What follows belongs to an exercise in optimizing a design on an open flow for small area and a short achievable clock period; a production flow would make more cautious choices.
Where RTL was checked, it was by simulation tests only, not by an equivalence proof against the original.
Some runs may be left out. An edit can pass the tests and still lose a function that they never use.
The RTL of run 2 was laid out without a check of its function.
Power is estimated from default activity; no workload was simulated.

**flow/config.mk**
```make
export PLATFORM = sky130hd
export DESIGN_NAME = cpu
export DESIGN_NICKNAME = cpu
export VERILOG_FILES = /design/flow/design.v
export SDC_FILE = /design/flow/constraint.sdc
export NUM_CORES = 4
export LEC_CHECK = 0
export CAP_MARGIN = 20
export CORE_MARGIN = 2
export CORE_UTILIZATION = 40
export SLEW_MARGIN = 20
```
**flow/constraint.sdc**
```tcl
create_clock -name core_clock -period 5.0 [get_ports {clk}]
set_input_delay 1.0000 -clock core_clock [delete_from_list [all_inputs] [get_ports {clk}]]
set_output_delay 1.0000 -clock core_clock [all_outputs]
set_load 0.01 [all_outputs]
```
**flow/design.v**
```verilog
`timescale 1ns / 1ps
module alu(
    input [31:0] in1,
    input [31:0] in2,
    input [3:0] alu_op,
    output zero,
    output reg [31:0] alu_result,
    output reg overflow
);
assign zero = (alu_result == 'h0);
always@(*)
begin
overflow = 1'b0;
    case(alu_op)
        4'h0: {overflow,alu_result} = in1 + in2;
        4'hA: {overflow,alu_result} = in1 - in2;
        4'h7: {overflow,alu_result} = in1 & in2;   
        4'h6:  {overflow,alu_result} = in1 | in2;
        4'h4: {overflow,alu_result} = in1 ^ in2;
        4'h1: {overflow,alu_result} = in1 << in2;
        4'h5: {overflow,alu_result} = in1 >> in2;
        4'hD: {overflow,alu_result} = in1 >>> in2;
        4'h2: alu_result = in1 < in2 ? 'b1 : 'b0;
        4'h3: alu_result = in1 < in2 ? 'b1 : 'b0;
        default: alu_result = in1;
    endcase
end
endmodule
`timescale 1ns / 1ps
module alu_control(
  input [2:0] funct3,
  input [0:0] funct7_5,
  input [1:0] ctrl_alu_op,
  output reg [3:0] alu_ctrl
);
always @ (*)
begin
  casez (ctrl_alu_op)
    2'b10:
    begin
      if (funct3[1:0] == 2'b01)
        alu_ctrl = {funct7_5,funct3};
      else
        alu_ctrl = {1'b0,funct3};
    end
    2'b01: alu_ctrl = 4'hA;
    2'b00: alu_ctrl = 4'h0;
    default:
      alu_ctrl = 4'h0;
  endcase
end
endmodule
`timescale 1ns / 1ps
module control_unit(
    input       [6:0]   opcode,
    output reg          branch,
    output reg          mem_read,
    output reg          mem_to_reg,
    output reg  [1:0]   alu_op,  
    output reg          mem_write,
    output reg          alu_src,
    output reg          reg_write
);
always@(*)
begin
    branch = 'b0;
    mem_read = 'b0;
    mem_to_reg = 'b0;
    alu_op = 'b0;
    mem_write = 'b0;
    alu_src = 'b0;
    reg_write = 'b0;
    case(opcode)
        7'b0000011: 
        begin
            mem_read = 'b1;
            mem_to_reg = 'b1;
            alu_src = 'b1;
            reg_write = 'b1;
        end
        7'b0010011:
        begin
            alu_op = 'b11;
            alu_src = 'b1;
            reg_write = 'b1;
        end
        7'b0010111:
        begin
            reg_write = 'b1;
            alu_src = 'b1;
        end
        7'b0100011:
        begin
            mem_write = 'b1;
            alu_src = 'b1;
        end
        7'b0110011:
        begin
            reg_write = 'b1;
            alu_op = 'b10;
        end
        7'b0110111:
        begin
            reg_write = 'b1;
            alu_src = 'b1;
        end
        7'b1100011:
        begin
            branch = 'b1;
            alu_op = 'b01;
        end
        7'b1100111:
        begin
            reg_write = 'b1;
        end
        7'b1101111:
        begin
            reg_write = 'b1;
        end
        default:
        begin
            branch = 'b0;
            mem_read = 'b0;
            mem_to_reg = 'b0;
            alu_op = 'b0;
            mem_write = 'b0;
            alu_src = 'b0;
            reg_write = 'b0;
        end
    endcase
end
endmodule
`timescale 1ns / 1ps
module reg_file(
    input           clk,
    input [4:0]     read_reg1,
    input [4:0]     read_reg2,
    input [4:0]     write_reg,
    input [31:0]    write_data,
    input           write_reg_enable,
    output [31:0]   read_data1,
    output [31:0]   read_data2
);
reg [31:0] regs [1:31];
assign read_data1 = (read_reg1 == 'h0) ? 'h0 : regs[read_reg1];
assign read_data2 = (read_reg2 == 'h0) ? 'h0 : regs[read_reg2];
always@(posedge clk)
begin
    if (write_reg_enable && write_reg != 5'h0)
        regs[write_reg] <= write_data;
end
endmodule
`timescale 1ns / 1ps
module instr_fetch
(
    input               clk,
    input               rst,
    input               branch_mem_if,
    input       [31:0]  PC_branch_mem_if,
    input               stall,
    output      [31:0]  PC_if_id
);
wire    [31:0]  Next_PC;
reg     [31:0]  PC_reg;
assign PC_if_id = PC_reg;
assign Next_PC = (stall) ? PC_reg : (branch_mem_if) ? PC_branch_mem_if : PC_reg + 4;
always@(posedge clk)
begin
    if (rst)
        PC_reg <= 32'h0;
    else
        PC_reg <= Next_PC;
end
endmodule
`timescale 1ns / 1ps
module decode(
    input               clk,
    input               rst,
    input [31:0]        instr_if_id,
    input [31:0]        PC_if_id,
    input [4:0]         write_reg_wb_id,  
    input [31:0]        write_data_wb_id,  
    input               write_reg_enable_wb_id,  
    output reg [31:0]   rs1_id_exe,
    output reg [31:0]   rs2_id_exe,
    output reg [31:0]   PC_id_exe,
    output reg [31:0]   imm_id_exe,
    output reg [4:0]    write_reg_id_exe,
    output reg [0:0]    ctrl_branch_id_exe,
    output reg [0:0]    ctrl_mem_read_id_exe,
    output reg [0:0]    ctrl_mem_to_reg_id_exe,
    output reg [1:0]    ctrl_alu_op_id_exe,
    output reg [0:0]    ctrl_mem_write_id_exe,
    output reg [0:0]    ctrl_alu_src_id_exe,
    output reg [0:0]    ctrl_write_reg_id_exe,
    output reg [2:0]    funct3_id_exe,
    output reg [0:0]    funct7_5_id_exe,
    output reg [0:0]    stall_out
);
localparam [31:0] STALL_INSTRUCTION =  32'h00000013;   
wire [31:0]     in_instruction;
wire [31:0]     out_instruction;
wire [31:0]     read_data1;
wire [31:0]     read_data2;
wire [6:0]      opcode;
wire [4:0]      rs1;
wire [4:0]      rs2;
wire [4:0]      rd;
wire [2:0]      funct3;
wire [6:0]      out_opcode;
wire [4:0]      out_rs1;
wire [4:0]      out_rs2;
wire [4:0]      out_rd;
wire [2:0]      out_funct3;
reg Next_stall;
assign in_instruction = instr_if_id;
assign out_instruction = stall_out ? STALL_INSTRUCTION : instr_if_id;  
assign opcode   = in_instruction[6:0];
assign rs1      = in_instruction[19:15];
assign rs2      = in_instruction[24:20];
assign rd       = in_instruction[11:7];
assign funct3   = in_instruction[14:12];
assign out_opcode   = out_instruction[6:0];
assign out_rs1      = out_instruction[19:15];
assign out_rs2      = out_instruction[24:20];
assign out_rd       = out_instruction[11:7];
assign out_funct3   = out_instruction[14:12];
wire [0:0] ctrl_branch_id_exe_next;
wire [0:0] ctrl_mem_read_id_exe_next;
wire [0:0] ctrl_mem_to_reg_id_exe_next;
wire [1:0] ctrl_alu_op_id_exe_next;
wire [0:0] ctrl_mem_write_id_exe_next;
wire [0:0] ctrl_alu_src_id_exe_next;
wire [0:0] ctrl_write_reg_id_exe_next;
reg [4:0]       read_reg1;
reg [4:0]       read_reg2;
reg_file u_reg_file (
    .clk(clk),
    .read_reg1(read_reg1),
    .read_reg2(read_reg2),
    .write_reg(write_reg_wb_id),
    .write_data(write_data_wb_id),
    .write_reg_enable(write_reg_enable_wb_id),
    .read_data1(read_data1),
    .read_data2(read_data2)
);
control_unit u_control_unit(
    .opcode(out_opcode),
    .branch(ctrl_branch_id_exe_next),  
    .mem_read(ctrl_mem_read_id_exe_next),  
    .mem_to_reg(ctrl_mem_to_reg_id_exe_next),  
    .alu_op(ctrl_alu_op_id_exe_next),  
    .mem_write(ctrl_mem_write_id_exe_next),  
    .alu_src(ctrl_alu_src_id_exe_next),  
    .reg_write(ctrl_write_reg_id_exe_next)  
);
localparam WRITTEN_REGS_BUF_LEN = 4;
reg [4:0]       Next_written_regs[0:WRITTEN_REGS_BUF_LEN-1];
reg [4:0]       written_regs[0:WRITTEN_REGS_BUF_LEN-1];
localparam JUMPS_BUF_LEN = 6;
reg [0:0]       Next_jumps[0:JUMPS_BUF_LEN-1];
reg [0:0]       jumps[0:JUMPS_BUF_LEN-1];
integer j;
always@(*)
begin
        Next_written_regs[0] = 'h0;  
        for (j = 0; j < WRITTEN_REGS_BUF_LEN-1; j = j + 1)
            Next_written_regs[j+1] = written_regs[j];
        if (stall_out == 0 && ctrl_write_reg_id_exe_next)
            Next_written_regs[0] = rd;
        Next_jumps[0] = 'h0;
        for (j = 0; j < JUMPS_BUF_LEN-1; j = j + 1)
            Next_jumps[j+1] = jumps[j];
        Next_jumps[0] = 0;
        if (stall_out == 0 && (opcode == 7'b1100111 || opcode == 7'b1101111 || opcode == 7'b1100011))
            Next_jumps[0] = 1;
end
reg [4:0]       in_read_reg1;
reg [4:0]       in_read_reg2;
always@(*)
begin
    case (opcode)
        7'b1100111,
        7'b0010011,
        7'b0000011:
        begin
            in_read_reg1 = rs1;
            in_read_reg2 = 'h0;
        end
        7'b0110111,
        7'b0010111:
        begin
            in_read_reg1 = 'h0;
            in_read_reg2 = 'h0;
        end
        default:
        begin
            in_read_reg1 = rs1;
            in_read_reg2 = rs2;
        end
    endcase
end
always@(*)
begin
    case (out_opcode)
        7'b1100111,
        7'b0010011,
        7'b0000011:
        begin
            read_reg1 = out_rs1;
            read_reg2 = 'h0;
        end
        7'b0110111,
        7'b0010111:
        begin
            read_reg1 = 'h0;
            read_reg2 = 'h0;
        end
        default:
        begin
            read_reg1 = out_rs1;
            read_reg2 = out_rs2;
        end
    endcase
end
integer k;
always@(*)
begin
    Next_stall = 0;
    for (k = 0; k < WRITTEN_REGS_BUF_LEN; k = k + 1)
    begin
        if ((Next_written_regs[k] == in_read_reg1 && in_read_reg1 != 0) || (Next_written_regs[k] == in_read_reg2 && in_read_reg2 != 0))
            Next_stall = 1;
    end
    for (k = 0; k < JUMPS_BUF_LEN; k = k + 1)
    begin
        if (Next_jumps[k] == 1)
            Next_stall = 1;
    end
end
reg  [31:0]     Next_imm;
always@(*)
begin
    case (out_opcode)
        7'b1100111,
        7'b0010011,
        7'b0000011:
            Next_imm = {{20{out_instruction[31]}},out_instruction[31:20]};
        7'b1100011:
            Next_imm = {{19{out_instruction[31]}},out_instruction[31],out_instruction[7],out_instruction[30:25],out_instruction[11:8],1'b0};
        7'b0100011:
            Next_imm = {{20{out_instruction[31]}},out_instruction[31:25],out_instruction[11:7]};
        7'b1101111:
            Next_imm = {{11{out_instruction[31]}},out_instruction[31],out_instruction[19:12],out_instruction[20],out_instruction[30:21],1'b0};
        7'b0110111,
        7'b0010111:
            Next_imm = {out_instruction[31:12],12'h000};
        default:
            Next_imm = 'h0;
    endcase
end
integer i;
always@(posedge clk)
begin
    if (rst)
    begin
        rs1_id_exe <= 'h0;
        rs2_id_exe <= 'h0;
        PC_id_exe <= 'h0;
        imm_id_exe <= 'h0;
        write_reg_id_exe <= 'h0;
        ctrl_branch_id_exe <= 'h0;
        ctrl_mem_read_id_exe <= 'h0;
        ctrl_mem_to_reg_id_exe <= 'h0;
        ctrl_alu_op_id_exe <= 'h0;
        ctrl_mem_write_id_exe <= 'h0;
        ctrl_alu_src_id_exe <= 'h0;
        ctrl_write_reg_id_exe <= 'h0;
        funct3_id_exe <= 'h0;
        funct7_5_id_exe <= 'h0;
        stall_out <= 'h0;
        for (i = 0; i < WRITTEN_REGS_BUF_LEN; i = i + 1)
            written_regs[i] <= 'h0;
        for (i = 0; i < JUMPS_BUF_LEN; i = i + 1)
            jumps[i] <= 'h0;
    end
    else
    begin
        rs1_id_exe <= read_data1;
        rs2_id_exe <= read_data2;
        PC_id_exe <= PC_if_id;
        imm_id_exe <= Next_imm;
        write_reg_id_exe <= rd;
        ctrl_branch_id_exe <= ctrl_branch_id_exe_next;
        ctrl_mem_read_id_exe <= ctrl_mem_read_id_exe_next;
        ctrl_mem_to_reg_id_exe <= ctrl_mem_to_reg_id_exe_next;
        ctrl_alu_op_id_exe <= ctrl_alu_op_id_exe_next;
        ctrl_mem_write_id_exe <= ctrl_mem_write_id_exe_next;
        ctrl_alu_src_id_exe <= ctrl_alu_src_id_exe_next;
        ctrl_write_reg_id_exe <= ctrl_write_reg_id_exe_next;
        funct3_id_exe <= out_funct3;
        funct7_5_id_exe <= out_instruction[30];
        stall_out <= Next_stall;
        for (i = 0; i < WRITTEN_REGS_BUF_LEN; i = i + 1)
            written_regs[i] <= Next_written_regs[i];
        for (i = 0; i < JUMPS_BUF_LEN-1; i = i + 1) 
            jumps[i] <= Next_jumps[i];
    end
end
endmodule
`timescale 1ns / 1ps
module execute(
        input               clk,
        input               rst,
        input [31:0]        PC_id_exe,
        input [31:0]        rs1_id_exe,
        input [31:0]        rs2_id_exe,
        input [31:0]        imm_id_exe,
        input               ctrl_alu_src_id_exe,
        input [1:0]         ctrl_alu_op_id_exe,
        input [0:0]         ctrl_branch_id_exe,  
        input [0:0]         ctrl_mem_read_id_exe,  
        input [0:0]         ctrl_mem_to_reg_id_exe,  
        input [0:0]         ctrl_mem_write_id_exe,  
        input [0:0]         ctrl_write_reg_id_exe,  
        input [4:0]         write_reg_id_exe,
        input [2:0]         funct3_id_exe,
        input [0:0]         funct7_5_id_exe,
        output reg [31:0]   alu_result_exe_mem,
        output reg          zero_exe_mem,
        output reg [31:0]   PC_branch_exe_mem,
        output reg [31:0]   rs2_exe_mem,
        output reg [4:0]    write_reg_exe_mem,
        output reg [0:0]    ctrl_branch_exe_mem,  
        output reg [0:0]    ctrl_mem_read_exe_mem,  
        output reg [0:0]    ctrl_mem_to_reg_exe_mem,  
        output reg [0:0]    ctrl_mem_write_exe_mem,  
        output reg [0:0]    ctrl_write_reg_exe_mem  
);
wire [31:0] alu_in1;
wire [31:0] alu_in2;
reg     [31:0]  Next_PC_sum;
wire    [31:0]  Next_alu_result;
wire            Next_zero;
always@(posedge clk)
begin
    if (rst)
    begin
        PC_branch_exe_mem <= 32'h0;
        alu_result_exe_mem <= 32'h0;
        zero_exe_mem <= 1'b0;
        rs2_exe_mem <= 32'h0;
        write_reg_exe_mem <= 5'h0;
        ctrl_branch_exe_mem <= 'h0;
        ctrl_mem_read_exe_mem <= 'h0;
        ctrl_mem_to_reg_exe_mem <= 'h0;
        ctrl_mem_write_exe_mem <= 'h0;
        ctrl_write_reg_exe_mem <= 'h0;
    end
    else
    begin
        PC_branch_exe_mem <= Next_PC_sum; 
        alu_result_exe_mem <= Next_alu_result;
        zero_exe_mem <= Next_zero;
        rs2_exe_mem <= rs2_id_exe;   
        write_reg_exe_mem <= write_reg_id_exe;
        ctrl_branch_exe_mem <= ctrl_branch_id_exe;
        ctrl_mem_read_exe_mem <= ctrl_mem_read_id_exe;
        ctrl_mem_to_reg_exe_mem <= ctrl_mem_to_reg_id_exe;
        ctrl_mem_write_exe_mem <= ctrl_mem_write_id_exe;
        ctrl_write_reg_exe_mem <= ctrl_write_reg_id_exe;
    end
end
always@(*)
begin
    Next_PC_sum = PC_id_exe + (imm_id_exe << 1);
end
assign alu_in1 = rs1_id_exe;
assign alu_in2 = ctrl_alu_src_id_exe ? imm_id_exe : rs2_id_exe;
wire [3:0] alu_ctrl;
alu_control u_alu_control (
   .funct3(funct3_id_exe),
   .funct7_5(funct7_5_id_exe),
   .ctrl_alu_op(ctrl_alu_op_id_exe),
   .alu_ctrl(alu_ctrl)
);
alu u_alu(
    .in1(alu_in1),
    .in2(alu_in2),
    .alu_op(alu_ctrl),
    .zero(Next_zero),
    .alu_result(Next_alu_result),
    .overflow()
);
endmodule
`timescale 1ns / 1ps
module mem_access # (
    parameter AddrWidth = 10,
    parameter DataWidth = 32
) (
    input               clk,
    input               ctrl_branch_exe_mem,
    input               ctrl_mem_read_exe_mem,
    input               ctrl_mem_to_reg_exe_mem,
    input               ctrl_write_reg_exe_mem,
    input       [31:0]  alu_out_exe_mem,
    input       [4:0]   write_reg_exe_mem,
    output reg  [31:0]  reg_out_mem_wb,
    output reg  [4:0]   write_reg_mem_wb,
    output reg          ctrl_branch_mem_wb,
    output reg          ctrl_mem_to_reg_mem_wb,
    output reg          ctrl_write_reg_mem_wb
);
always@(posedge clk)
begin
    begin
        reg_out_mem_wb <= alu_out_exe_mem;
        write_reg_mem_wb <= write_reg_exe_mem;
        ctrl_branch_mem_wb <= ctrl_branch_exe_mem;
        ctrl_mem_to_reg_mem_wb <= ctrl_mem_to_reg_exe_mem;
        ctrl_write_reg_mem_wb <= ctrl_write_reg_exe_mem;
    end
end
endmodule
`timescale 1ns / 1ps
module write_back(
    input clk,
    input       [31:0]  r_data_mem_wb,
    input       [31:0]  reg_out_mem_wb,
    input       [4:0]   write_reg_mem_wb,
    input               ctrl_mem_to_reg_mem_wb,
    input               ctrl_write_reg_mem_wb,
    output      [31:0]  write_data_wb_id,
    output      [4:0]   write_reg_wb_id,
    output      [0:0]   ctrl_write_reg_wb_id
);
assign write_data_wb_id = ctrl_mem_to_reg_mem_wb ? r_data_mem_wb : reg_out_mem_wb;   
assign ctrl_write_reg_wb_id = ctrl_write_reg_mem_wb;
assign write_reg_wb_id = write_reg_mem_wb;
endmodule
`timescale 1ns / 1ps
module cpu(
    input               clk,
    input               rst,
    input  [31:0]       rom_rdata,
    input  [31:0]       ram_rdata,
    output              ram_we,
    output [31:0]       ram_wdata,
    output [31:0]       rom_addr,
    output [31:0]       ram_addr,
    output [15:0]       led
);
wire [31:0] PC_branch_mem_if;
assign PC_branch_mem_if = 0;  
wire        ctrl_branch_mem_if;
wire [31:0] PC_if_id;
wire [31:0] instr_if_id;
instr_fetch u_instr_fetch(
    .clk(clk),
    .rst(rst),
    .branch_mem_if(ctrl_branch_mem_if),
    .PC_branch_mem_if(PC_branch_mem_if),
    .stall(stall_id),
    .PC_if_id(PC_if_id)
);
assign instr_if_id = rom_rdata;
assign rom_addr = PC_if_id;
wire [31:0] rs1_id_exe;
wire [31:0] rs2_id_exe;
wire [31:0] PC_id_exe;
wire [31:0] imm_id_exe;
wire [4:0]  write_reg_wb_id;
wire [31:0] write_data_wb_id;
wire [0:0]  ctrl_write_reg_wb_id;  
wire [4:0]  write_reg_id_exe;
wire [0:0]  stall_id;  
wire [0:0]    ctrl_branch_id_exe;  
wire [0:0]    ctrl_mem_read_id_exe;  
wire [0:0]    ctrl_mem_to_reg_id_exe;  
wire [1:0]    ctrl_alu_op_id_exe;  
wire [0:0]    ctrl_mem_write_id_exe;  
wire [0:0]    ctrl_alu_src_id_exe;  
wire [0:0]    ctrl_write_reg_id_exe;  
wire [2:0]    funct3_id_exe;
wire [0:0]    funct7_5_id_exe;
decode u_decode(
    .clk(clk),
    .rst(rst),
    .instr_if_id(instr_if_id),
    .PC_if_id(PC_if_id),
    .write_reg_wb_id(write_reg_wb_id),
    .write_data_wb_id(write_data_wb_id),
    .write_reg_enable_wb_id(ctrl_write_reg_wb_id),
    .rs1_id_exe(rs1_id_exe),
    .rs2_id_exe(rs2_id_exe),
    .PC_id_exe(PC_id_exe),
    .imm_id_exe(imm_id_exe),
    .write_reg_id_exe(write_reg_id_exe),
    .ctrl_branch_id_exe(ctrl_branch_id_exe),
    .ctrl_mem_read_id_exe(ctrl_mem_read_id_exe),
    .ctrl_mem_to_reg_id_exe(ctrl_mem_to_reg_id_exe),
    .ctrl_alu_op_id_exe(ctrl_alu_op_id_exe),
    .ctrl_mem_write_id_exe(ctrl_mem_write_id_exe),
    .ctrl_alu_src_id_exe(ctrl_alu_src_id_exe),
    .ctrl_write_reg_id_exe(ctrl_write_reg_id_exe),
    .funct3_id_exe(funct3_id_exe),
    .funct7_5_id_exe(funct7_5_id_exe),
    .stall_out(stall_id)
);
wire [31:0] alu_result_exe_mem;
wire        zero_exe_mem;
wire [31:0] PC_branch_exe_mem;
wire [31:0] rs2_exe_mem;
wire [4:0]  write_reg_exe_mem;
wire [0:0]    ctrl_branch_exe_mem;  
wire [0:0]    ctrl_mem_read_exe_mem;  
wire [0:0]    ctrl_mem_to_reg_exe_mem;  
wire [0:0]    ctrl_mem_write_exe_mem;  
wire [0:0]    ctrl_write_reg_exe_mem;  
execute u_execute(
    .clk(clk),
    .rst(rst),
    .PC_id_exe(PC_id_exe),
    .rs1_id_exe(rs1_id_exe),
    .rs2_id_exe(rs2_id_exe),
    .imm_id_exe(imm_id_exe),
    .ctrl_alu_src_id_exe(ctrl_alu_src_id_exe),
    .ctrl_alu_op_id_exe(ctrl_alu_op_id_exe),
    .ctrl_branch_id_exe(ctrl_branch_id_exe),
    .ctrl_mem_read_id_exe(ctrl_mem_read_id_exe),
    .ctrl_mem_to_reg_id_exe(ctrl_mem_to_reg_id_exe),
    .ctrl_mem_write_id_exe(ctrl_mem_write_id_exe),
    .ctrl_write_reg_id_exe(ctrl_write_reg_id_exe),
    .write_reg_id_exe(write_reg_id_exe),
    .funct3_id_exe(funct3_id_exe),
    .funct7_5_id_exe(funct7_5_id_exe),
    .alu_result_exe_mem(alu_result_exe_mem),
    .zero_exe_mem(zero_exe_mem),
    .PC_branch_exe_mem(PC_branch_exe_mem),  
    .rs2_exe_mem(rs2_exe_mem),
    .write_reg_exe_mem(write_reg_exe_mem),
    .ctrl_branch_exe_mem(ctrl_branch_exe_mem),
    .ctrl_mem_read_exe_mem(ctrl_mem_read_exe_mem),
    .ctrl_mem_to_reg_exe_mem(ctrl_mem_to_reg_exe_mem),
    .ctrl_mem_write_exe_mem(ctrl_mem_write_exe_mem),
    .ctrl_write_reg_exe_mem(ctrl_write_reg_exe_mem)
);
wire [31:0] r_data_mem_wb;
wire [31:0] reg_out_mem_wb;
wire [4:0]  write_reg_mem_wb;
wire [0:0]    ctrl_mem_to_reg_mem_wb;  
wire [0:0]    ctrl_write_reg_mem_wb;  
mem_access u_mem_access(
    .clk(clk),
    .ctrl_branch_exe_mem(ctrl_branch_exe_mem),
    .ctrl_mem_read_exe_mem(ctrl_mem_read_exe_mem),
    .ctrl_mem_to_reg_exe_mem(ctrl_mem_to_reg_exe_mem),
    .ctrl_write_reg_exe_mem(ctrl_write_reg_exe_mem),
    .alu_out_exe_mem(alu_result_exe_mem),
    .write_reg_exe_mem(write_reg_exe_mem),
    .reg_out_mem_wb(reg_out_mem_wb),
    .write_reg_mem_wb(write_reg_mem_wb),
    .ctrl_branch_mem_wb(ctrl_branch_mem_if),
    .ctrl_mem_to_reg_mem_wb(ctrl_mem_to_reg_mem_wb),
    .ctrl_write_reg_mem_wb(ctrl_write_reg_mem_wb)
);
assign r_data_mem_wb = ram_rdata;
assign ram_addr = alu_result_exe_mem;
assign ram_we = ctrl_mem_write_exe_mem;
assign ram_wdata = rs2_exe_mem;
write_back u_write_back(
    .clk(clk),
    .r_data_mem_wb(r_data_mem_wb),
    .reg_out_mem_wb(reg_out_mem_wb),
    .write_reg_mem_wb(write_reg_mem_wb),
    .ctrl_mem_to_reg_mem_wb(ctrl_mem_to_reg_mem_wb),
    .ctrl_write_reg_mem_wb(ctrl_write_reg_mem_wb),
    .write_data_wb_id(write_data_wb_id),
    .write_reg_wb_id(write_reg_wb_id),
    .ctrl_write_reg_wb_id(ctrl_write_reg_wb_id)
);
assign led = r_data_mem_wb[15:0];
endmodule
```
**flow/run.sh**
```bash
#!/bin/bash
# synth_recipe.tcl (not shown) runs the flow's synth.tcl, then flattens the netlist and writes it again
# the make line also repeats each setting of config.mk as NAME=value (left out here)
make -C /OpenROAD-flow-scripts/flow DESIGN_CONFIG=/design/flow/config.mk WORK_HOME=/design/flow/orfs CLKGATE_MAP_FILE= SYNTH_SCRIPT=/design/flow/synth_recipe.tcl finish
```
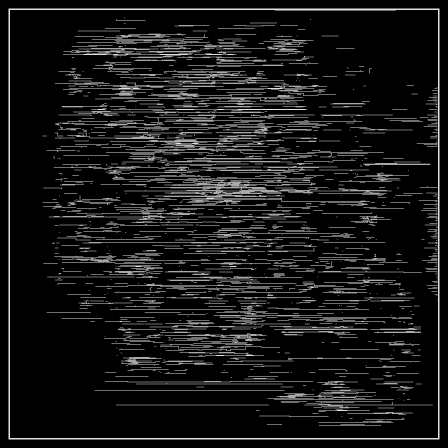
run_1/layer_met3.png
nets with wire on the layer: 961
longest straight run: 178 microns
final WL: 274000 microns
Vias: 56.1k
met3 Resource Use GR: 8.76%

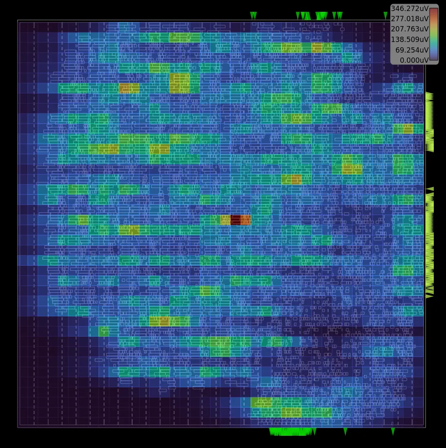
run_1/ir_drop.png
cell-internal power: 20400 uW
Psw: 9710 uW
Final Total Pwr: 30100 uW

==> metrics.md, run 1 <==
| Metric | Value |
|---|---|
| Count of clock buffers in the final design | 178 |
| Nets | approximately 6.4k |
| Post-Synthesis Cell Area | 63400 sq um |
| Mean Syn Cell Area | between 10 and 15 sq um |
| Global route overflow | 0 |
| Total negative slack | 0 ps |
| DRT Pass-1 Iters | 8 |
| Initial antenna violation count | 14 |
| Post-DP HPWL | 176000 microns |
| R2r setup slk | 370 ps |
| Simple-Gate Fraction of Synth Area | around an eighth |
| Die area | approximately 160000 sq um |
| Most common cell in the netlist | nand2_1 |
| CP Class | reg2reg |
| Clock tree buffer depth | 3 |
| Fraction of area in registers | approximately 48% |
| Combinational power share | 23.5% |
| Max FFs per register | 992 |
| Clock sink total | 1268 |
| Seq. cell area | 35300 sq um |
| Core footprint | 158000 sq um |
| CP arrival | 5270 ps |
| Hold path depth | 0 |
| Worst R2R End | u_execute.alu_result_exe_mem[20] |
| Fin. max-slew vios | 0 |
| # Taps | 2072 |
| Invs w/o clock | 99 |
| Cell family with most CP delay | compound AO/OA/AOI/OAI gates |
| Commonest non-fill, non-tap cell in the layout | nand2_1 |
| Status | no timing/DRC/antenna violations |
| Relative slew slack | around a fifth |
| Final Skew | 45.0 ps |
| Mux share of post-synthesis cell area | roughly 3.6% |
| WHS Endpoint | u_mem_access.ctrl_mem_to_reg_mem_wb |
| CP Depth | 16 |
| Yosys Warn Count | 12 |
| Top sig layer | met5 |
| Met2 WL | around 120000 microns |
| Std-Cell Rows | 146 |
| Worst Setup Start Kind | register |
| Synth cell types | 91 |
| Worst Tran Pin Value | 1220 ps |
| Period Utilization, post-route | 92.7% |
| CP max FO | 7 |
| Inserted Diodes | 12 |
| Share of power burned in the clock network | 34.9% |
| Combinational cell power | 7070 uW |
| Largest cell class by area | registers |
| Commonest cells post-synth | nand2_1 (1127), edfxtp_1 (992), clkbuf_1 (364), o221ai_1 (325), o21ai_0 (297) |
| Clock root cell | clkbuf_16 |
| Switching portion of total power | between 30% and 40% |
| Top power group | sequential cells |
| WL met3 | 34100 microns |
| Maximum clock rate | 0.216 GHz |
| R2R depth | 16 |
| Biggest register | u_decode.u_reg_file.regs |
| Io pins | 179 |
| Port buffer count | around 180 |
| CTS Hold Bufs | 0 |
| Area Overhead vs Synth | 16.5% |
| Clock Latency Late Sink | ~800 ps |
| Tmin final | 4630 ps |
| Max cap viols | 0 |
| Vias/cell | 6.69 |
| Most frequent cells in the layout | nand2_1 (1114), edfxtp_1 (992), o221ai_1 (325) |
| Final setup margin | 367 ps |
| Critical Path Slowest Stage Cell | dfxtp_1 |
| Largest family of logic cells by synthesized area | compound AO/OA/AOI/OAI gates |
| HP Start | u_execute.ctrl_mem_to_reg_exe_mem |
| FF+latch count | around 1.3k |
| Fin Hold WS | 322 ps |
| Clock-cell share of area | 6.24% |
| Post-layout instance area | roughly 74000 sq um |
| Horiz. Die Dim | between 400 and 500 microns |
| Reg-to-Reg Start | u_decode.rs1_id_exe[0] |
| Leakage | 0.0252 uW |
| Placed Cells | 8119 |
| Clock-net power | 10500 uW |
| Fin util | 46.8% |
| Share of total power in sequential cells | 41.5% |
| Final Hold Vio Count | 0 |
| Layout cells sized above 1 | 11.5% |
| Yosys top cell by area | edfxtp_1 |
| H-tree levels | 4 |
| Non-clock buffering overhead | 6.77% |
| VDD IR max | 316 uV |
| Met1 Use GR | a little over two fifths |
| Total global routing track utilization | 32.7% |
| Vias in the first global route | around 53k |
| Num CTS Buffers | 140 |
| Crit path to | u_execute.alu_result_exe_mem[20] |
| Final Wtd Congestion | 0.986 |
| Synth Area in Compound Gates | 20.3% |
| Wl on met1 | 103000 microns |
| P_seq | 12500 uW |
| Post-synth top flop | edfxtp_1 |
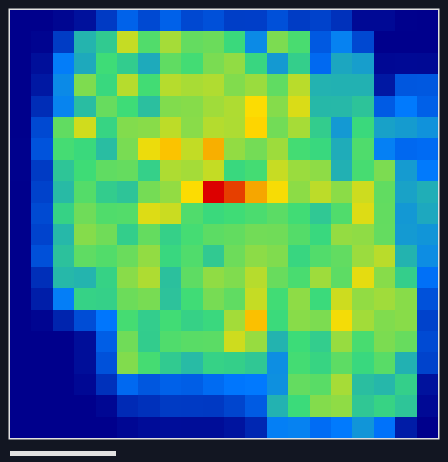
run_1/metal_density.png
Bar = 100 microns. The die is cut into 20 by 20 equal tiles; dark blue is low, red is high, scaled to the fullest tile. Values are wire area over tile area, all layers added.
tiles over half the peak: 43%
fullest tile: 0.77
emptiest ninth of the die: south-west
mean over tiles: 0.30
densest ninth of the die: center

run_1/sizes.png
Bar = 100 microns.
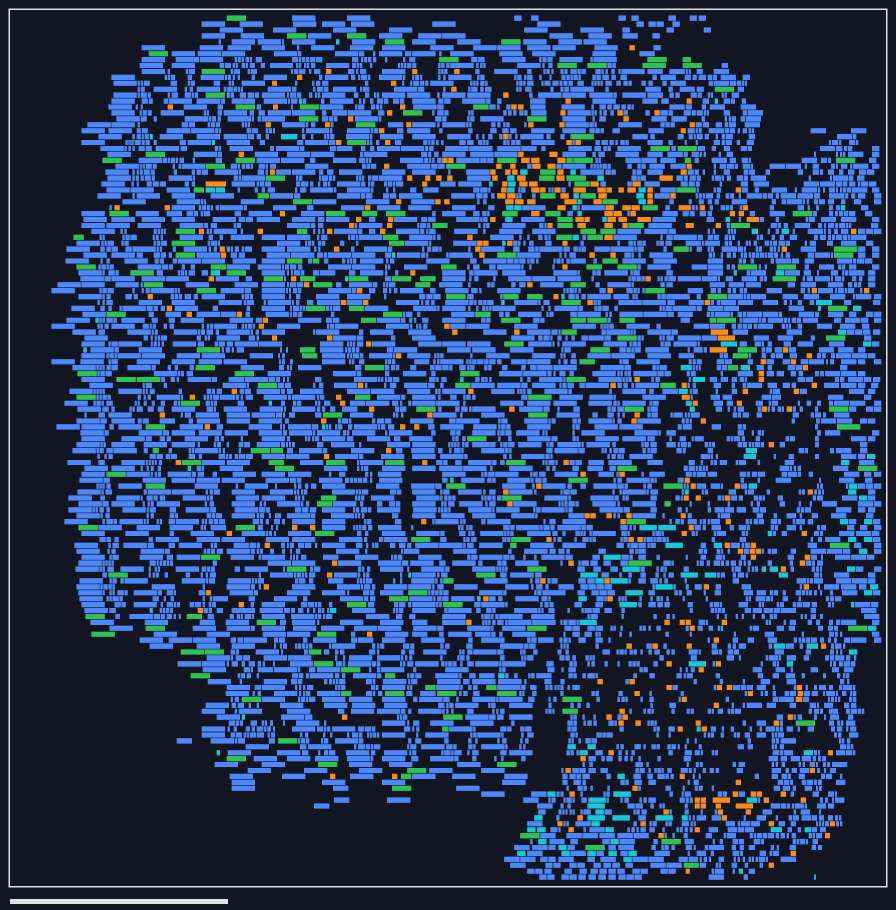

==> run 2: a larger rewrite; changed files in full <==
==> flow/design.v <==
`timescale 1ns / 1ps
module cpu(
    input               clk,
    input               rst,
    input  [31:0]       rom_rdata,
    input  [31:0]       ram_rdata,
    output              ram_we,
    output [31:0]       ram_wdata,
    output [31:0]       rom_addr,
    output [31:0]       ram_addr,
    output [15:0]       led
);
localparam [6:0] OP_LOAD   = 7'b0000011;
localparam [6:0] OP_MATHI  = 7'b0010011;
localparam [6:0] OP_AUIPC  = 7'b0010111;
localparam [6:0] OP_STORE  = 7'b0100011;
localparam [6:0] OP_MATHR  = 7'b0110011;
localparam [6:0] OP_LUI    = 7'b0110111;
localparam [6:0] OP_BRANCH = 7'b1100011;
localparam [6:0] OP_JALR   = 7'b1100111;
localparam [6:0] OP_JAL    = 7'b1101111;
reg  [31:2] pc;
reg         stall;               
reg  [4:0]  wregs0, wregs1, wregs2;    
reg  [4:0]  jumps;               
reg  [31:0] ex_a, ex_b, ex_d;    
reg         ex_inv;              
reg         ex_s_add, ex_s_slt, ex_s_xor, ex_s_or, ex_s_and, ex_s_sh, ex_s_left;
reg  [4:0]  ex_wr;               
reg         ex_m2r, ex_mw, ex_br;
reg  [31:0] mem_alu, mem_d;
reg  [4:0]  mem_wr;
reg         mem_m2r, mem_mw, mem_br;
reg  [31:0] wb_alu;
reg  [4:0]  wb_wr;
reg         wb_m2r, wb_br;
reg  [31:0] regs [1:31];
always @(posedge clk) begin
    if (rst)
        pc <= 30'd0;
    else if (!stall)
        pc <= wb_br ? 30'd0 : pc + 30'd1;
end
assign rom_addr = {pc, 2'b00};
wire [31:0] ins   = rom_rdata;
wire [6:0]  op    = ins[6:0];
wire [4:0]  f_rd  = ins[11:7];
wire [2:0]  f3    = ins[14:12];
wire [4:0]  f_rs1 = ins[19:15];
wire [4:0]  f_rs2 = ins[24:20];
wire is_load   = op == OP_LOAD;
wire is_mathi  = op == OP_MATHI;
wire is_auipc  = op == OP_AUIPC;
wire is_store  = op == OP_STORE;
wire is_mathr  = op == OP_MATHR;
wire is_lui    = op == OP_LUI;
wire is_branch = op == OP_BRANCH;
wire is_jalr   = op == OP_JALR;
wire is_jal    = op == OP_JAL;
wire uses_rs1  = !(is_lui | is_auipc);
wire uses_rs2  = !(is_lui | is_auipc | is_jalr | is_mathi | is_load);
wire writes_rd = is_load | is_mathi | is_auipc | is_mathr | is_lui | is_jalr | is_jal;
wire is_jump   = is_jalr | is_jal | is_branch;
wire [4:0] hz_r1 = uses_rs1 ? f_rs1 : 5'd0;
wire [4:0] hz_r2 = uses_rs2 ? f_rs2 : 5'd0;
wire [4:0] nwregs0 = (!stall && writes_rd) ? f_rd : 5'd0;
function hz_match(input [4:0] w, input [4:0] r1, input [4:0] r2);
    hz_match = (w != 5'd0) && (w == r1 || w == r2);
endfunction
wire next_stall = hz_match(nwregs0, hz_r1, hz_r2) | hz_match(wregs0, hz_r1, hz_r2) |
                  hz_match(wregs1, hz_r1, hz_r2)  | hz_match(wregs2, hz_r1, hz_r2) |
                  (!stall && is_jump) | (|jumps);
always @(posedge clk) begin
    if (rst) begin
        stall  <= 1'b0;
        wregs0 <= 5'd0;
        wregs1 <= 5'd0;
        wregs2 <= 5'd0;
        jumps  <= 5'd0;
    end else begin
        stall  <= next_stall;
        wregs0 <= nwregs0;
        wregs1 <= wregs0;
        wregs2 <= wregs1;
        jumps  <= {jumps[3:0], !stall && is_jump};
    end
end
wire live = !stall && !rst;
wire a_en = live && uses_rs1 && f_rs1 != 5'd0;
wire d_en = live && uses_rs2 && f_rs2 != 5'd0;
wire [31:0] rd1 = regs[f_rs1];
wire [31:0] rd2 = regs[f_rs2];
wire sel_imm = is_load | is_mathi | is_auipc | is_store | is_lui;
wire m_slt   = is_mathr && f3[2:1] == 2'b01;
wire m_pass  = is_mathr && f3 == 3'b001 && ins[30];
wire m_sll   = is_mathr && f3 == 3'b001 && !ins[30];
wire m_srl   = is_mathr && f3 == 3'b101;
wire m_xor   = is_mathr && f3 == 3'b100;
wire m_or    = is_mathr && f3 == 3'b110;
wire m_and   = is_mathr && f3 == 3'b111;
reg [31:0] imm;
always @(*) begin
    if (is_load | is_mathi)
        imm = {{20{ins[31]}}, ins[31:20]};
    else if (is_store)
        imm = {{20{ins[31]}}, ins[31:25], ins[11:7]};
    else
        imm = {ins[31:12], 12'h000};
end
wire b_imm = live && sel_imm;
wire b_reg = d_en && !sel_imm && !m_pass;
always @(posedge clk) begin
    ex_a      <= a_en  ? rd1 : 32'd0;
    ex_d      <= d_en  ? rd2 : 32'd0;
    ex_b      <= (b_imm ? imm : 32'd0) | (b_reg ? rd2 : 32'd0);
    ex_inv    <= live && (is_branch || m_slt);
    ex_s_slt  <= live && m_slt;
    ex_s_xor  <= live && m_xor;
    ex_s_or   <= live && m_or;
    ex_s_and  <= live && m_and;
    ex_s_sh   <= live && (m_sll || m_srl);
    ex_s_left <= m_sll;
    ex_s_add  <= !(live && (m_slt || m_xor || m_or || m_and || m_sll || m_srl));
    ex_wr     <= (!rst && (stall || writes_rd)) ? f_rd : 5'd0;
    ex_m2r    <= live && is_load;
    ex_mw     <= live && is_store;
    ex_br     <= live && is_branch;
end
wire [31:0] bx = ex_b ^ {32{ex_inv}};
wire [32:0] sum = {1'b0, ex_a} + {1'b0, bx} + {32'd0, ex_inv};
function [31:0] rev32(input [31:0] x);
    integer i;
    for (i = 0; i < 32; i = i + 1) rev32[i] = x[31-i];
endfunction
wire [31:0] sh_in  = ex_s_left ? rev32(ex_a) : ex_a;
wire [31:0] sh_r   = sh_in >> ex_b[4:0];
wire [31:0] sh_out = (|ex_b[31:5]) ? 32'd0 : (ex_s_left ? rev32(sh_r) : sh_r);
wire [31:0] result = ({32{ex_s_add}} & sum[31:0])
                   | {31'd0, ex_s_slt & !sum[32]}
                   | ({32{ex_s_xor}} & (ex_a ^ ex_b))
                   | ({32{ex_s_or}}  & (ex_a | ex_b))
                   | ({32{ex_s_and}} & (ex_a & ex_b))
                   | ({32{ex_s_sh}}  & sh_out);
always @(posedge clk) begin
    if (rst) begin
        mem_alu <= 32'd0;
        mem_d   <= 32'd0;
        mem_wr  <= 5'd0;
        mem_m2r <= 1'b0;
        mem_mw  <= 1'b0;
        mem_br  <= 1'b0;
    end else begin
        mem_alu <= result;
        mem_d   <= ex_d;
        mem_wr  <= ex_wr;
        mem_m2r <= ex_m2r;
        mem_mw  <= ex_mw;
        mem_br  <= ex_br;
    end
end
assign ram_addr  = mem_alu;
assign ram_we    = mem_mw;
assign ram_wdata = mem_d;
assign led       = ram_rdata[15:0];
always @(posedge clk) begin
    wb_alu <= mem_alu;
    wb_wr  <= mem_wr;
    wb_m2r <= mem_m2r;
    wb_br  <= mem_br;
end
wire [31:0] wb_data = wb_m2r ? ram_rdata : wb_alu;
always @(posedge clk) begin
    if (wb_wr != 5'd0)
        regs[wb_wr] <= wb_data;
end
endmodule
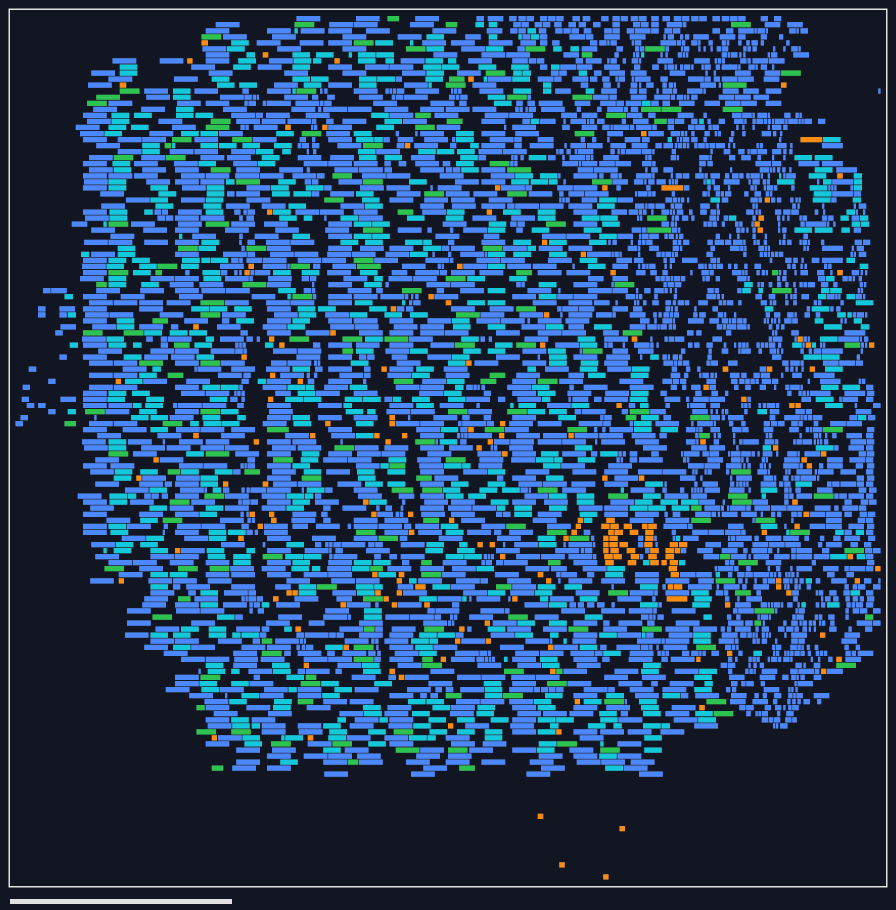
run_2/sizes.png
Bar = 100 microns.
| color | size | cells | share |
|---|---|---|---|
| cyan | _2 cells | 688 | 16% |
| blue | _0 and _1 cells | 3084 | 74% |
| orange | _3 and _4 cells | 197 | 4.7% |
| green | _6 and larger | 204 | 4.9% |

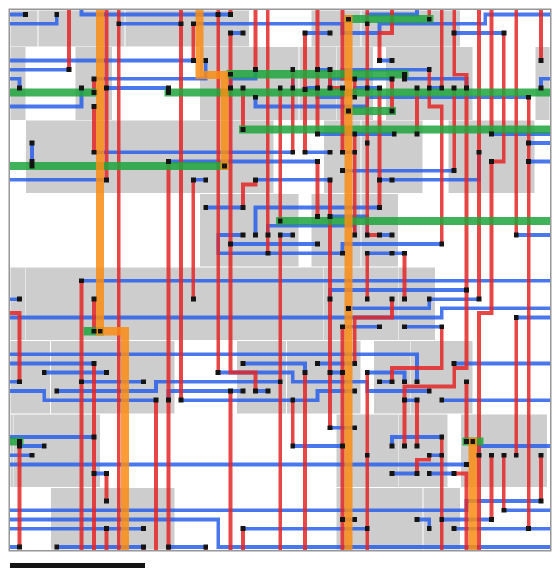
run_2/detail.png
Bar = 5 microns. Region (286, 286) to (306, 306) microns. Cells in gray, sequential cells in the stronger gray; small squares are vias.
| color | layer |
|---|---|
| orange | metal 4 |
| red | metal 2 |
| green | metal 3 |
| blue | metal 1 |
sequential cells in the window: 0
cells with their middle in the window: 27
most frequent: nand2_1 (6), xor2_1 (3)

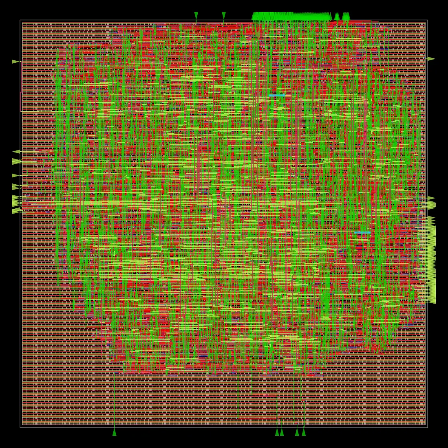
run_2/routing.png
final WL: 199000 microns
wl on met1: 80800 microns
WL/cell: 32.1 microns
Vias: 38.4k
total global routing track utilization: 25.3%

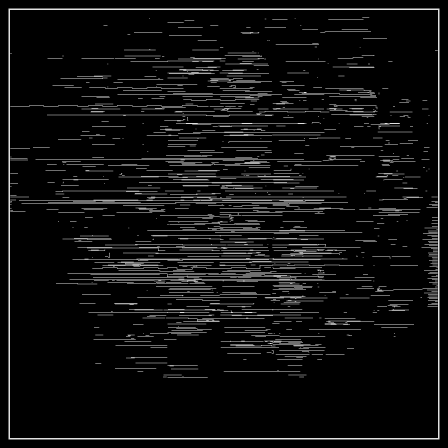
run_2/layer_met3.png
share of all routed wire: 10%
nets with wire on the layer: 539
main direction: horizontal
longest straight run: 247 microns
met3 Resource Use GR: 6.02%

==> run 2 against run 1 <==
  * Hold slack improved by 1.4 ps
  * Critical path type unchanged
  * Die area down 3.9%
  * Design area is 4.9% lower
  * Still clean
  * Combinational power shrank 58%
  * Clock skew grew 6.8 ps
  * Via count decreased by 32%
==> metrics.md, run 2 <==
| Metric | Value |
|---|---|
| Status | no timing/DRC/antenna violations |
| Tmin final | 3850 ps |
| Fraction of area in registers | 50.2% |
| Fin util | a little under half |
| Initial antenna violation count | 11 |
| Invs w/o clock | 89 |
| Final setup margin | 1150 ps |
| P_seq | ~12000 uW |
| Final Skew | 51.9 ps |
| Commonest non-fill, non-tap cell in the layout | edfxtp_1 |
| Final Total Pwr | 25400 uW |
| Count of clock buffers in the final design | 175 |
| Most frequent cells in the layout | edfxtp_1 (992), mux4_2 (527), dfxtp_1 (270) |
| Top power group | sequential cells |
| Mean Syn Cell Area | between 15 and 20 sq um |
| Cell-internal power | 19000 uW |
| Clock Latency Late Sink | 780 ps |
| Clock-net power | approximately 10000 uW |
| R2R depth | 11 |
| Synth cell types | 84 |
| Relative slew slack | 30.2% |
| Std-Cell Rows | about 140 |
| Post-synth top flop | edfxtp_1 |
| Simple-Gate Fraction of Synth Area | around 5.3% |
| Yosys Warn Count | 1 |
| Post-layout instance area | about 70000 sq um |
| Combinational cell power | 3000 uW |
| Final Wtd Congestion | 0.916 |
| Commonest cells post-synth | edfxtp_1 (992), mux4_2 (527), dfxtp_1 (274), nor2_1 (229), clkbuf_1 (180) |
| HP Start | mem_m2r |
| H-tree levels | 4 |
| Total negative slack | 0 ps |
| WL met3 | 20200 microns |
| Vias/cell | 6.19 |
| # Taps | 2030 |
| R2r setup slk | 1150 ps |
| Biggest register | regs |
| Met2 WL | 91400 microns |
| Layout cells sized above 1 | 26.1% |
| Top sig layer | met5 |
| Clock sink total | 1266 |
| Io pins | 179 |
| Switching portion of total power | 25.3% |
| Largest family of logic cells by synthesized area | multiplexers |
| Nets | 4227 |
| Synth Area in Compound Gates | 5.60% |
| Max cap viols | 0 |
| Reg-to-Reg Start | ex_inv |
| Placed Cells | 5958 |
| Hold path depth | 0 |
| Combinational power share | 11.8% |
| Non-clock buffering overhead | under 10% |
| Cell family with most CP delay | compound AO/OA/AOI/OAI gates |
| Final Hold Vio Count | 0 |
| Worst R2R End | mem_alu[31] |
| Maximum clock rate | 0.260 GHz |
| Area Overhead vs Synth | 15.4% |
| Yosys top cell by area | edfxtp_1 |
| VDD IR max | 350 uV |
| FF+latch count | 1266 |
| Global route overflow | 0 |
| Horiz. Die Dim | just under 400 microns |
| Mux share of post-synthesis cell area | 24.9% |
| DRT Pass-1 Iters | 6 |
| Critical Path Slowest Stage Cell | dfxtp_2 |
| Crit path to | mem_alu[31] |
| Leakage | 0.0238 uW |
| Worst Setup Start Kind | register |
| CTS Hold Bufs | 0 |
| Num CTS Buffers | 134 |
| Port buffer count | 176 |
run_2/ir_drop.png
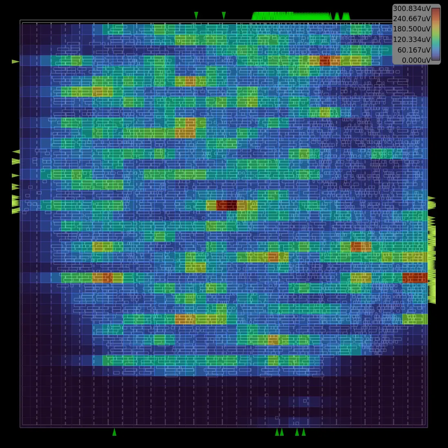

==> run 3: a larger rewrite; changed files in full <==
removed: flow/run.sh
==> flow/design.v <==
`timescale 1ns / 1ps
module cpu(
    input               clk,
    input               rst,
    input  [31:0]       rom_rdata,
    input  [31:0]       ram_rdata,
    output              ram_we,
    output [31:0]       ram_wdata,
    output [31:0]       rom_addr,
    output [31:0]       ram_addr,
    output [15:0]       led
);
localparam [6:0] OP_LOAD   = 7'b0000011;
localparam [6:0] OP_MATHI  = 7'b0010011;
localparam [6:0] OP_AUIPC  = 7'b0010111;
localparam [6:0] OP_STORE  = 7'b0100011;
localparam [6:0] OP_MATHR  = 7'b0110011;
localparam [6:0] OP_LUI    = 7'b0110111;
localparam [6:0] OP_BRANCH = 7'b1100011;
localparam [6:0] OP_JALR   = 7'b1100111;
localparam [6:0] OP_JAL    = 7'b1101111;
reg  [31:2] pc;
reg         stall;               
reg         hk0, hk1, hk2;       
reg  [4:0]  jumps;               
reg  [31:0] ex_a, ex_b, ex_d;    
reg         ex_inv;              
reg         ex_s_add, ex_s_slt, ex_s_xor, ex_s_or, ex_s_and, ex_s_sh, ex_s_left;
reg  [4:0]  ex_wr;               
reg         ex_m2r, ex_mw, ex_br;
reg  [31:0] mem_alu, mem_d;
reg  [4:0]  mem_wr;
reg         mem_m2r, mem_mw, mem_br;
reg  [31:0] wb_alu;
reg  [4:0]  wb_wr;
reg  [3:0]  wb_wr_hi;            
reg  [7:0]  wb_wr_lo;            
integer     kw, kr;
reg         wb_m2r, wb_br;
reg  [31:0] regs [1:31];
always @(posedge clk) begin
    if (rst)
        pc <= 30'd0;
    else if (!stall)
        pc <= wb_br ? 30'd0 : pc + 30'd1;
end
assign rom_addr = {pc, 2'b00};
wire [31:0] ins   = rom_rdata;
wire [6:0]  op    = ins[6:0];
wire [4:0]  f_rd  = ins[11:7];
wire [2:0]  f3    = ins[14:12];
wire [4:0]  f_rs1 = ins[19:15];
wire [4:0]  f_rs2 = ins[24:20];
wire is_load   = op == OP_LOAD;
wire is_mathi  = op == OP_MATHI;
wire is_auipc  = op == OP_AUIPC;
wire is_store  = op == OP_STORE;
wire is_mathr  = op == OP_MATHR;
wire is_lui    = op == OP_LUI;
wire is_branch = op == OP_BRANCH;
wire is_jalr   = op == OP_JALR;
wire is_jal    = op == OP_JAL;
wire uses_rs1  = !(is_lui | is_auipc);
wire uses_rs2  = !(is_lui | is_auipc | is_jalr | is_mathi | is_load);
wire writes_rd = is_load | is_mathi | is_auipc | is_mathr | is_lui | is_jalr | is_jal;
wire is_jump   = is_jalr | is_jal | is_branch;
wire [4:0] hz_r1 = uses_rs1 ? f_rs1 : 5'd0;
wire [4:0] hz_r2 = uses_rs2 ? f_rs2 : 5'd0;
wire [4:0] nwregs0 = (!stall && writes_rd) ? f_rd : 5'd0;
wire [4:0] wregs0 = hk0 ? 5'd0 : ex_wr;
wire [4:0] wregs1 = hk1 ? 5'd0 : mem_wr;
wire [4:0] wregs2 = hk2 ? 5'd0 : wb_wr;
function hz_match(input [4:0] w, input [4:0] r1, input [4:0] r2);
    hz_match = (w != 5'd0) && (w == r1 || w == r2);
endfunction
wire next_stall = hz_match(nwregs0, hz_r1, hz_r2) | hz_match(wregs0, hz_r1, hz_r2) |
                  hz_match(wregs1, hz_r1, hz_r2)  | hz_match(wregs2, hz_r1, hz_r2) |
                  (!stall && is_jump) | (|jumps);
always @(posedge clk) begin
    if (rst) begin
        stall  <= 1'b0;
        hk0    <= 1'b0;
        hk1    <= 1'b0;
        hk2    <= 1'b1;
        jumps  <= 5'd0;
    end else begin
        stall  <= next_stall;
        hk0    <= stall;
        hk1    <= hk0;
        hk2    <= hk1;
        jumps  <= {jumps[3:0], !stall && is_jump};
    end
end
wire live = !stall && !rst;
wire a_en = live && uses_rs1 && f_rs1 != 5'd0;
wire d_en = live && uses_rs2 && f_rs2 != 5'd0;
reg [31:0] rd1, rd2;
integer k;
always @(*) begin
    rd1 = 32'd0;
    rd2 = 32'd0;
    for (k = 1; k < 32; k = k + 1) begin
        rd1 = rd1 | ({32{f_rs1 == k}} & regs[k]);
        rd2 = rd2 | ({32{f_rs2 == k}} & regs[k]);
    end
end
wire sel_imm = is_load | is_mathi | is_auipc | is_store | is_lui;
wire m_slt   = is_mathr && f3[2:1] == 2'b01;
wire m_pass  = is_mathr && f3 == 3'b001 && ins[30];
wire m_sll   = is_mathr && f3 == 3'b001 && !ins[30];
wire m_srl   = is_mathr && f3 == 3'b101;
wire m_xor   = is_mathr && f3 == 3'b100;
wire m_or    = is_mathr && f3 == 3'b110;
wire m_and   = is_mathr && f3 == 3'b111;
reg [31:0] imm;
always @(*) begin
    if (is_load | is_mathi)
        imm = {{20{ins[31]}}, ins[31:20]};
    else if (is_store)
        imm = {{20{ins[31]}}, ins[31:25], ins[11:7]};
    else
        imm = {ins[31:12], 12'h000};
end
wire b_imm = live && sel_imm;
wire b_reg = d_en && !sel_imm && !m_pass;
wire b_inv = live && (is_branch || m_slt);
always @(posedge clk) begin
    ex_a      <= a_en  ? rd1 : 32'd0;
    ex_d      <= d_en  ? rd2 : 32'd0;
    ex_b      <= b_imm ? imm : ((b_reg ? rd2 : 32'd0) ^ {32{b_inv}});
    ex_inv    <= b_inv;
    ex_s_slt  <= live && m_slt;
    ex_s_xor  <= live && m_xor;
    ex_s_or   <= live && m_or;
    ex_s_and  <= live && m_and;
    ex_s_sh   <= live && (m_sll || m_srl);
    ex_s_left <= m_sll;
    ex_s_add  <= !(live && (m_slt || m_xor || m_or || m_and || m_sll || m_srl));
    ex_wr     <= (!rst && (stall || writes_rd)) ? f_rd : 5'd0;
    ex_m2r    <= live && is_load;
    ex_mw     <= live && is_store;
    ex_br     <= live && is_branch;
end
wire [31:0] pg_p = ex_a ^ ex_b;
wire [31:0] pg_g = ex_a & ex_b;
wire [31:0] kg [0:5];
wire [31:0] kp [0:5];
assign kg[0] = pg_g;
assign kp[0] = pg_p;
genvar gl, gi;
generate
    for (gl = 0; gl < 5; gl = gl + 1) begin : ks_level
        for (gi = 0; gi < 32; gi = gi + 1) begin : ks_bit
            if (gi >= (1 << gl)) begin : ks_merge
                assign kg[gl+1][gi] = kg[gl][gi] | (kp[gl][gi] & kg[gl][gi - (1 << gl)]);
                assign kp[gl+1][gi] = kp[gl][gi] & kp[gl][gi - (1 << gl)];
            end else begin : ks_pass
                assign kg[gl+1][gi] = kg[gl][gi];
                assign kp[gl+1][gi] = kp[gl][gi];
            end
        end
    end
endgenerate
wire [31:0] carry = kg[5] | (kp[5] & {32{ex_inv}});
wire [31:0] sum_lo = pg_p ^ {carry[30:0], ex_inv};
wire        cout = carry[31];
function [31:0] rev32(input [31:0] x);
    integer i;
    for (i = 0; i < 32; i = i + 1) rev32[i] = x[31-i];
endfunction
wire [31:0] sh_in  = ex_s_left ? rev32(ex_a) : ex_a;
wire [31:0] sh_r   = sh_in >> ex_b[4:0];
wire [31:0] sh_out = (|ex_b[31:5]) ? 32'd0 : (ex_s_left ? rev32(sh_r) : sh_r);
wire g_add = ex_s_add & !rst;
wire g_slt = ex_s_slt & !rst;
wire g_xor = ex_s_xor & !rst;
wire g_or  = ex_s_or  & !rst;
wire g_and = ex_s_and & !rst;
wire g_sh  = ex_s_sh  & !rst;
wire [31:0] result = ({32{g_add}} & sum_lo)
                   | {31'd0, g_slt & !cout}
                   | ({32{g_xor}} & pg_p)
                   | ({32{g_or}}  & (pg_p | pg_g))
                   | ({32{g_and}} & pg_g)
                   | ({32{g_sh}}  & sh_out);
always @(posedge clk) begin
    mem_alu <= result;
    if (rst) begin
        mem_d   <= 32'd0;
        mem_wr  <= 5'd0;
        mem_m2r <= 1'b0;
        mem_mw  <= 1'b0;
        mem_br  <= 1'b0;
    end else begin
        mem_d   <= ex_d;
        mem_wr  <= ex_wr;
        mem_m2r <= ex_m2r;
        mem_mw  <= ex_mw;
        mem_br  <= ex_br;
    end
end
assign ram_addr  = mem_alu;
assign ram_we    = mem_mw;
assign ram_wdata = mem_d;
assign led       = ram_rdata[15:0];
always @(posedge clk) begin
    wb_alu <= mem_alu;
    wb_wr  <= mem_wr;
    for (kw = 0; kw < 4; kw = kw + 1) wb_wr_hi[kw] <= mem_wr[4:3] == kw;
    for (kw = 0; kw < 8; kw = kw + 1) wb_wr_lo[kw] <= mem_wr[2:0] == kw;
    wb_m2r <= mem_m2r;
    wb_br  <= mem_br;
end
wire [31:0] wb_data = wb_m2r ? ram_rdata : wb_alu;
always @(posedge clk) begin
    for (kr = 1; kr < 32; kr = kr + 1)
        if (wb_wr_hi[kr >> 3] && wb_wr_lo[kr & 7])
            regs[kr] <= wb_data;
end
endmodule
==> flow/flow/run.sh <==
#!/bin/bash
# Layout flow: the standard ORFS flow (standard synthesis unchanged), with
# plain buffers on the ports, footprint-free resizing and a leaner clock tree.
set -euo pipefail
bash standard.sh \
  "BUFFER_PORTS_ARGS=-buffer_cell sky130_fd_sc_hd__buf_2" \
  "MATCH_CELL_FOOTPRINT=0" \
  "CTS_ARGS=-sink_clustering_enable -repair_clock_nets -dont_use_dummy_load -sink_clustering_size 24 -sink_clustering_max_diameter 80 -buf_list {sky130_fd_sc_hd__clkbuf_8 sky130_fd_sc_hd__clkbuf_16}" \
  finish > standard.log 2>&1
==> flow/standard.sh <==
#!/bin/bash
# synth_recipe.tcl (not shown) runs the flow's synth.tcl, then flattens the netlist and writes it again
# the make line also repeats each setting of config.mk as NAME=value (left out here)
make -C /OpenROAD-flow-scripts/flow DESIGN_CONFIG=/design/flow/config.mk WORK_HOME=/design/flow/orfs CLKGATE_MAP_FILE= SYNTH_SCRIPT=/design/flow/synth_recipe.tcl "${@:-finish}"
==> flow/config.mk <==
export PLATFORM = sky130hd
export DESIGN_NAME = cpu
export DESIGN_NICKNAME = cpu
export VERILOG_FILES = /design/flow/design.v
export SDC_FILE = /design/flow/constraint.sdc
export NUM_CORES = 4
export LEC_CHECK = 0
export ABC_AREA = 1
export CAP_MARGIN = 10
export CORE_MARGIN = 2
export CORE_UTILIZATION = 42
export SETUP_SLACK_MARGIN = 2.4
export SLEW_MARGIN = 10
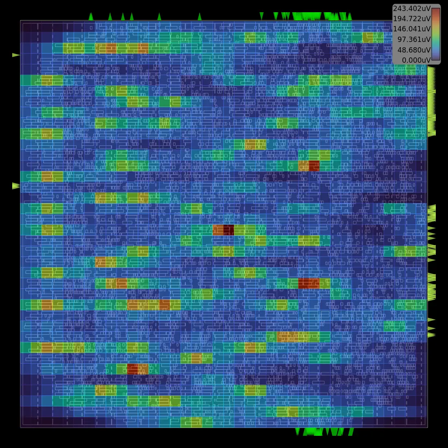
run_3/ir_drop.png
Cell Pwr Density: 314 nW/um^2
Final Total Pwr: 21400 uW

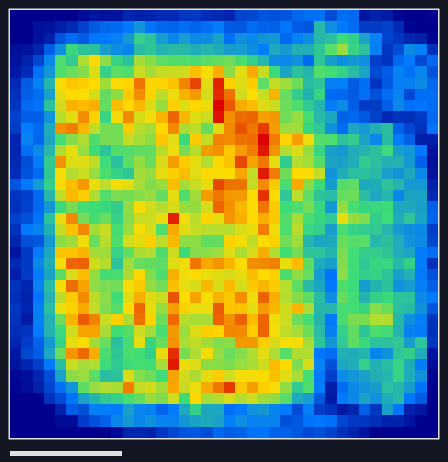
run_3/metal_density.png
Bar = 100 microns. The die is cut into 38 by 38 equal tiles; dark blue is low, red is high, scaled to the fullest tile. Values are wire area over tile area, all layers added.
nearly empty tiles: 3.7%
densest ninth of the die: center
mean over tiles: 0.45

==> run 3 against run 2 <==
  * Sequential power hardly changed
  * Sequential share of layout area is 1.8 points higher
  * Cell count is 38% higher
  * Combinational power is 4% lower
  * Register-to-register slack better by 1200 ps
  * Still clean on timing, DRC and antenna
  * Core utilization is 1.8 points higher
  * First-iteration DRC count is 130% higher
  * Largest power group unchanged
  * Design area is 3.1% lower
  * Hold slack worse by 19 ps
==> metrics.md, run 3 <==
| Metric | Value |
|---|---|
| Commonest cells post-synth | nand2_1 (1439), edfxtp_1 (992), inv_1 (842), nor2_1 (468), o21ai_0 (365) |
| Area Overhead vs Synth | 14.1% |
| Share of power burned in the clock network | between 30% and 40% |
| WL met3 | 54900 microns |
| Top power group | sequential cells |
| Share of total power in sequential cells | 56.4% |
| Clock tree buffer depth | 3 |
| Final Skew | 85.8 ps |
| Max FFs per register | 992 |
| Biggest register | regs |
| Relative slew slack | 19.6% |
| Non-clock buffering overhead | 5.74% |
| Worst R2R End | mem_alu[18] |
| FF+latch count | 1266 |
| Tmin final | 2660 ps |
| Io pins | 179 |
| Fraction of area in registers | 52.0% |
| H-tree levels | 3 |
| Cell-internal power | around 15000 uW |
| Final Wtd Congestion | 1.03 |
| Clock-cell share of area | 2.94% |
| Wl on met1 | 119000 microns |
| Post-Synthesis Cell Area | approximately 60000 sq um |
| First-pass GRT wire length | 452000 microns |
| R2r setup slk | 2340 ps |
| Std-Cell Rows | 138 |
| Psw | 6040 uW |
| Fin Hold WS | 304 ps |
| Core footprint | 141000 sq um |
| Clock sink total | 1266 |
| Post-layout instance area | between 60000 and 70000 sq um |
| Die area | 145000 sq um |
| CP max FO | 16 |
| Clock Latency Late Sink | 740 ps |
| Global route overflow | 0 |
| Invs w/o clock | 882 |
| Crit path to | ex_a[5] |
| Max cap viols | 0 |
| Vias in the first global route | 50.7k |
| Critical Path Slowest Stage Cell | bufinv_8 |
| Fin. max-slew vios | 0 |
| Yosys top cell by area | edfxtp_1 |
| Leakage | around 0.026 uW |
| HP Start | mem_br |
| Final setup margin | 2340 ps |
| CP Class | in2reg |
| Reg-to-Reg Start | ex_b[8] |
| Buffers and inverters on the worst path | 3 |
| Most frequent cells in the layout | nand2_1 (1404), edfxtp_1 (992), inv_1 (778) |
| Synth cell types | slightly below 60 |
| Met1 Use GR | 56.9% |
| Synth Area in Compound Gates | 12.6% |
| Simple-Gate Fraction of Synth Area | 17.9% |
| Met3 Resource Use GR | 18.5% |
| Hold path depth | 0 |
| Num CTS Buffers | 80 |
| Worst Setup Start Kind | primary input |
| CP arrival | 3210 ps |
| # Taps | roughly 1.9k |
| VDD IR max | 263 uV |
| Horiz. Die Dim | 381 microns |
| Period Utilization, post-route | 53.1% |
| Layout cells sized above 1 | 14.8% |
| Total negative slack | 0 ps |
| Yosys Warn Count | 2 |
| Fin util | 48.2% |
| CP Depth | 10 |
| Post-DP HPWL | approximately 220000 microns |
| DRT Pass-1 Iters | 10 |
| Chip height | ~380 microns |
| Post-route DRC violation count | 0 |
| Placed Cells | 8299 |
| R2R depth | 12 |
| Nets | 6726 |
| Inserted Diodes | 57 |
| Met2 WL | 140000 microns |
| Fraction of area in multi-input gates | between 30 and 40% |
| Cell family with most CP delay | simple AND/OR/NAND/NOR gates |
| CTS Hold Bufs | 0 |
| Total global routing track utilization | a little under half |
| Mean Syn Cell Area | 9.48 sq um |
| Top sig layer | met5 |
| Pin count of the biggest net entering global routing | 65 |
| Largest family of logic cells by synthesized area | simple AND/OR/NAND/NOR gates |
| Initial antenna violation count | 48 |
| Switching portion of total power | between 20% and 30% |
| Combinational cell power | 2880 uW |
| Vias/cell | 6.71 |
| GR peak layer | met2 |
| Commonest non-fill, non-tap cell in the layout | nand2_1 |
| Mux share of post-synthesis cell area | less than 1% |
| Post-synth top flop | edfxtp_1 |
| Clock-net power | around 6500 uW |
| P_seq | 12100 uW |
| Largest cell class by area | registers |
| Worst Tran Pin Value | approximately 1200 ps |
| Final Hold Vio Count | 0 |
| Port buffer count | 176 |
| Combinational power share | 13.5% |
| Seq. cell area | about 35000 sq um |
| Status | no timing/DRC/antenna violations |
| Count of clock buffers in the final design | 80 |
| Clock root cell | clkbuf_16 |
| Most common cell in the netlist | nand2_1 |
| WHS Endpoint | wb_br |
| Maximum clock rate | roughly 0.38 GHz |
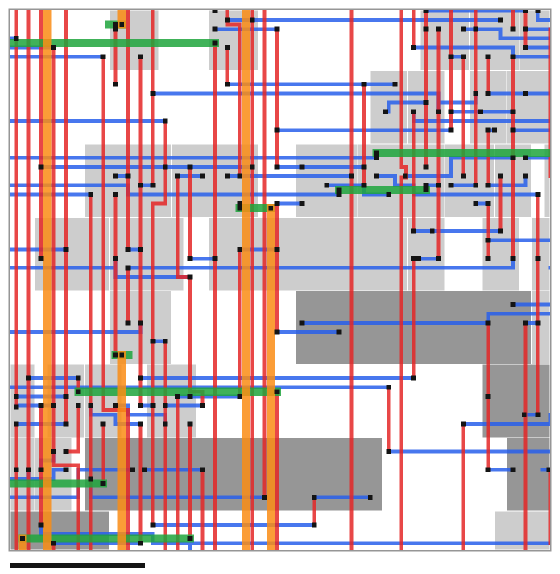
run_3/detail.png
Bar = 5 microns. Region (276, 276) to (296, 296) microns. Cells in gray, sequential cells in the stronger gray; small squares are vias.
| color | layer |
|---|---|
| blue | metal 1 |
| orange | metal 4 |
| green | metal 3 |
| red | metal 2 |
sequential cells in the window: 2
most frequent: nand2_1 (4), inv_1 (3), nor3_1 (3)
cells with their middle in the window: 27
netlist names of flops here include: ex_s_left (1), regs (1)

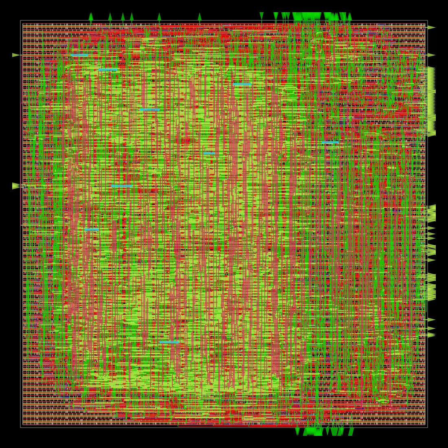
run_3/routing.png
final WL: 349000 microns
Vias: 57.3k
WL/cell: 40.9 microns

run_3/sizes.png
Bar = 100 microns.
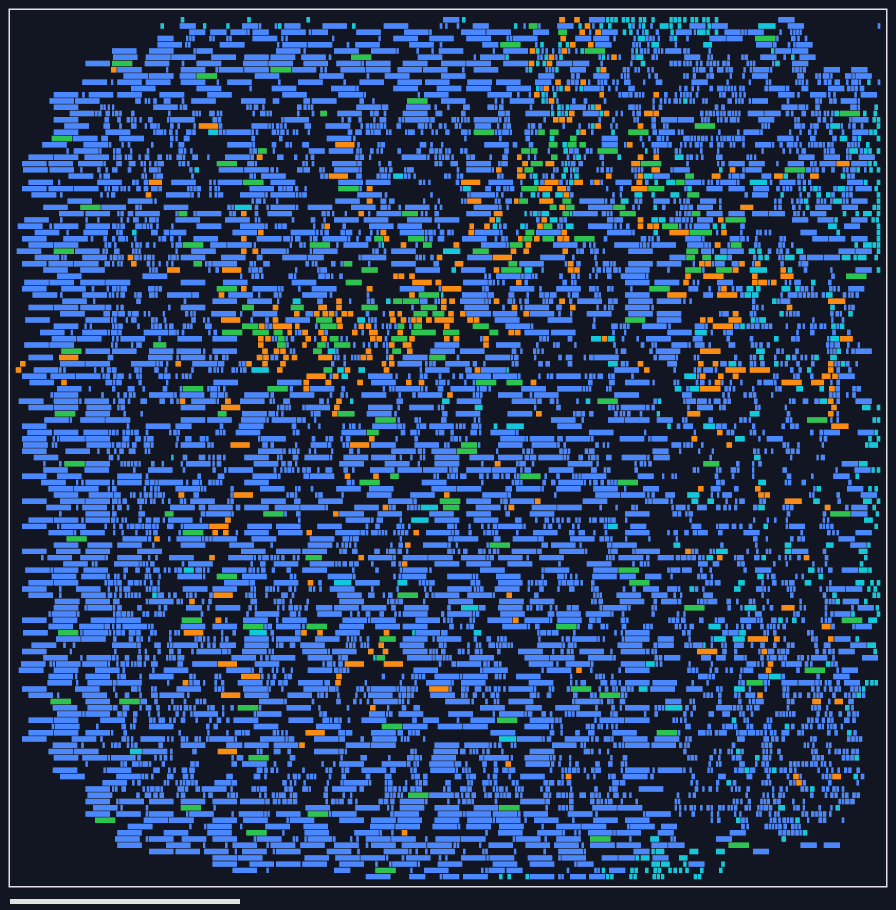

## Run 4: what changed since run 3
--- a/flow/config.mk
+++ b/flow/config.mk
@@ -9,5 +9,5 @@
 export CAP_MARGIN = 10
 export CORE_MARGIN = 2
 export CORE_UTILIZATION = 42
-export SETUP_SLACK_MARGIN = 2.4
+export SETUP_SLACK_MARGIN = 2.6
 export SLEW_MARGIN = 10
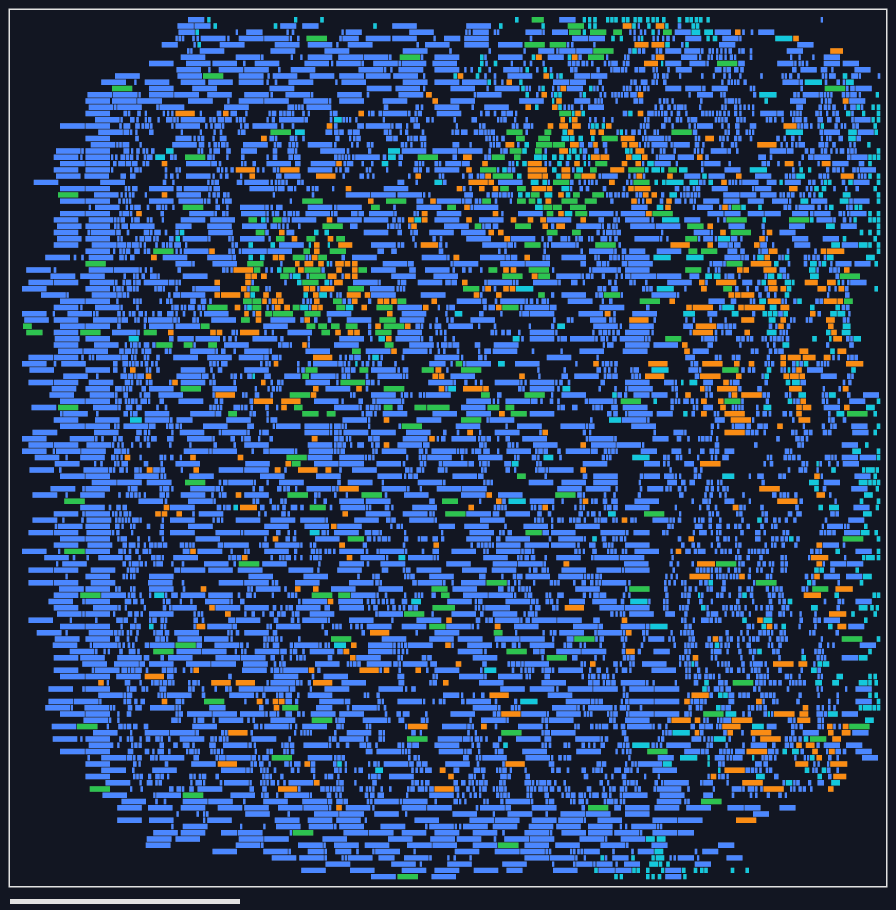
run_4/sizes.png
Bar = 100 microns.
| color | size | cells | share |
|---|---|---|---|
| cyan | _2 cells | 489 | 7.3% |
| green | _6 and larger | 232 | 3.5% |
| blue | _0 and _1 cells | 5480 | 82% |
| orange | _3 and _4 cells | 481 | 7.2% |
post-layout instance area: 70200 sq um
Area Overhead vs Synth: 17.6%
final setup margin: 2460 ps
Non-CTS buffers: 581

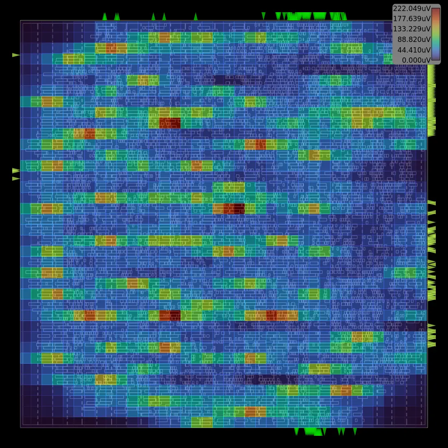
run_4/ir_drop.png
Psw: 6170 uW
Final Total Pwr: 21700 uW

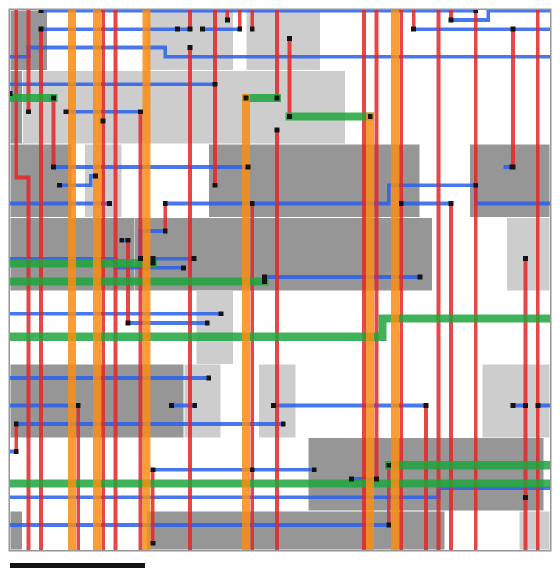
run_4/detail.png
Bar = 5 microns. Region (276, 276) to (296, 296) microns. Cells in gray, sequential cells in the stronger gray; small squares are vias.
| color | layer |
|---|---|
| green | metal 3 |
| blue | metal 1 |
| red | metal 2 |
| orange | metal 4 |
netlist names of flops here include: regs (3)
most frequent: inv_1 (4), edfxtp_1 (3), buf_4 (2)
sequential cells in the window: 5
cells with their middle in the window: 13

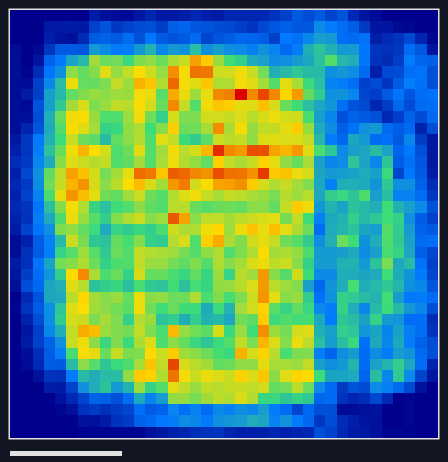
run_4/metal_density.png
Bar = 100 microns. The die is cut into 38 by 38 equal tiles; dark blue is low, red is high, scaled to the fullest tile. Values are wire area over tile area, all layers added.
fullest tile: 1.1
densest ninth of the die: center
mean over tiles: 0.47
tiles over half the peak: 42%
nearly empty tiles: 6.0%

==> run 4 against run 3 <==
  * Critical endpoint is now ex_a[31]
  * Hold slack got worse by 4.4 ps
  * First-iteration DRC count increased by 2.3%
  * Non-clock buffer count increased by 89
  * Cell count grew 1.4%
  * Highest routed layer unchanged
  * Critical path depth is the same
  * Core utilization up 1.5 points
  * Power up 1.3%
==> metrics.md, run 4 <==
| Metric | Value |
|---|---|
| Worst Tran Pin Value | 1200 ps |
| Yosys top cell by area | edfxtp_1 |
| Commonest non-fill, non-tap cell in the layout | nand2_1 |
| Vias | 59.2k |
| Initial antenna violation count | 55 |
| HP Start | mem_alu[22] |
| Seq. cell area | between 30000 and 40000 sq um |
| Simple-Gate Fraction of Synth Area | roughly 18% |
| Maximum clock rate | 0.393 GHz |
| Fraction of area in registers | 50.5% |
| Top sig layer | met5 |
| CP Class | in2reg |
| Share of power burned in the clock network | ~30% |
| Core footprint | about 140000 sq um |
| Die area | 145000 sq um |
| Yosys Warn Count | 2 |
| P_seq | 12000 uW |
| CTS Hold Bufs | 0 |
| Horiz. Die Dim | around 380 microns |
| H-tree levels | 3 |
| Reg-to-Reg Start | ex_b[4] |
| CP arrival | 3080 ps |
| Clock Latency Late Sink | 760 ps |
| VDD IR max | 286 uV |
| Top power group | sequential cells |
| Fraction of area in multi-input gates | between 30% and 40% |
| Synth Area in Compound Gates | 12.6% |
| GR peak layer | met2 |
| Invs w/o clock | 883 |
| Most frequent cells in the layout | nand2_1 (1372), edfxtp_1 (992), inv_1 (758) |
| Buffers and inverters on the worst path | 4 |
| Num CTS Buffers | 80 |
| Cell family with most CP delay | buffers and inverters |
| Largest cell class by area | registers |
| Mean Syn Cell Area | 9.48 sq um |
| Fin Hold WS | 300 ps |
| Relative slew slack | between 15 and 20% |
| Inserted Diodes | 84 |
| Biggest register | regs |
| R2r setup slk | 2480 ps |
| Leakage | 0.0267 uW |
| Most common cell in the netlist | nand2_1 |
| R2R depth | 14 |
| DRT Pass-1 Iters | 14 |
| Final Wtd Congestion | ~1.1 |
| Final WL | approximately 350000 microns |
| Total negative slack | 0 ps |
| Mux share of post-synthesis cell area | 0.788% |
| Vias/cell | a little under 7 |
| WHS Endpoint | wb_alu[22] |
| FF+latch count | 1266 |
| Period Utilization, post-route | about half |
| Met2 WL | about 140000 microns |
| Status | no timing/DRC/antenna violations |
| CP Depth | 10 |
| WL/cell | 40.7 microns |
| Max cap viols | 0 |
| Share of total power in sequential cells | 55.6% |
| Global route overflow | 0 |
| Max FFs per register | approximately 990 |
run_4/routing.png
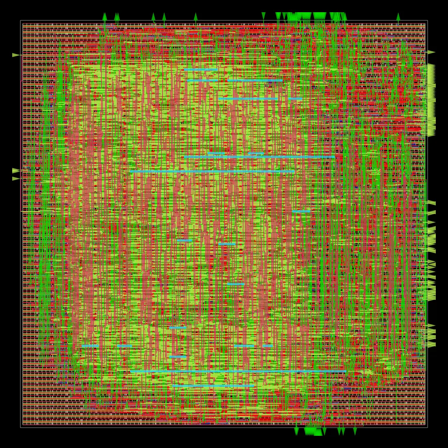

## Run 5: what changed since run 4
--- a/flow/design.v
+++ b/flow/design.v
@@ -112,15 +112,12 @@
 wire m_xor   = is_mathr && f3 == 3'b100;
 wire m_or    = is_mathr && f3 == 3'b110;
 wire m_and   = is_mathr && f3 == 3'b111;
-reg [31:0] imm;
-always @(*) begin
-    if (is_load | is_mathi)
-        imm = {{20{ins[31]}}, ins[31:20]};
-    else if (is_store)
-        imm = {{20{ins[31]}}, ins[31:25], ins[11:7]};
-    else
-        imm = {ins[31:12], 12'h000};
-end
+wire        fmt_u = op[2];
+wire        fmt_s = op[5];
+wire [31:0] imm = {ins[31],
+                   fmt_u ? ins[30:12] : {19{ins[31]}},
+                   fmt_u ? 7'd0 : ins[31:25],
+                   fmt_u ? 5'd0 : (fmt_s ? ins[11:7] : ins[24:20])};
 wire b_imm = live && sel_imm;
 wire b_reg = d_en && !sel_imm && !m_pass;
 wire b_inv = live && (is_branch || m_slt);
--- a/flow/config.mk
+++ b/flow/config.mk
@@ -8,6 +8,6 @@
 export ABC_AREA = 1
 export CAP_MARGIN = 10
 export CORE_MARGIN = 2
-export CORE_UTILIZATION = 42
-export SETUP_SLACK_MARGIN = 2.6
+export CORE_UTILIZATION = 40
+export SETUP_SLACK_MARGIN = 2.5
 export SLEW_MARGIN = 10
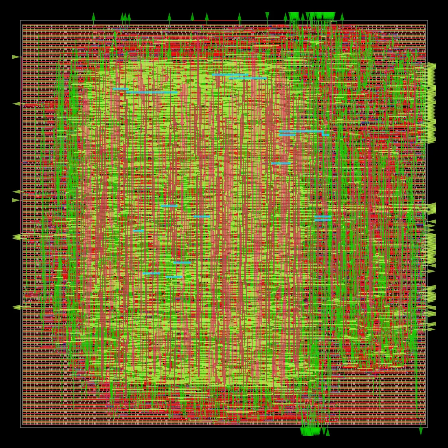
run_5/routing.png
Vias: 58.2k
wl on met1: 117000 microns
top sig layer: met5
met2 WL: 137000 microns

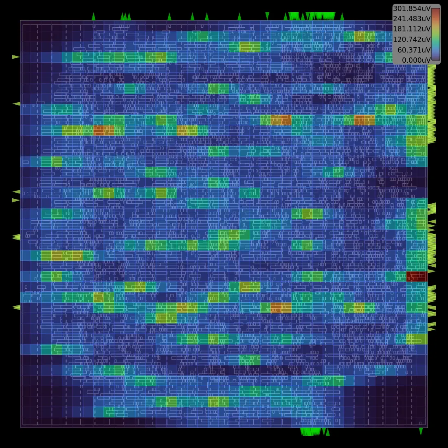
run_5/ir_drop.png
Psw: 6120 uW
Cell Pwr Density: 312 nW/um^2
Final Total Pwr: 21700 uW

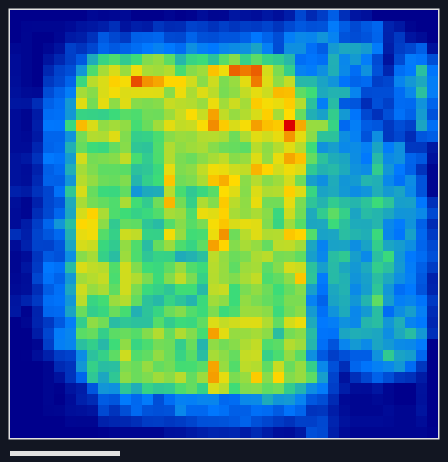
run_5/metal_density.png
Bar = 100 microns. The die is cut into 39 by 39 equal tiles; dark blue is low, red is high, scaled to the fullest tile. Values are wire area over tile area, all layers added.
nearly empty tiles: 9.8%
fullest tile: 1.2
densest ninth of the die: center
tiles over half the peak: 35%
mean over tiles: 0.43
total global routing track utilization: 43.3%
WL/cell: 39.9 microns
final WL: 345000 microns

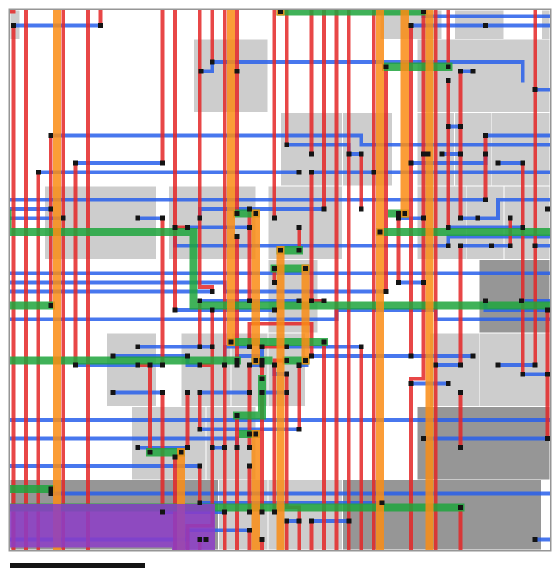
run_5/detail.png
Bar = 5 microns. Region (283, 283) to (303, 303) microns. Cells in gray, sequential cells in the stronger gray; small squares are vias.
| color | layer |
|---|---|
| blue | metal 1 |
| purple | metal 5 |
| orange | metal 4 |
| green | metal 3 |
| red | metal 2 |
sequential cells in the window: 3
most frequent: buf_4 (4), a21oi_1 (3)
cells with their middle in the window: 26

==> run 5 against run 4 <==
  * Still clean
  * Largest cell class unchanged
  * Routed wire length shrank 2.0%
  * Largest power group unchanged
  * Combinational power is 5% lower
  * Sequential share of layout area is 0.38 points higher
==> metrics.md, run 5 <==
| Metric | Value |
|---|---|
| Status | no timing/DRC/antenna violations |
| First-pass GRT wire length | 444000 microns |
| Commonest non-fill, non-tap cell in the layout | nand2_1 |
| Post-route DRC violation count | 0 |
| Buffers and inverters on the worst path | 4 |
| Pin count of the biggest net entering global routing | 65 |
| Share of power burned in the clock network | around 31% |
| Worst Setup Start Kind | primary input |
| Mux share of post-synthesis cell area | less than 1% |
| Yosys Warn Count | 2 |
| Layout cells sized above 1 | about 17% |
| Worst R2R End | mem_alu[20] |
| Cell-internal power | 15600 uW |
| Clock Latency Late Sink | 760 ps |
| Inserted Diodes | 74 |
| Total negative slack | 0 ps |
| Fraction of area in multi-input gates | about 30% |
| Placed Cells | 8368 |
| Count of clock buffers in the final design | 84 |
| Max cap viols | 0 |
| P_seq | 12000 uW |
| Vias in the first global route | around 51k |
| Final Wtd Congestion | about 1.0 |
| Final Hold Vio Count | 0 |
| Crit path to | ex_a[14] |
| Fraction of area in registers | 50.9% |
| Fin. max-slew vios | 0 |
| Non-CTS buffers | 550 |
| H-tree levels | 3 |
| Post-Synthesis Cell Area | about 60000 sq um |
| Final Skew | between 100 and 150 ps |
| HP Start | mem_m2r |
| Simple-Gate Fraction of Synth Area | 18.0% |
| Reg-to-Reg Start | ex_a[11] |
| Relative slew slack | 8.06% |
| Nets | 6792 |
| Worst Tran Pin Value | about 1400 ps |
| Chip height | 390 microns |
| Met1 Use GR | roughly 53% |
| Period Utilization, post-route | 54.1% |
| Critical Path Slowest Stage Cell | buf_4 |
| Most frequent cells in the layout | nand2_1 (1385), edfxtp_1 (992), inv_1 (786) |
| Yosys top cell by area | edfxtp_1 |
| Std-Cell Rows | 141 |
| R2r setup slk | between 2000 and 2500 ps |
| WL met3 | 56200 microns |
| Vias/cell | about 6.7 |
| Cell family with most CP delay | buffers and inverters |
| FF+latch count | 1266 |
| Biggest register | regs |
| CP max FO | 9 |
| Max FFs per register | roughly 990 |
| Global route overflow | 0 |
| Clock-net power | 6650 uW |
| Largest family of logic cells by synthesized area | simple AND/OR/NAND/NOR gates |
| GR peak layer | met2 |
| Maximum clock rate | 0.370 GHz |
| Mean Syn Cell Area | about 9.5 sq um |
| Port buffer count | 176 |
| WHS Endpoint | wb_m2r |
| Num CTS Buffers | 84 |
| Io pins | ~180 |
| Hold path depth | 0 |
| Post-synth top flop | edfxtp_1 |
| Combinational power share | 13.9% |
| Commonest cells post-synth | nand2_1 (1432), edfxtp_1 (992), inv_1 (858), nor2_1 (461), o21ai_0 (344) |
| Post-DP HPWL | 217000 microns |
| R2R depth | 15 |
| Leakage | 0.0265 uW |
| Clock tree buffer depth | 3 |
| Clock-cell share of area | 3.02% |
| Initial antenna violation count | 50 |
| CP Class | in2reg |
| Clock sink total | 1266 |
| Synth cell types | 60 |
| Die area | 152000 sq um |
| Tmin final | between 2000 and 3000 ps |
| Top power group | sequential cells |
| Combinational cell power | 3010 uW |
| Fin util | 47.0% |
| Horiz. Die Dim | 390 microns |
run_5/layer_met3.png
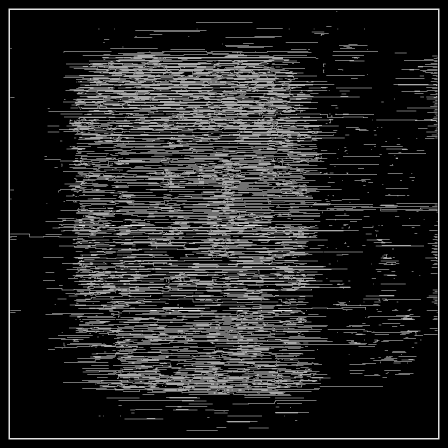

## Run 6: what changed since run 5
--- a/flow/config.mk
+++ b/flow/config.mk
@@ -9,5 +9,5 @@
 export CAP_MARGIN = 10
 export CORE_MARGIN = 2
 export CORE_UTILIZATION = 40
-export SETUP_SLACK_MARGIN = 2.5
+export SETUP_SLACK_MARGIN = 2.75
 export SLEW_MARGIN = 10
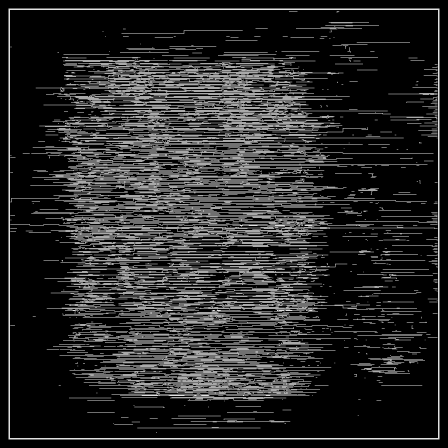
run_6/layer_met3.png
nets with wire on the layer: 1288
share of all routed wire: 16%
longest straight run: 212 microns
main direction: horizontal
final WL: 366000 microns
Vias: 60.2k
met3 Resource Use GR: 21.7%

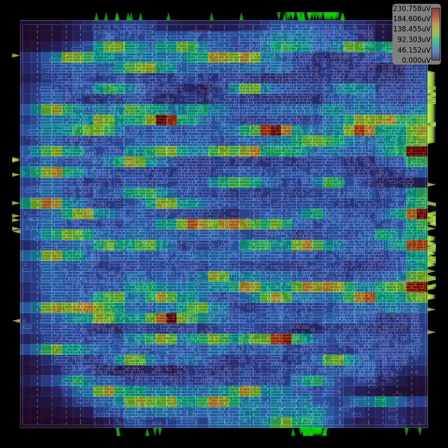
run_6/ir_drop.png
Psw: 6410 uW
Cell Pwr Density: 295 nW/um^2
cell-internal power: 15800 uW
Final Total Pwr: 22200 uW

==> run 6 against run 5 <==
  * Critical path depth grew 3
  * Critical path type is now reg2reg
  * Clock skew grew 15 ps
  * Hold slack gained 10 ps
  * Count of clock-buffer cells in the layout shrank 2
  * Core utilization grew 3.9 points
  * Now fails the layout checks on capacitance limit, slew limit
==> metrics.md, run 6 <==
| Metric | Value |
|---|---|
| CP Class | reg2reg |
| Port buffer count | 176 |
| Synth Area in Compound Gates | 12.5% |
| WHS Endpoint | wb_br |
| R2R depth | 15 |
| Commonest non-fill, non-tap cell in the layout | nand2_1 |
| Simple-Gate Fraction of Synth Area | 18.0% |
| Top sig layer | met5 |
| H-tree levels | 3 |
| Seq. cell area | 35500 sq um |
| Share of power burned in the clock network | 29.7% |
| Clock-net power | about 6600 uW |
| Post-route DRC violation count | 0 |
| CP Depth | 15 |
| Top power group | sequential cells |
| Max cap viols | 1 |
| Met2 WL | approximately 140000 microns |
| Initial antenna violation count | 61 |
| Num CTS Buffers | 82 |
| CP endpoint kind | register |
| Non-CTS buffers | 825 |
| Critical Path Slowest Stage Cell | dfxtp_4 |
| Status | finished with violations |
| CTS tree | done |
| Non-clock buffering overhead | 10.7% |
| CTS Hold Bufs | 0 |
| Worst R2R End | mem_alu[20] |
| Vias in the first global route | 52.2k |
| Count of clock buffers in the final design | 82 |
| Cell family with most CP delay | simple AND/OR/NAND/NOR gates |
| Inserted Diodes | 74 |
| Global route overflow | 0 |
| Core footprint | 148000 sq um |
| VDD IR max | 268 uV |
| Clock Latency Late Sink | 800 ps |
| Buffers and inverters on the worst path | 3 |
| Post-synth top flop | edfxtp_1 |
| Yosys top cell by area | edfxtp_1 |
| Share of total power in sequential cells | 54.5% |
| DRT Pass-1 Iters | 10 |
| Total global routing track utilization | 45.5% |
| Post-layout instance area | 75300 sq um |
| Tmin final | roughly 2500 ps |
| Yosys Warn Count | 2 |
| Horiz. Die Dim | 390 microns |
| Area Overhead vs Synth | 26.2% |
| Post-DP HPWL | 224000 microns |
| Fin util | 50.9% |
| Chip height | ~390 microns |
| Wl on met1 | roughly 120000 microns |
| WL met3 | approximately 60000 microns |
| Combinational cell power | between 3000 and 4000 uW |
| R2r setup slk | 2530 ps |
| CP max FO | 5 |
| First-pass GRT wire length | 463000 microns |
| Reg-to-Reg Start | ex_b[7] |
| Failing Checks | capacitance limit, slew limit |
| P_seq | 12100 uW |
| Mean Syn Cell Area | ~9.5 sq um |
| Std-Cell Rows | 141 |
| Most common cell in the netlist | nand2_1 |
| Fraction of area in multi-input gates | a little under a third |
| Worst Setup Start Kind | register |
| Max FFs per register | 992 |
| Clock tree buffer depth | 3 |
| Leakage | between 0.02 and 0.03 uW |
| CP arrival | 3060 ps |
| Final setup margin | ~2500 ps |
| Fin Hold WS | 307 ps |
| Switching portion of total power | 28.9% |
| Fin. max-slew vios | 3 |
| GR peak layer | met2 |
| Mux share of post-synthesis cell area | 0.788% |
| Pin count of the biggest net entering global routing | 39 |
| Worst Tran Pin Value | 1540 ps |
| Layout cells sized above 1 | roughly a quarter |
| Final Skew | roughly 130 ps |
| Vias/cell | 6.74 |
| Final Wtd Congestion | roughly 1.1 |
| Clock root cell | clkbuf_16 |
| Fraction of area in registers | 47.2% |
| Io pins | 179 |
| Placed Cells | 8377 |
| Biggest register | regs |
| Clock-cell share of area | under 10% |
| HP Start | mem_br |
| Met1 Use GR | roughly 53% |
| Combinational power share | 15.8% |
| # Taps | 1930 |
| Period Utilization, post-route | between 40% and 50% |
| Die area | 152000 sq um |
| Crit path to | mem_alu[20] |
| Synth cell types | 60 |
| Clock sink total | 1266 |
| Relative slew slack | -2.96% |
| Critical path required time | between 5000 and 6000 ps |
| Invs w/o clock | 902 |
| Commonest cells post-synth | nand2_1 (1432), edfxtp_1 (992), inv_1 (858), nor2_1 (461), o21ai_0 (344) |
| Post-Synthesis Cell Area | 59700 sq um |
| Multi-input logic cell count | 3864 |
| Maximum clock rate | 0.405 GHz |
| Most frequent cells in the layout | nand2_1 (1319), edfxtp_1 (992), inv_1 (750) |
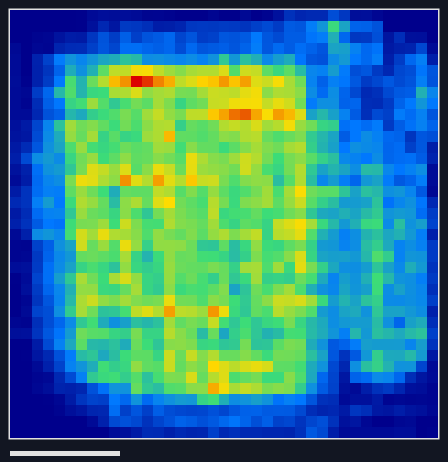
run_6/metal_density.png
Bar = 100 microns. The die is cut into 39 by 39 equal tiles; dark blue is low, red is high, scaled to the fullest tile. Values are wire area over tile area, all layers added.
tiles over half the peak: 34%
nearly empty tiles: 7.8%
densest ninth of the die: center
mean over tiles: 0.46
fullest tile: 1.3

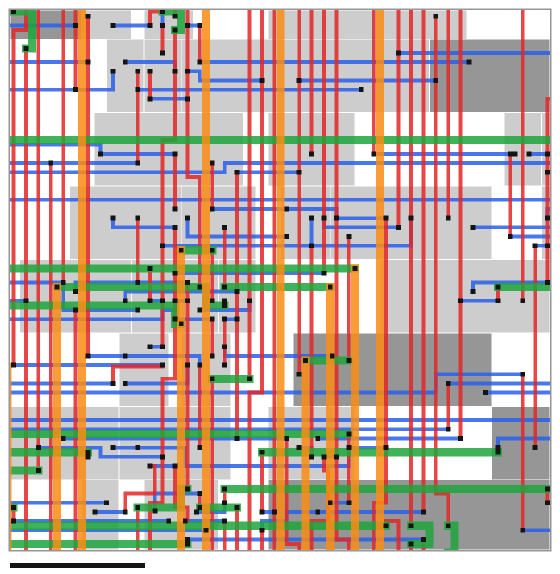
run_6/detail.png
Bar = 5 microns. Region (283, 283) to (303, 303) microns. Cells in gray, sequential cells in the stronger gray; small squares are vias.
| color | layer |
|---|---|
| red | metal 2 |
| blue | metal 1 |
| green | metal 3 |
| orange | metal 4 |
cells with their middle in the window: 26
sequential cells in the window: 3
netlist names of flops here include: ex_b (2), regs (1)
most frequent: inv_1 (4), nand2_1 (4)

run_6/routing.png
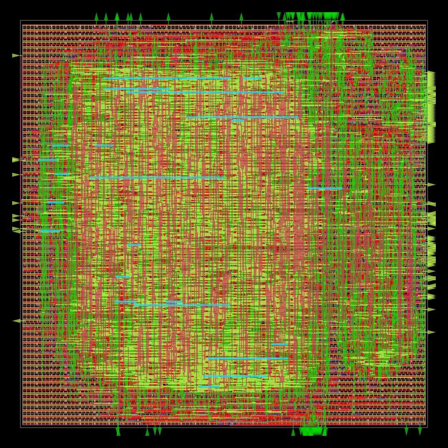

## Run 7: what changed since run 6
--- a/flow/config.mk
+++ b/flow/config.mk
@@ -8,6 +8,6 @@
 export ABC_AREA = 1
 export CAP_MARGIN = 10
 export CORE_MARGIN = 2
-export CORE_UTILIZATION = 40
-export SETUP_SLACK_MARGIN = 2.75
+export CORE_UTILIZATION = 42
+export SETUP_SLACK_MARGIN = 2.6
 export SLEW_MARGIN = 10
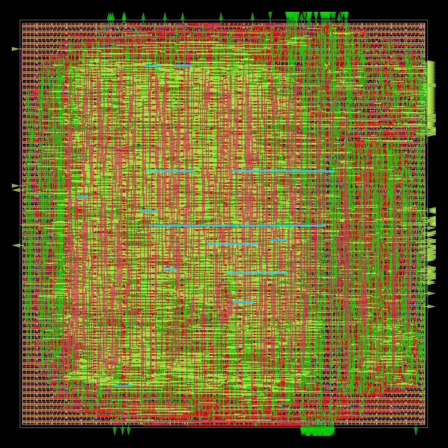
run_7/routing.png
Vias: 58.2k
WL/cell: 40.6 microns

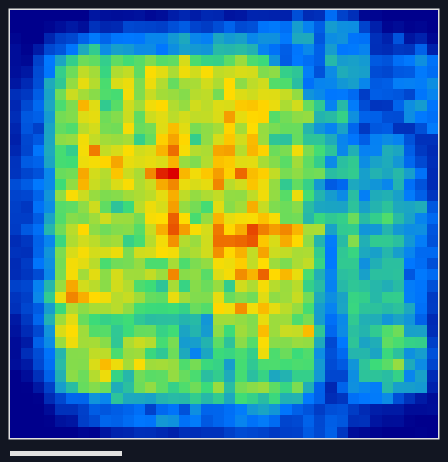
run_7/metal_density.png
Bar = 100 microns. The die is cut into 38 by 38 equal tiles; dark blue is low, red is high, scaled to the fullest tile. Values are wire area over tile area, all layers added.
densest ninth of the die: center
fullest tile: 1.1
tiles over half the peak: 42%

==> run 7 against run 6 <==
  * The run now finishes clean
  * Global-route usage grew 0.88 points
  * Power shrank 2.6%
  * Routed wire length shrank 3.7%
  * Critical path depth shrank 1
  * Clock skew shrank 20 ps
  * Core utilization shrank 0.27 points
  * Largest power group unchanged
==> metrics.md, run 7 <==
| Metric | Value |
|---|---|
| Vias/cell | ~6.7 |
| Mean Syn Cell Area | 9.47 sq um |
| Yosys Warn Count | 2 |
| Combinational power share | between 10% and 20% |
| CP Depth | 14 |
| Reg-to-Reg Start | ex_a[27] |
| Most frequent cells in the layout | nand2_1 (1359), edfxtp_1 (992), inv_1 (764) |
| WHS Endpoint | wb_alu[23] |
| Num CTS Buffers | between 70 and 80 |
| GR peak layer | met2 |
| CP endpoint kind | register |
| Worst R2R End | mem_alu[29] |
| Total global routing track utilization | 46.4% |
| Critical path required time | between 5000 and 6000 ps |
| Final Wtd Congestion | 1.06 |
| Period Utilization, post-route | between 40% and 50% |
| Met2 WL | 141000 microns |
| Hold path depth | 0 |
| Cell-internal power | ~15000 uW |
| Seq. cell area | 35400 sq um |
| Tmin final | 2470 ps |
| R2r setup slk | 2530 ps |
| Std-Cell Rows | 138 |
| H-tree levels | 3 |
| CTS Hold Bufs | 0 |
| Status | no timing/DRC/antenna violations |
| WL met3 | 54700 microns |
| Io pins | 179 |
| Worst Tran Pin Value | 1210 ps |
| Top power group | sequential cells |
| Fraction of area in registers | between 40% and 50% |
| CP arrival | 3070 ps |
| Combinational cell power | approximately 3300 uW |
| Wl on met1 | 120000 microns |
| Clock tree buffer depth | 3 |
| Clock sink total | 1266 |
| Switching portion of total power | 28.4% |
| FF+latch count | about 1.3k |
| Worst Setup Start Kind | primary input |
| Fin util | 50.6% |
| Horiz. Die Dim | 381 microns |
| Pin count of the biggest net entering global routing | between 60 and 70 |
| Placed Cells | 8329 |
| Inserted Diodes | 44 |
| Largest family of logic cells by synthesized area | simple AND/OR/NAND/NOR gates |
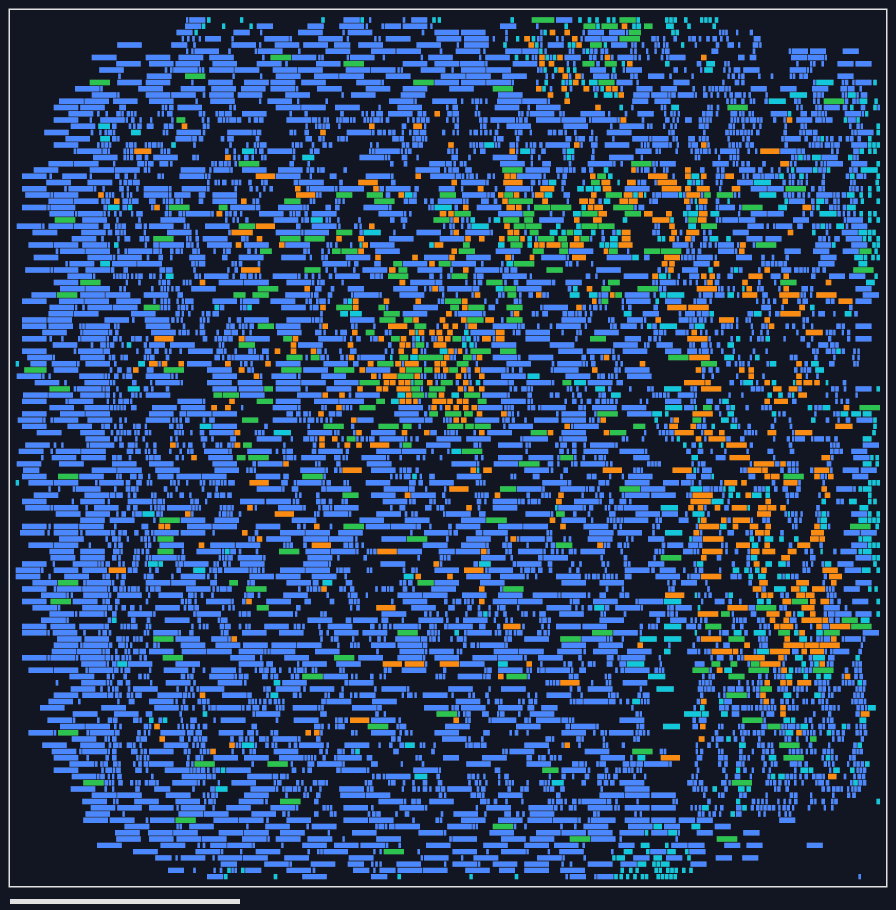
run_7/sizes.png
Bar = 100 microns.
| color | size | cells | share |
|---|---|---|---|
| blue | _0 and _1 cells | 5407 | 80% |
| cyan | _2 cells | 544 | 8.1% |
| green | _6 and larger | 256 | 3.8% |
| orange | _3 and _4 cells | 541 | 8.0% |
final setup margin: 2530 ps
Area Overhead vs Synth: 19.8%
Non-CTS buffers: 645
post-layout instance area: 71500 sq um

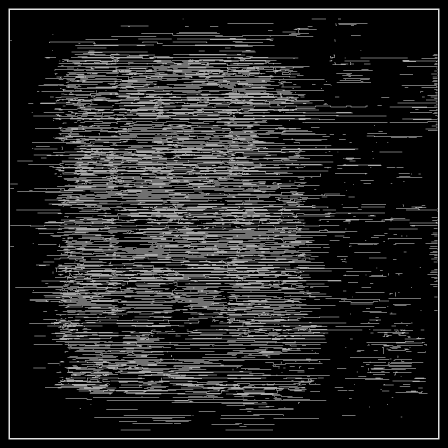
run_7/layer_met3.png
share of all routed wire: 16%
longest straight run: 203 microns

run_7/ir_drop.png
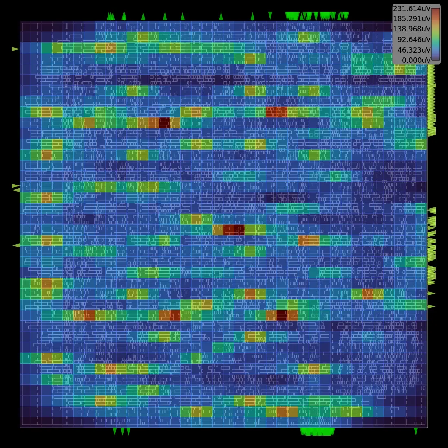

## Run 8: what changed since run 7
--- a/flow/config.mk
+++ b/flow/config.mk
@@ -8,6 +8,6 @@
 export ABC_AREA = 1
 export CAP_MARGIN = 10
 export CORE_MARGIN = 2
-export CORE_UTILIZATION = 42
+export CORE_UTILIZATION = 45
 export SETUP_SLACK_MARGIN = 2.6
 export SLEW_MARGIN = 10
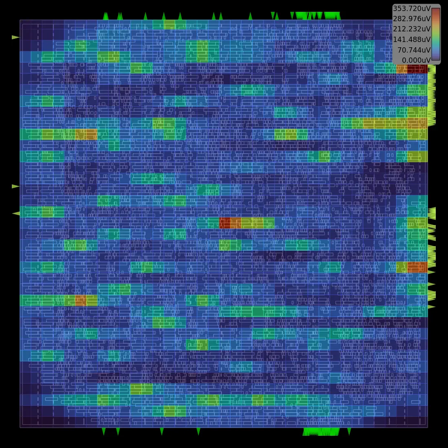
run_8/ir_drop.png
cell-internal power: 15400 uW
Cell Pwr Density: 303 nW/um^2
Final Total Pwr: 21400 uW
Psw: 6080 uW

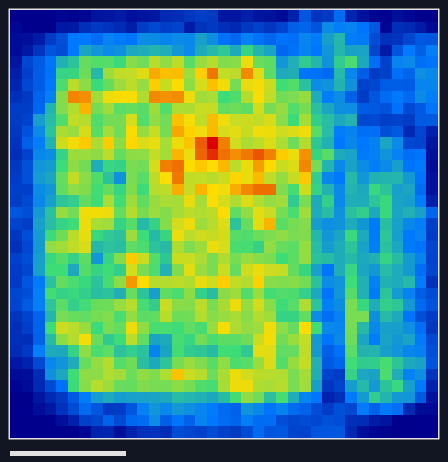
run_8/metal_density.png
Bar = 100 microns. The die is cut into 37 by 37 equal tiles; dark blue is low, red is high, scaled to the fullest tile. Values are wire area over tile area, all layers added.
nearly empty tiles: 3.2%
mean over tiles: 0.48
fullest tile: 1.2
tiles over half the peak: 41%
WL/cell: 40.2 microns
total global routing track utilization: 48.6%
Vias: 59.0k
final WL: 344000 microns

==> run 8 against run 7 <==
  * Still clean
  * Register-to-register slack lost 190 ps
  * Power shrank 0.82%
  * Combinational power down 3%
  * Clock skew down 11 ps
  * Sequential cell count unchanged
  * Setup slack worse by 190 ps
  * Clock power down 1%
  * Critical path type is now reg2reg
==> metrics.md, run 8 <==
| Metric | Value |
|---|---|
| Status | no timing/DRC/antenna violations |
| Total negative slack | 0 ps |
| Initial antenna violation count | 55 |
| Synth Area in Compound Gates | between 10% and 20% |
| Buffers and inverters on the worst path | 2 |
| Tmin final | around 2700 ps |
| Clock root cell | clkbuf_16 |
| Largest family of logic cells by synthesized area | simple AND/OR/NAND/NOR gates |
| Hold path depth | 0 |
| Final Skew | 102 ps |
| Fin. max-slew vios | 0 |
| Horiz. Die Dim | 368 microns |
| Combinational cell power | 3180 uW |
| Mean Syn Cell Area | 9.47 sq um |
| Clock-net power | ~6200 uW |
| Final Hold Vio Count | 0 |
| Fin util | 53.8% |
| R2r setup slk | 2340 ps |
| Relative slew slack | between 10% and 20% |
| Maximum clock rate | 0.376 GHz |
| Top power group | sequential cells |
| Post-DP HPWL | 211000 microns |
| CP Depth | 11 |
| Num CTS Buffers | 75 |
| Count of clock buffers in the final design | 75 |
| Non-clock buffering overhead | under 10% |
| WHS Endpoint | wb_alu[1] |
| Inserted Diodes | around 80 |
| CP endpoint kind | register |
| Fin Hold WS | around 320 ps |
| Cell family with most CP delay | simple AND/OR/NAND/NOR gates |
| Post-Synthesis Cell Area | 59700 sq um |
| Invs w/o clock | around 900 |
| First-pass GRT wire length | 443000 microns |
| DRT Pass-1 Iters | 12 |
| CP Class | reg2reg |
| Pin count of the biggest net entering global routing | 65 |
| Chip height | 368 microns |
| P_seq | around 12000 uW |
| Worst R2R End | mem_alu[29] |
| Yosys Warn Count | 2 |
| Commonest non-fill, non-tap cell in the layout | nand2_1 |
| Clock Latency Late Sink | 770 ps |
| Yosys top cell by area | edfxtp_1 |
| Clock-cell share of area | 2.65% |
| Period Utilization, post-route | 53.2% |
| Worst Tran Pin Value | 1240 ps |
| Most common cell in the netlist | nand2_1 |
| Seq. cell area | roughly 35000 sq um |
| Top sig layer | met5 |
| CP max FO | 7 |
| VDD IR max | 358 uV |
| Crit path to | mem_alu[29] |
| H-tree levels | 3 |
| Share of total power in sequential cells | 56.1% |
| Critical path required time | 5570 ps |
| Post-synth top flop | edfxtp_1 |
| Layout cells sized above 1 | roughly a fifth |
| Global route overflow | 0 |
| Met1 Use GR | 58.2% |
| Combinational power share | approximately 15% |
| Fraction of area in multi-input gates | a little under a third |
| Synth cell types | 60 |
| Std-Cell Rows | ~130 |
| Placed Cells | 8191 |
| FF+latch count | 1266 |
| Core footprint | 132000 sq um |
| Worst Setup Start Kind | register |
| CTS Hold Bufs | 0 |
| Mux share of post-synthesis cell area | 0.788% |
| Io pins | 179 |
| Vias/cell | 6.91 |
| Port buffer count | 176 |
| Share of power burned in the clock network | between 20 and 30% |
| Multi-input logic cell count | 3863 |
| Post-route DRC violation count | 0 |
| Fraction of area in registers | between 40% and 50% |
| HP Start | mem_alu[1] |
| CTS tree | done |
| Switching portion of total power | 28.3% |
| Simple-Gate Fraction of Synth Area | 18.0% |
| Biggest register | regs |
| Largest cell class by area | registers |
| Met3 Resource Use GR | 23.3% |
| # Taps | 1755 |
| Critical Path Slowest Stage Cell | dfxtp_4 |
| Clock tree buffer depth | 3 |
| Final Wtd Congestion | between 1 and 1.5 |
| Max cap viols | 0 |
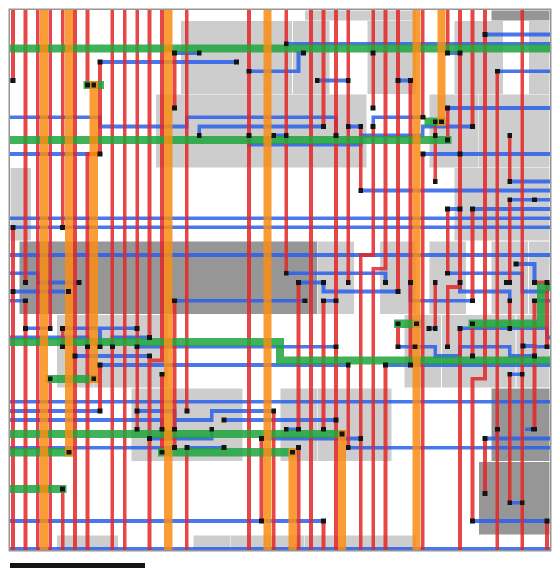
run_8/detail.png
Bar = 5 microns. Region (266, 266) to (286, 286) microns. Cells in gray, sequential cells in the stronger gray; small squares are vias.
| color | layer |
|---|---|
| blue | metal 1 |
| red | metal 2 |
| green | metal 3 |
| orange | metal 4 |
cells with their middle in the window: 20
most frequent: inv_1 (3), nand2_1 (3), buf_2 (3)
netlist names of flops here include: regs (1)
sequential cells in the window: 1

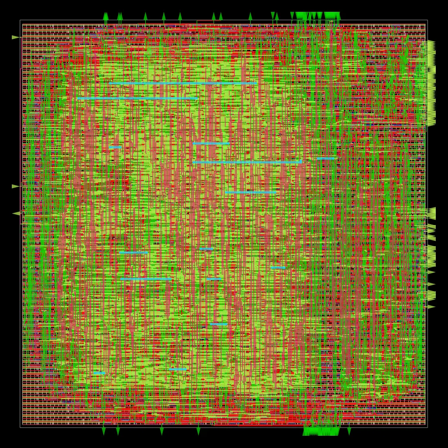
run_8/routing.png
WL met3: 57000 microns
met2 WL: 136000 microns
wl on met1: 115000 microns


==> screenshots <==
Drive-strength map.
Bar = 100 microns.
Plate I
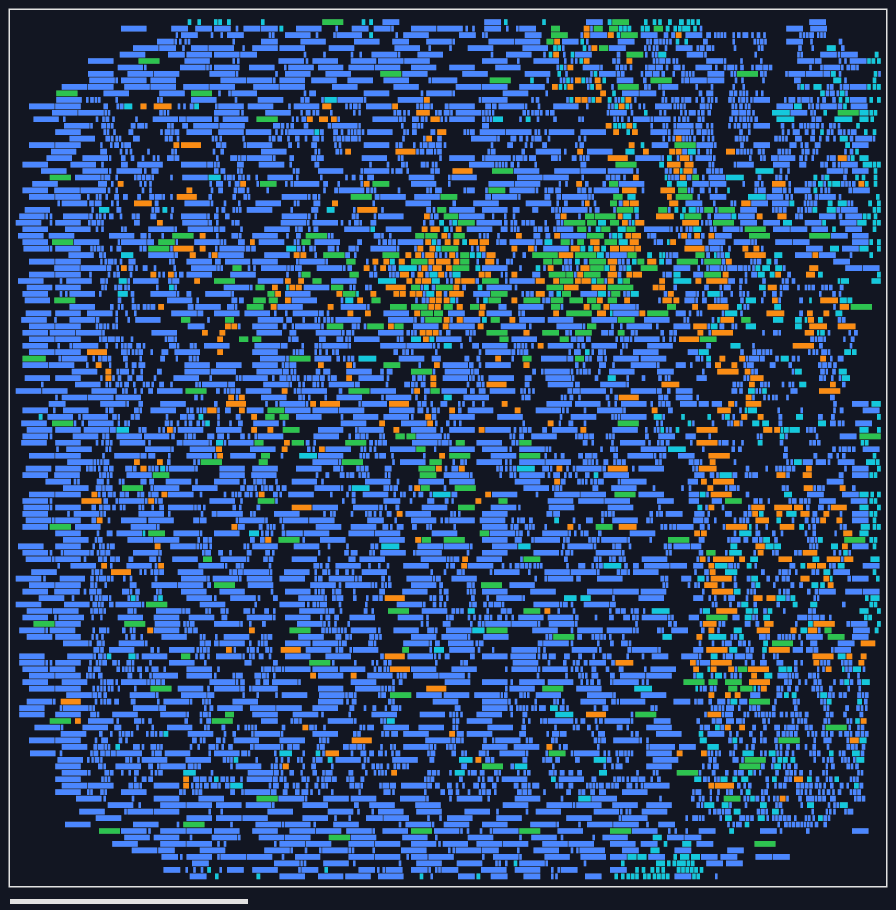
Plate II
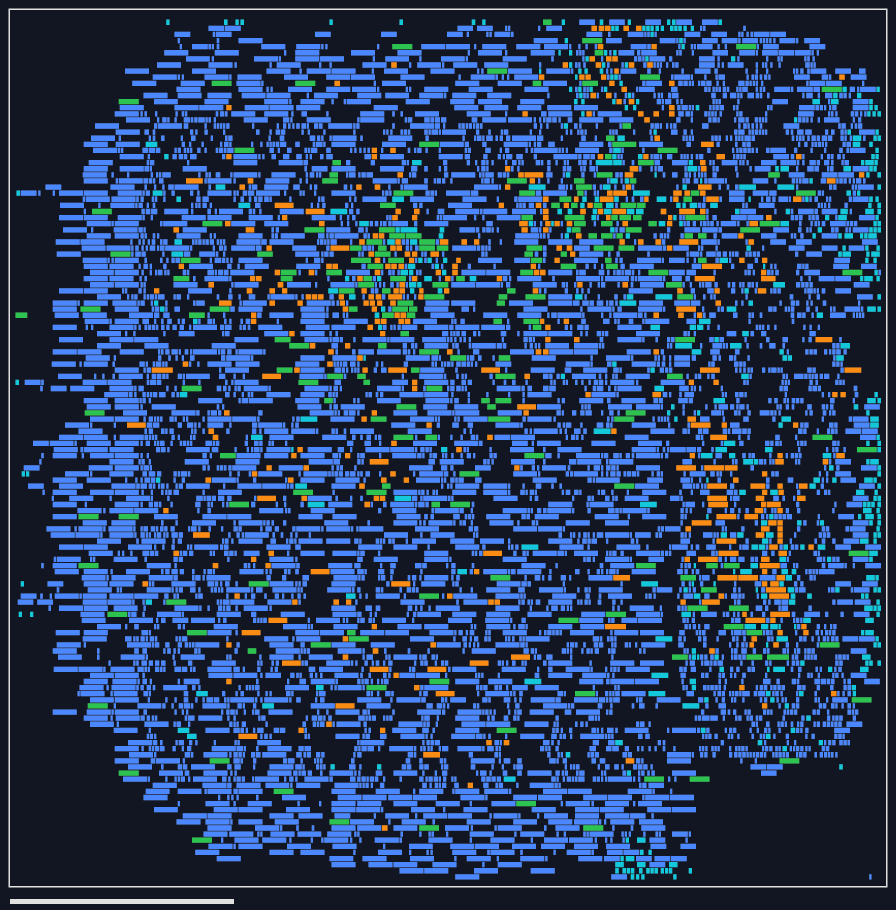
Plate II is run 5.
Plate I is run 8.

-- re-timing with driven ports --
No port has a modelled driver above. Below, the same layouts with a new extraction and two added sets of constraints. Step 1, drivers: a clkbuf_16 drives clk and a buf_2 each remaining input, both assumed. Step 2 adds t to the input delays and takes it off the output delays; t is the mean of the earliest and latest rising clock arrival at the registers after step 1. Input paths then give back, and output paths get back, about the clock's delay inside the block. Three values: ideal ports, drivers, drivers and shift; two values: the first two.
| run | t (ns) | setup slack, ns | hold WS [ns] | worst register clock-pin slew, ns | worst data-port slew with drivers (ns) |
|---|---|---|---|---|---|
| run 1 | 0.875 | 0.367 / 0.367 / -0.217 | 0.322 / 0.322 / 0.322 | 0.07 / 0.07 | 0.09 |
| run 2 | 0.833 | 1.148 / 1.148 / 1.108 | 0.324 / 0.324 / 0.324 | 0.08 / 0.08 | 0.07 |
| run 3 | 0.779 | 2.345 / 2.310 / 1.531 | 0.304 / 0.304 / 0.304 | 0.10 / 0.10 | 0.28 |
| run 4 | 0.783 | 2.457 / 2.481 / 1.704 | 0.300 / 0.300 / 0.300 | 0.11 / 0.11 | 0.12 |
| run 5 | 0.781 | 2.297 / 2.356 / 1.575 | 0.297 / 0.297 / 0.297 | 0.11 / 0.11 | 0.13 |
| run 6 | 0.816 | 2.533 / 2.431 / 1.615 | 0.307 / 0.307 / 0.307 | 0.11 / 0.11 | 0.32 |
| run 7 | 0.795 | 2.531 / 2.396 / 1.601 | 0.317 / 0.317 / 0.317 | 0.11 / 0.11 | 0.29 |
| run 8 | 0.790 | 2.340 / 2.340 / 1.612 | 0.322 / 0.322 / 0.322 | 0.11 / 0.11 | 0.13 |
Met with ideal ports but missed after step 2: setup timing in run 1. The setup slack of run 7, which loses most, moves by -0.135 ns with the drivers and by -0.930 ns with both steps.
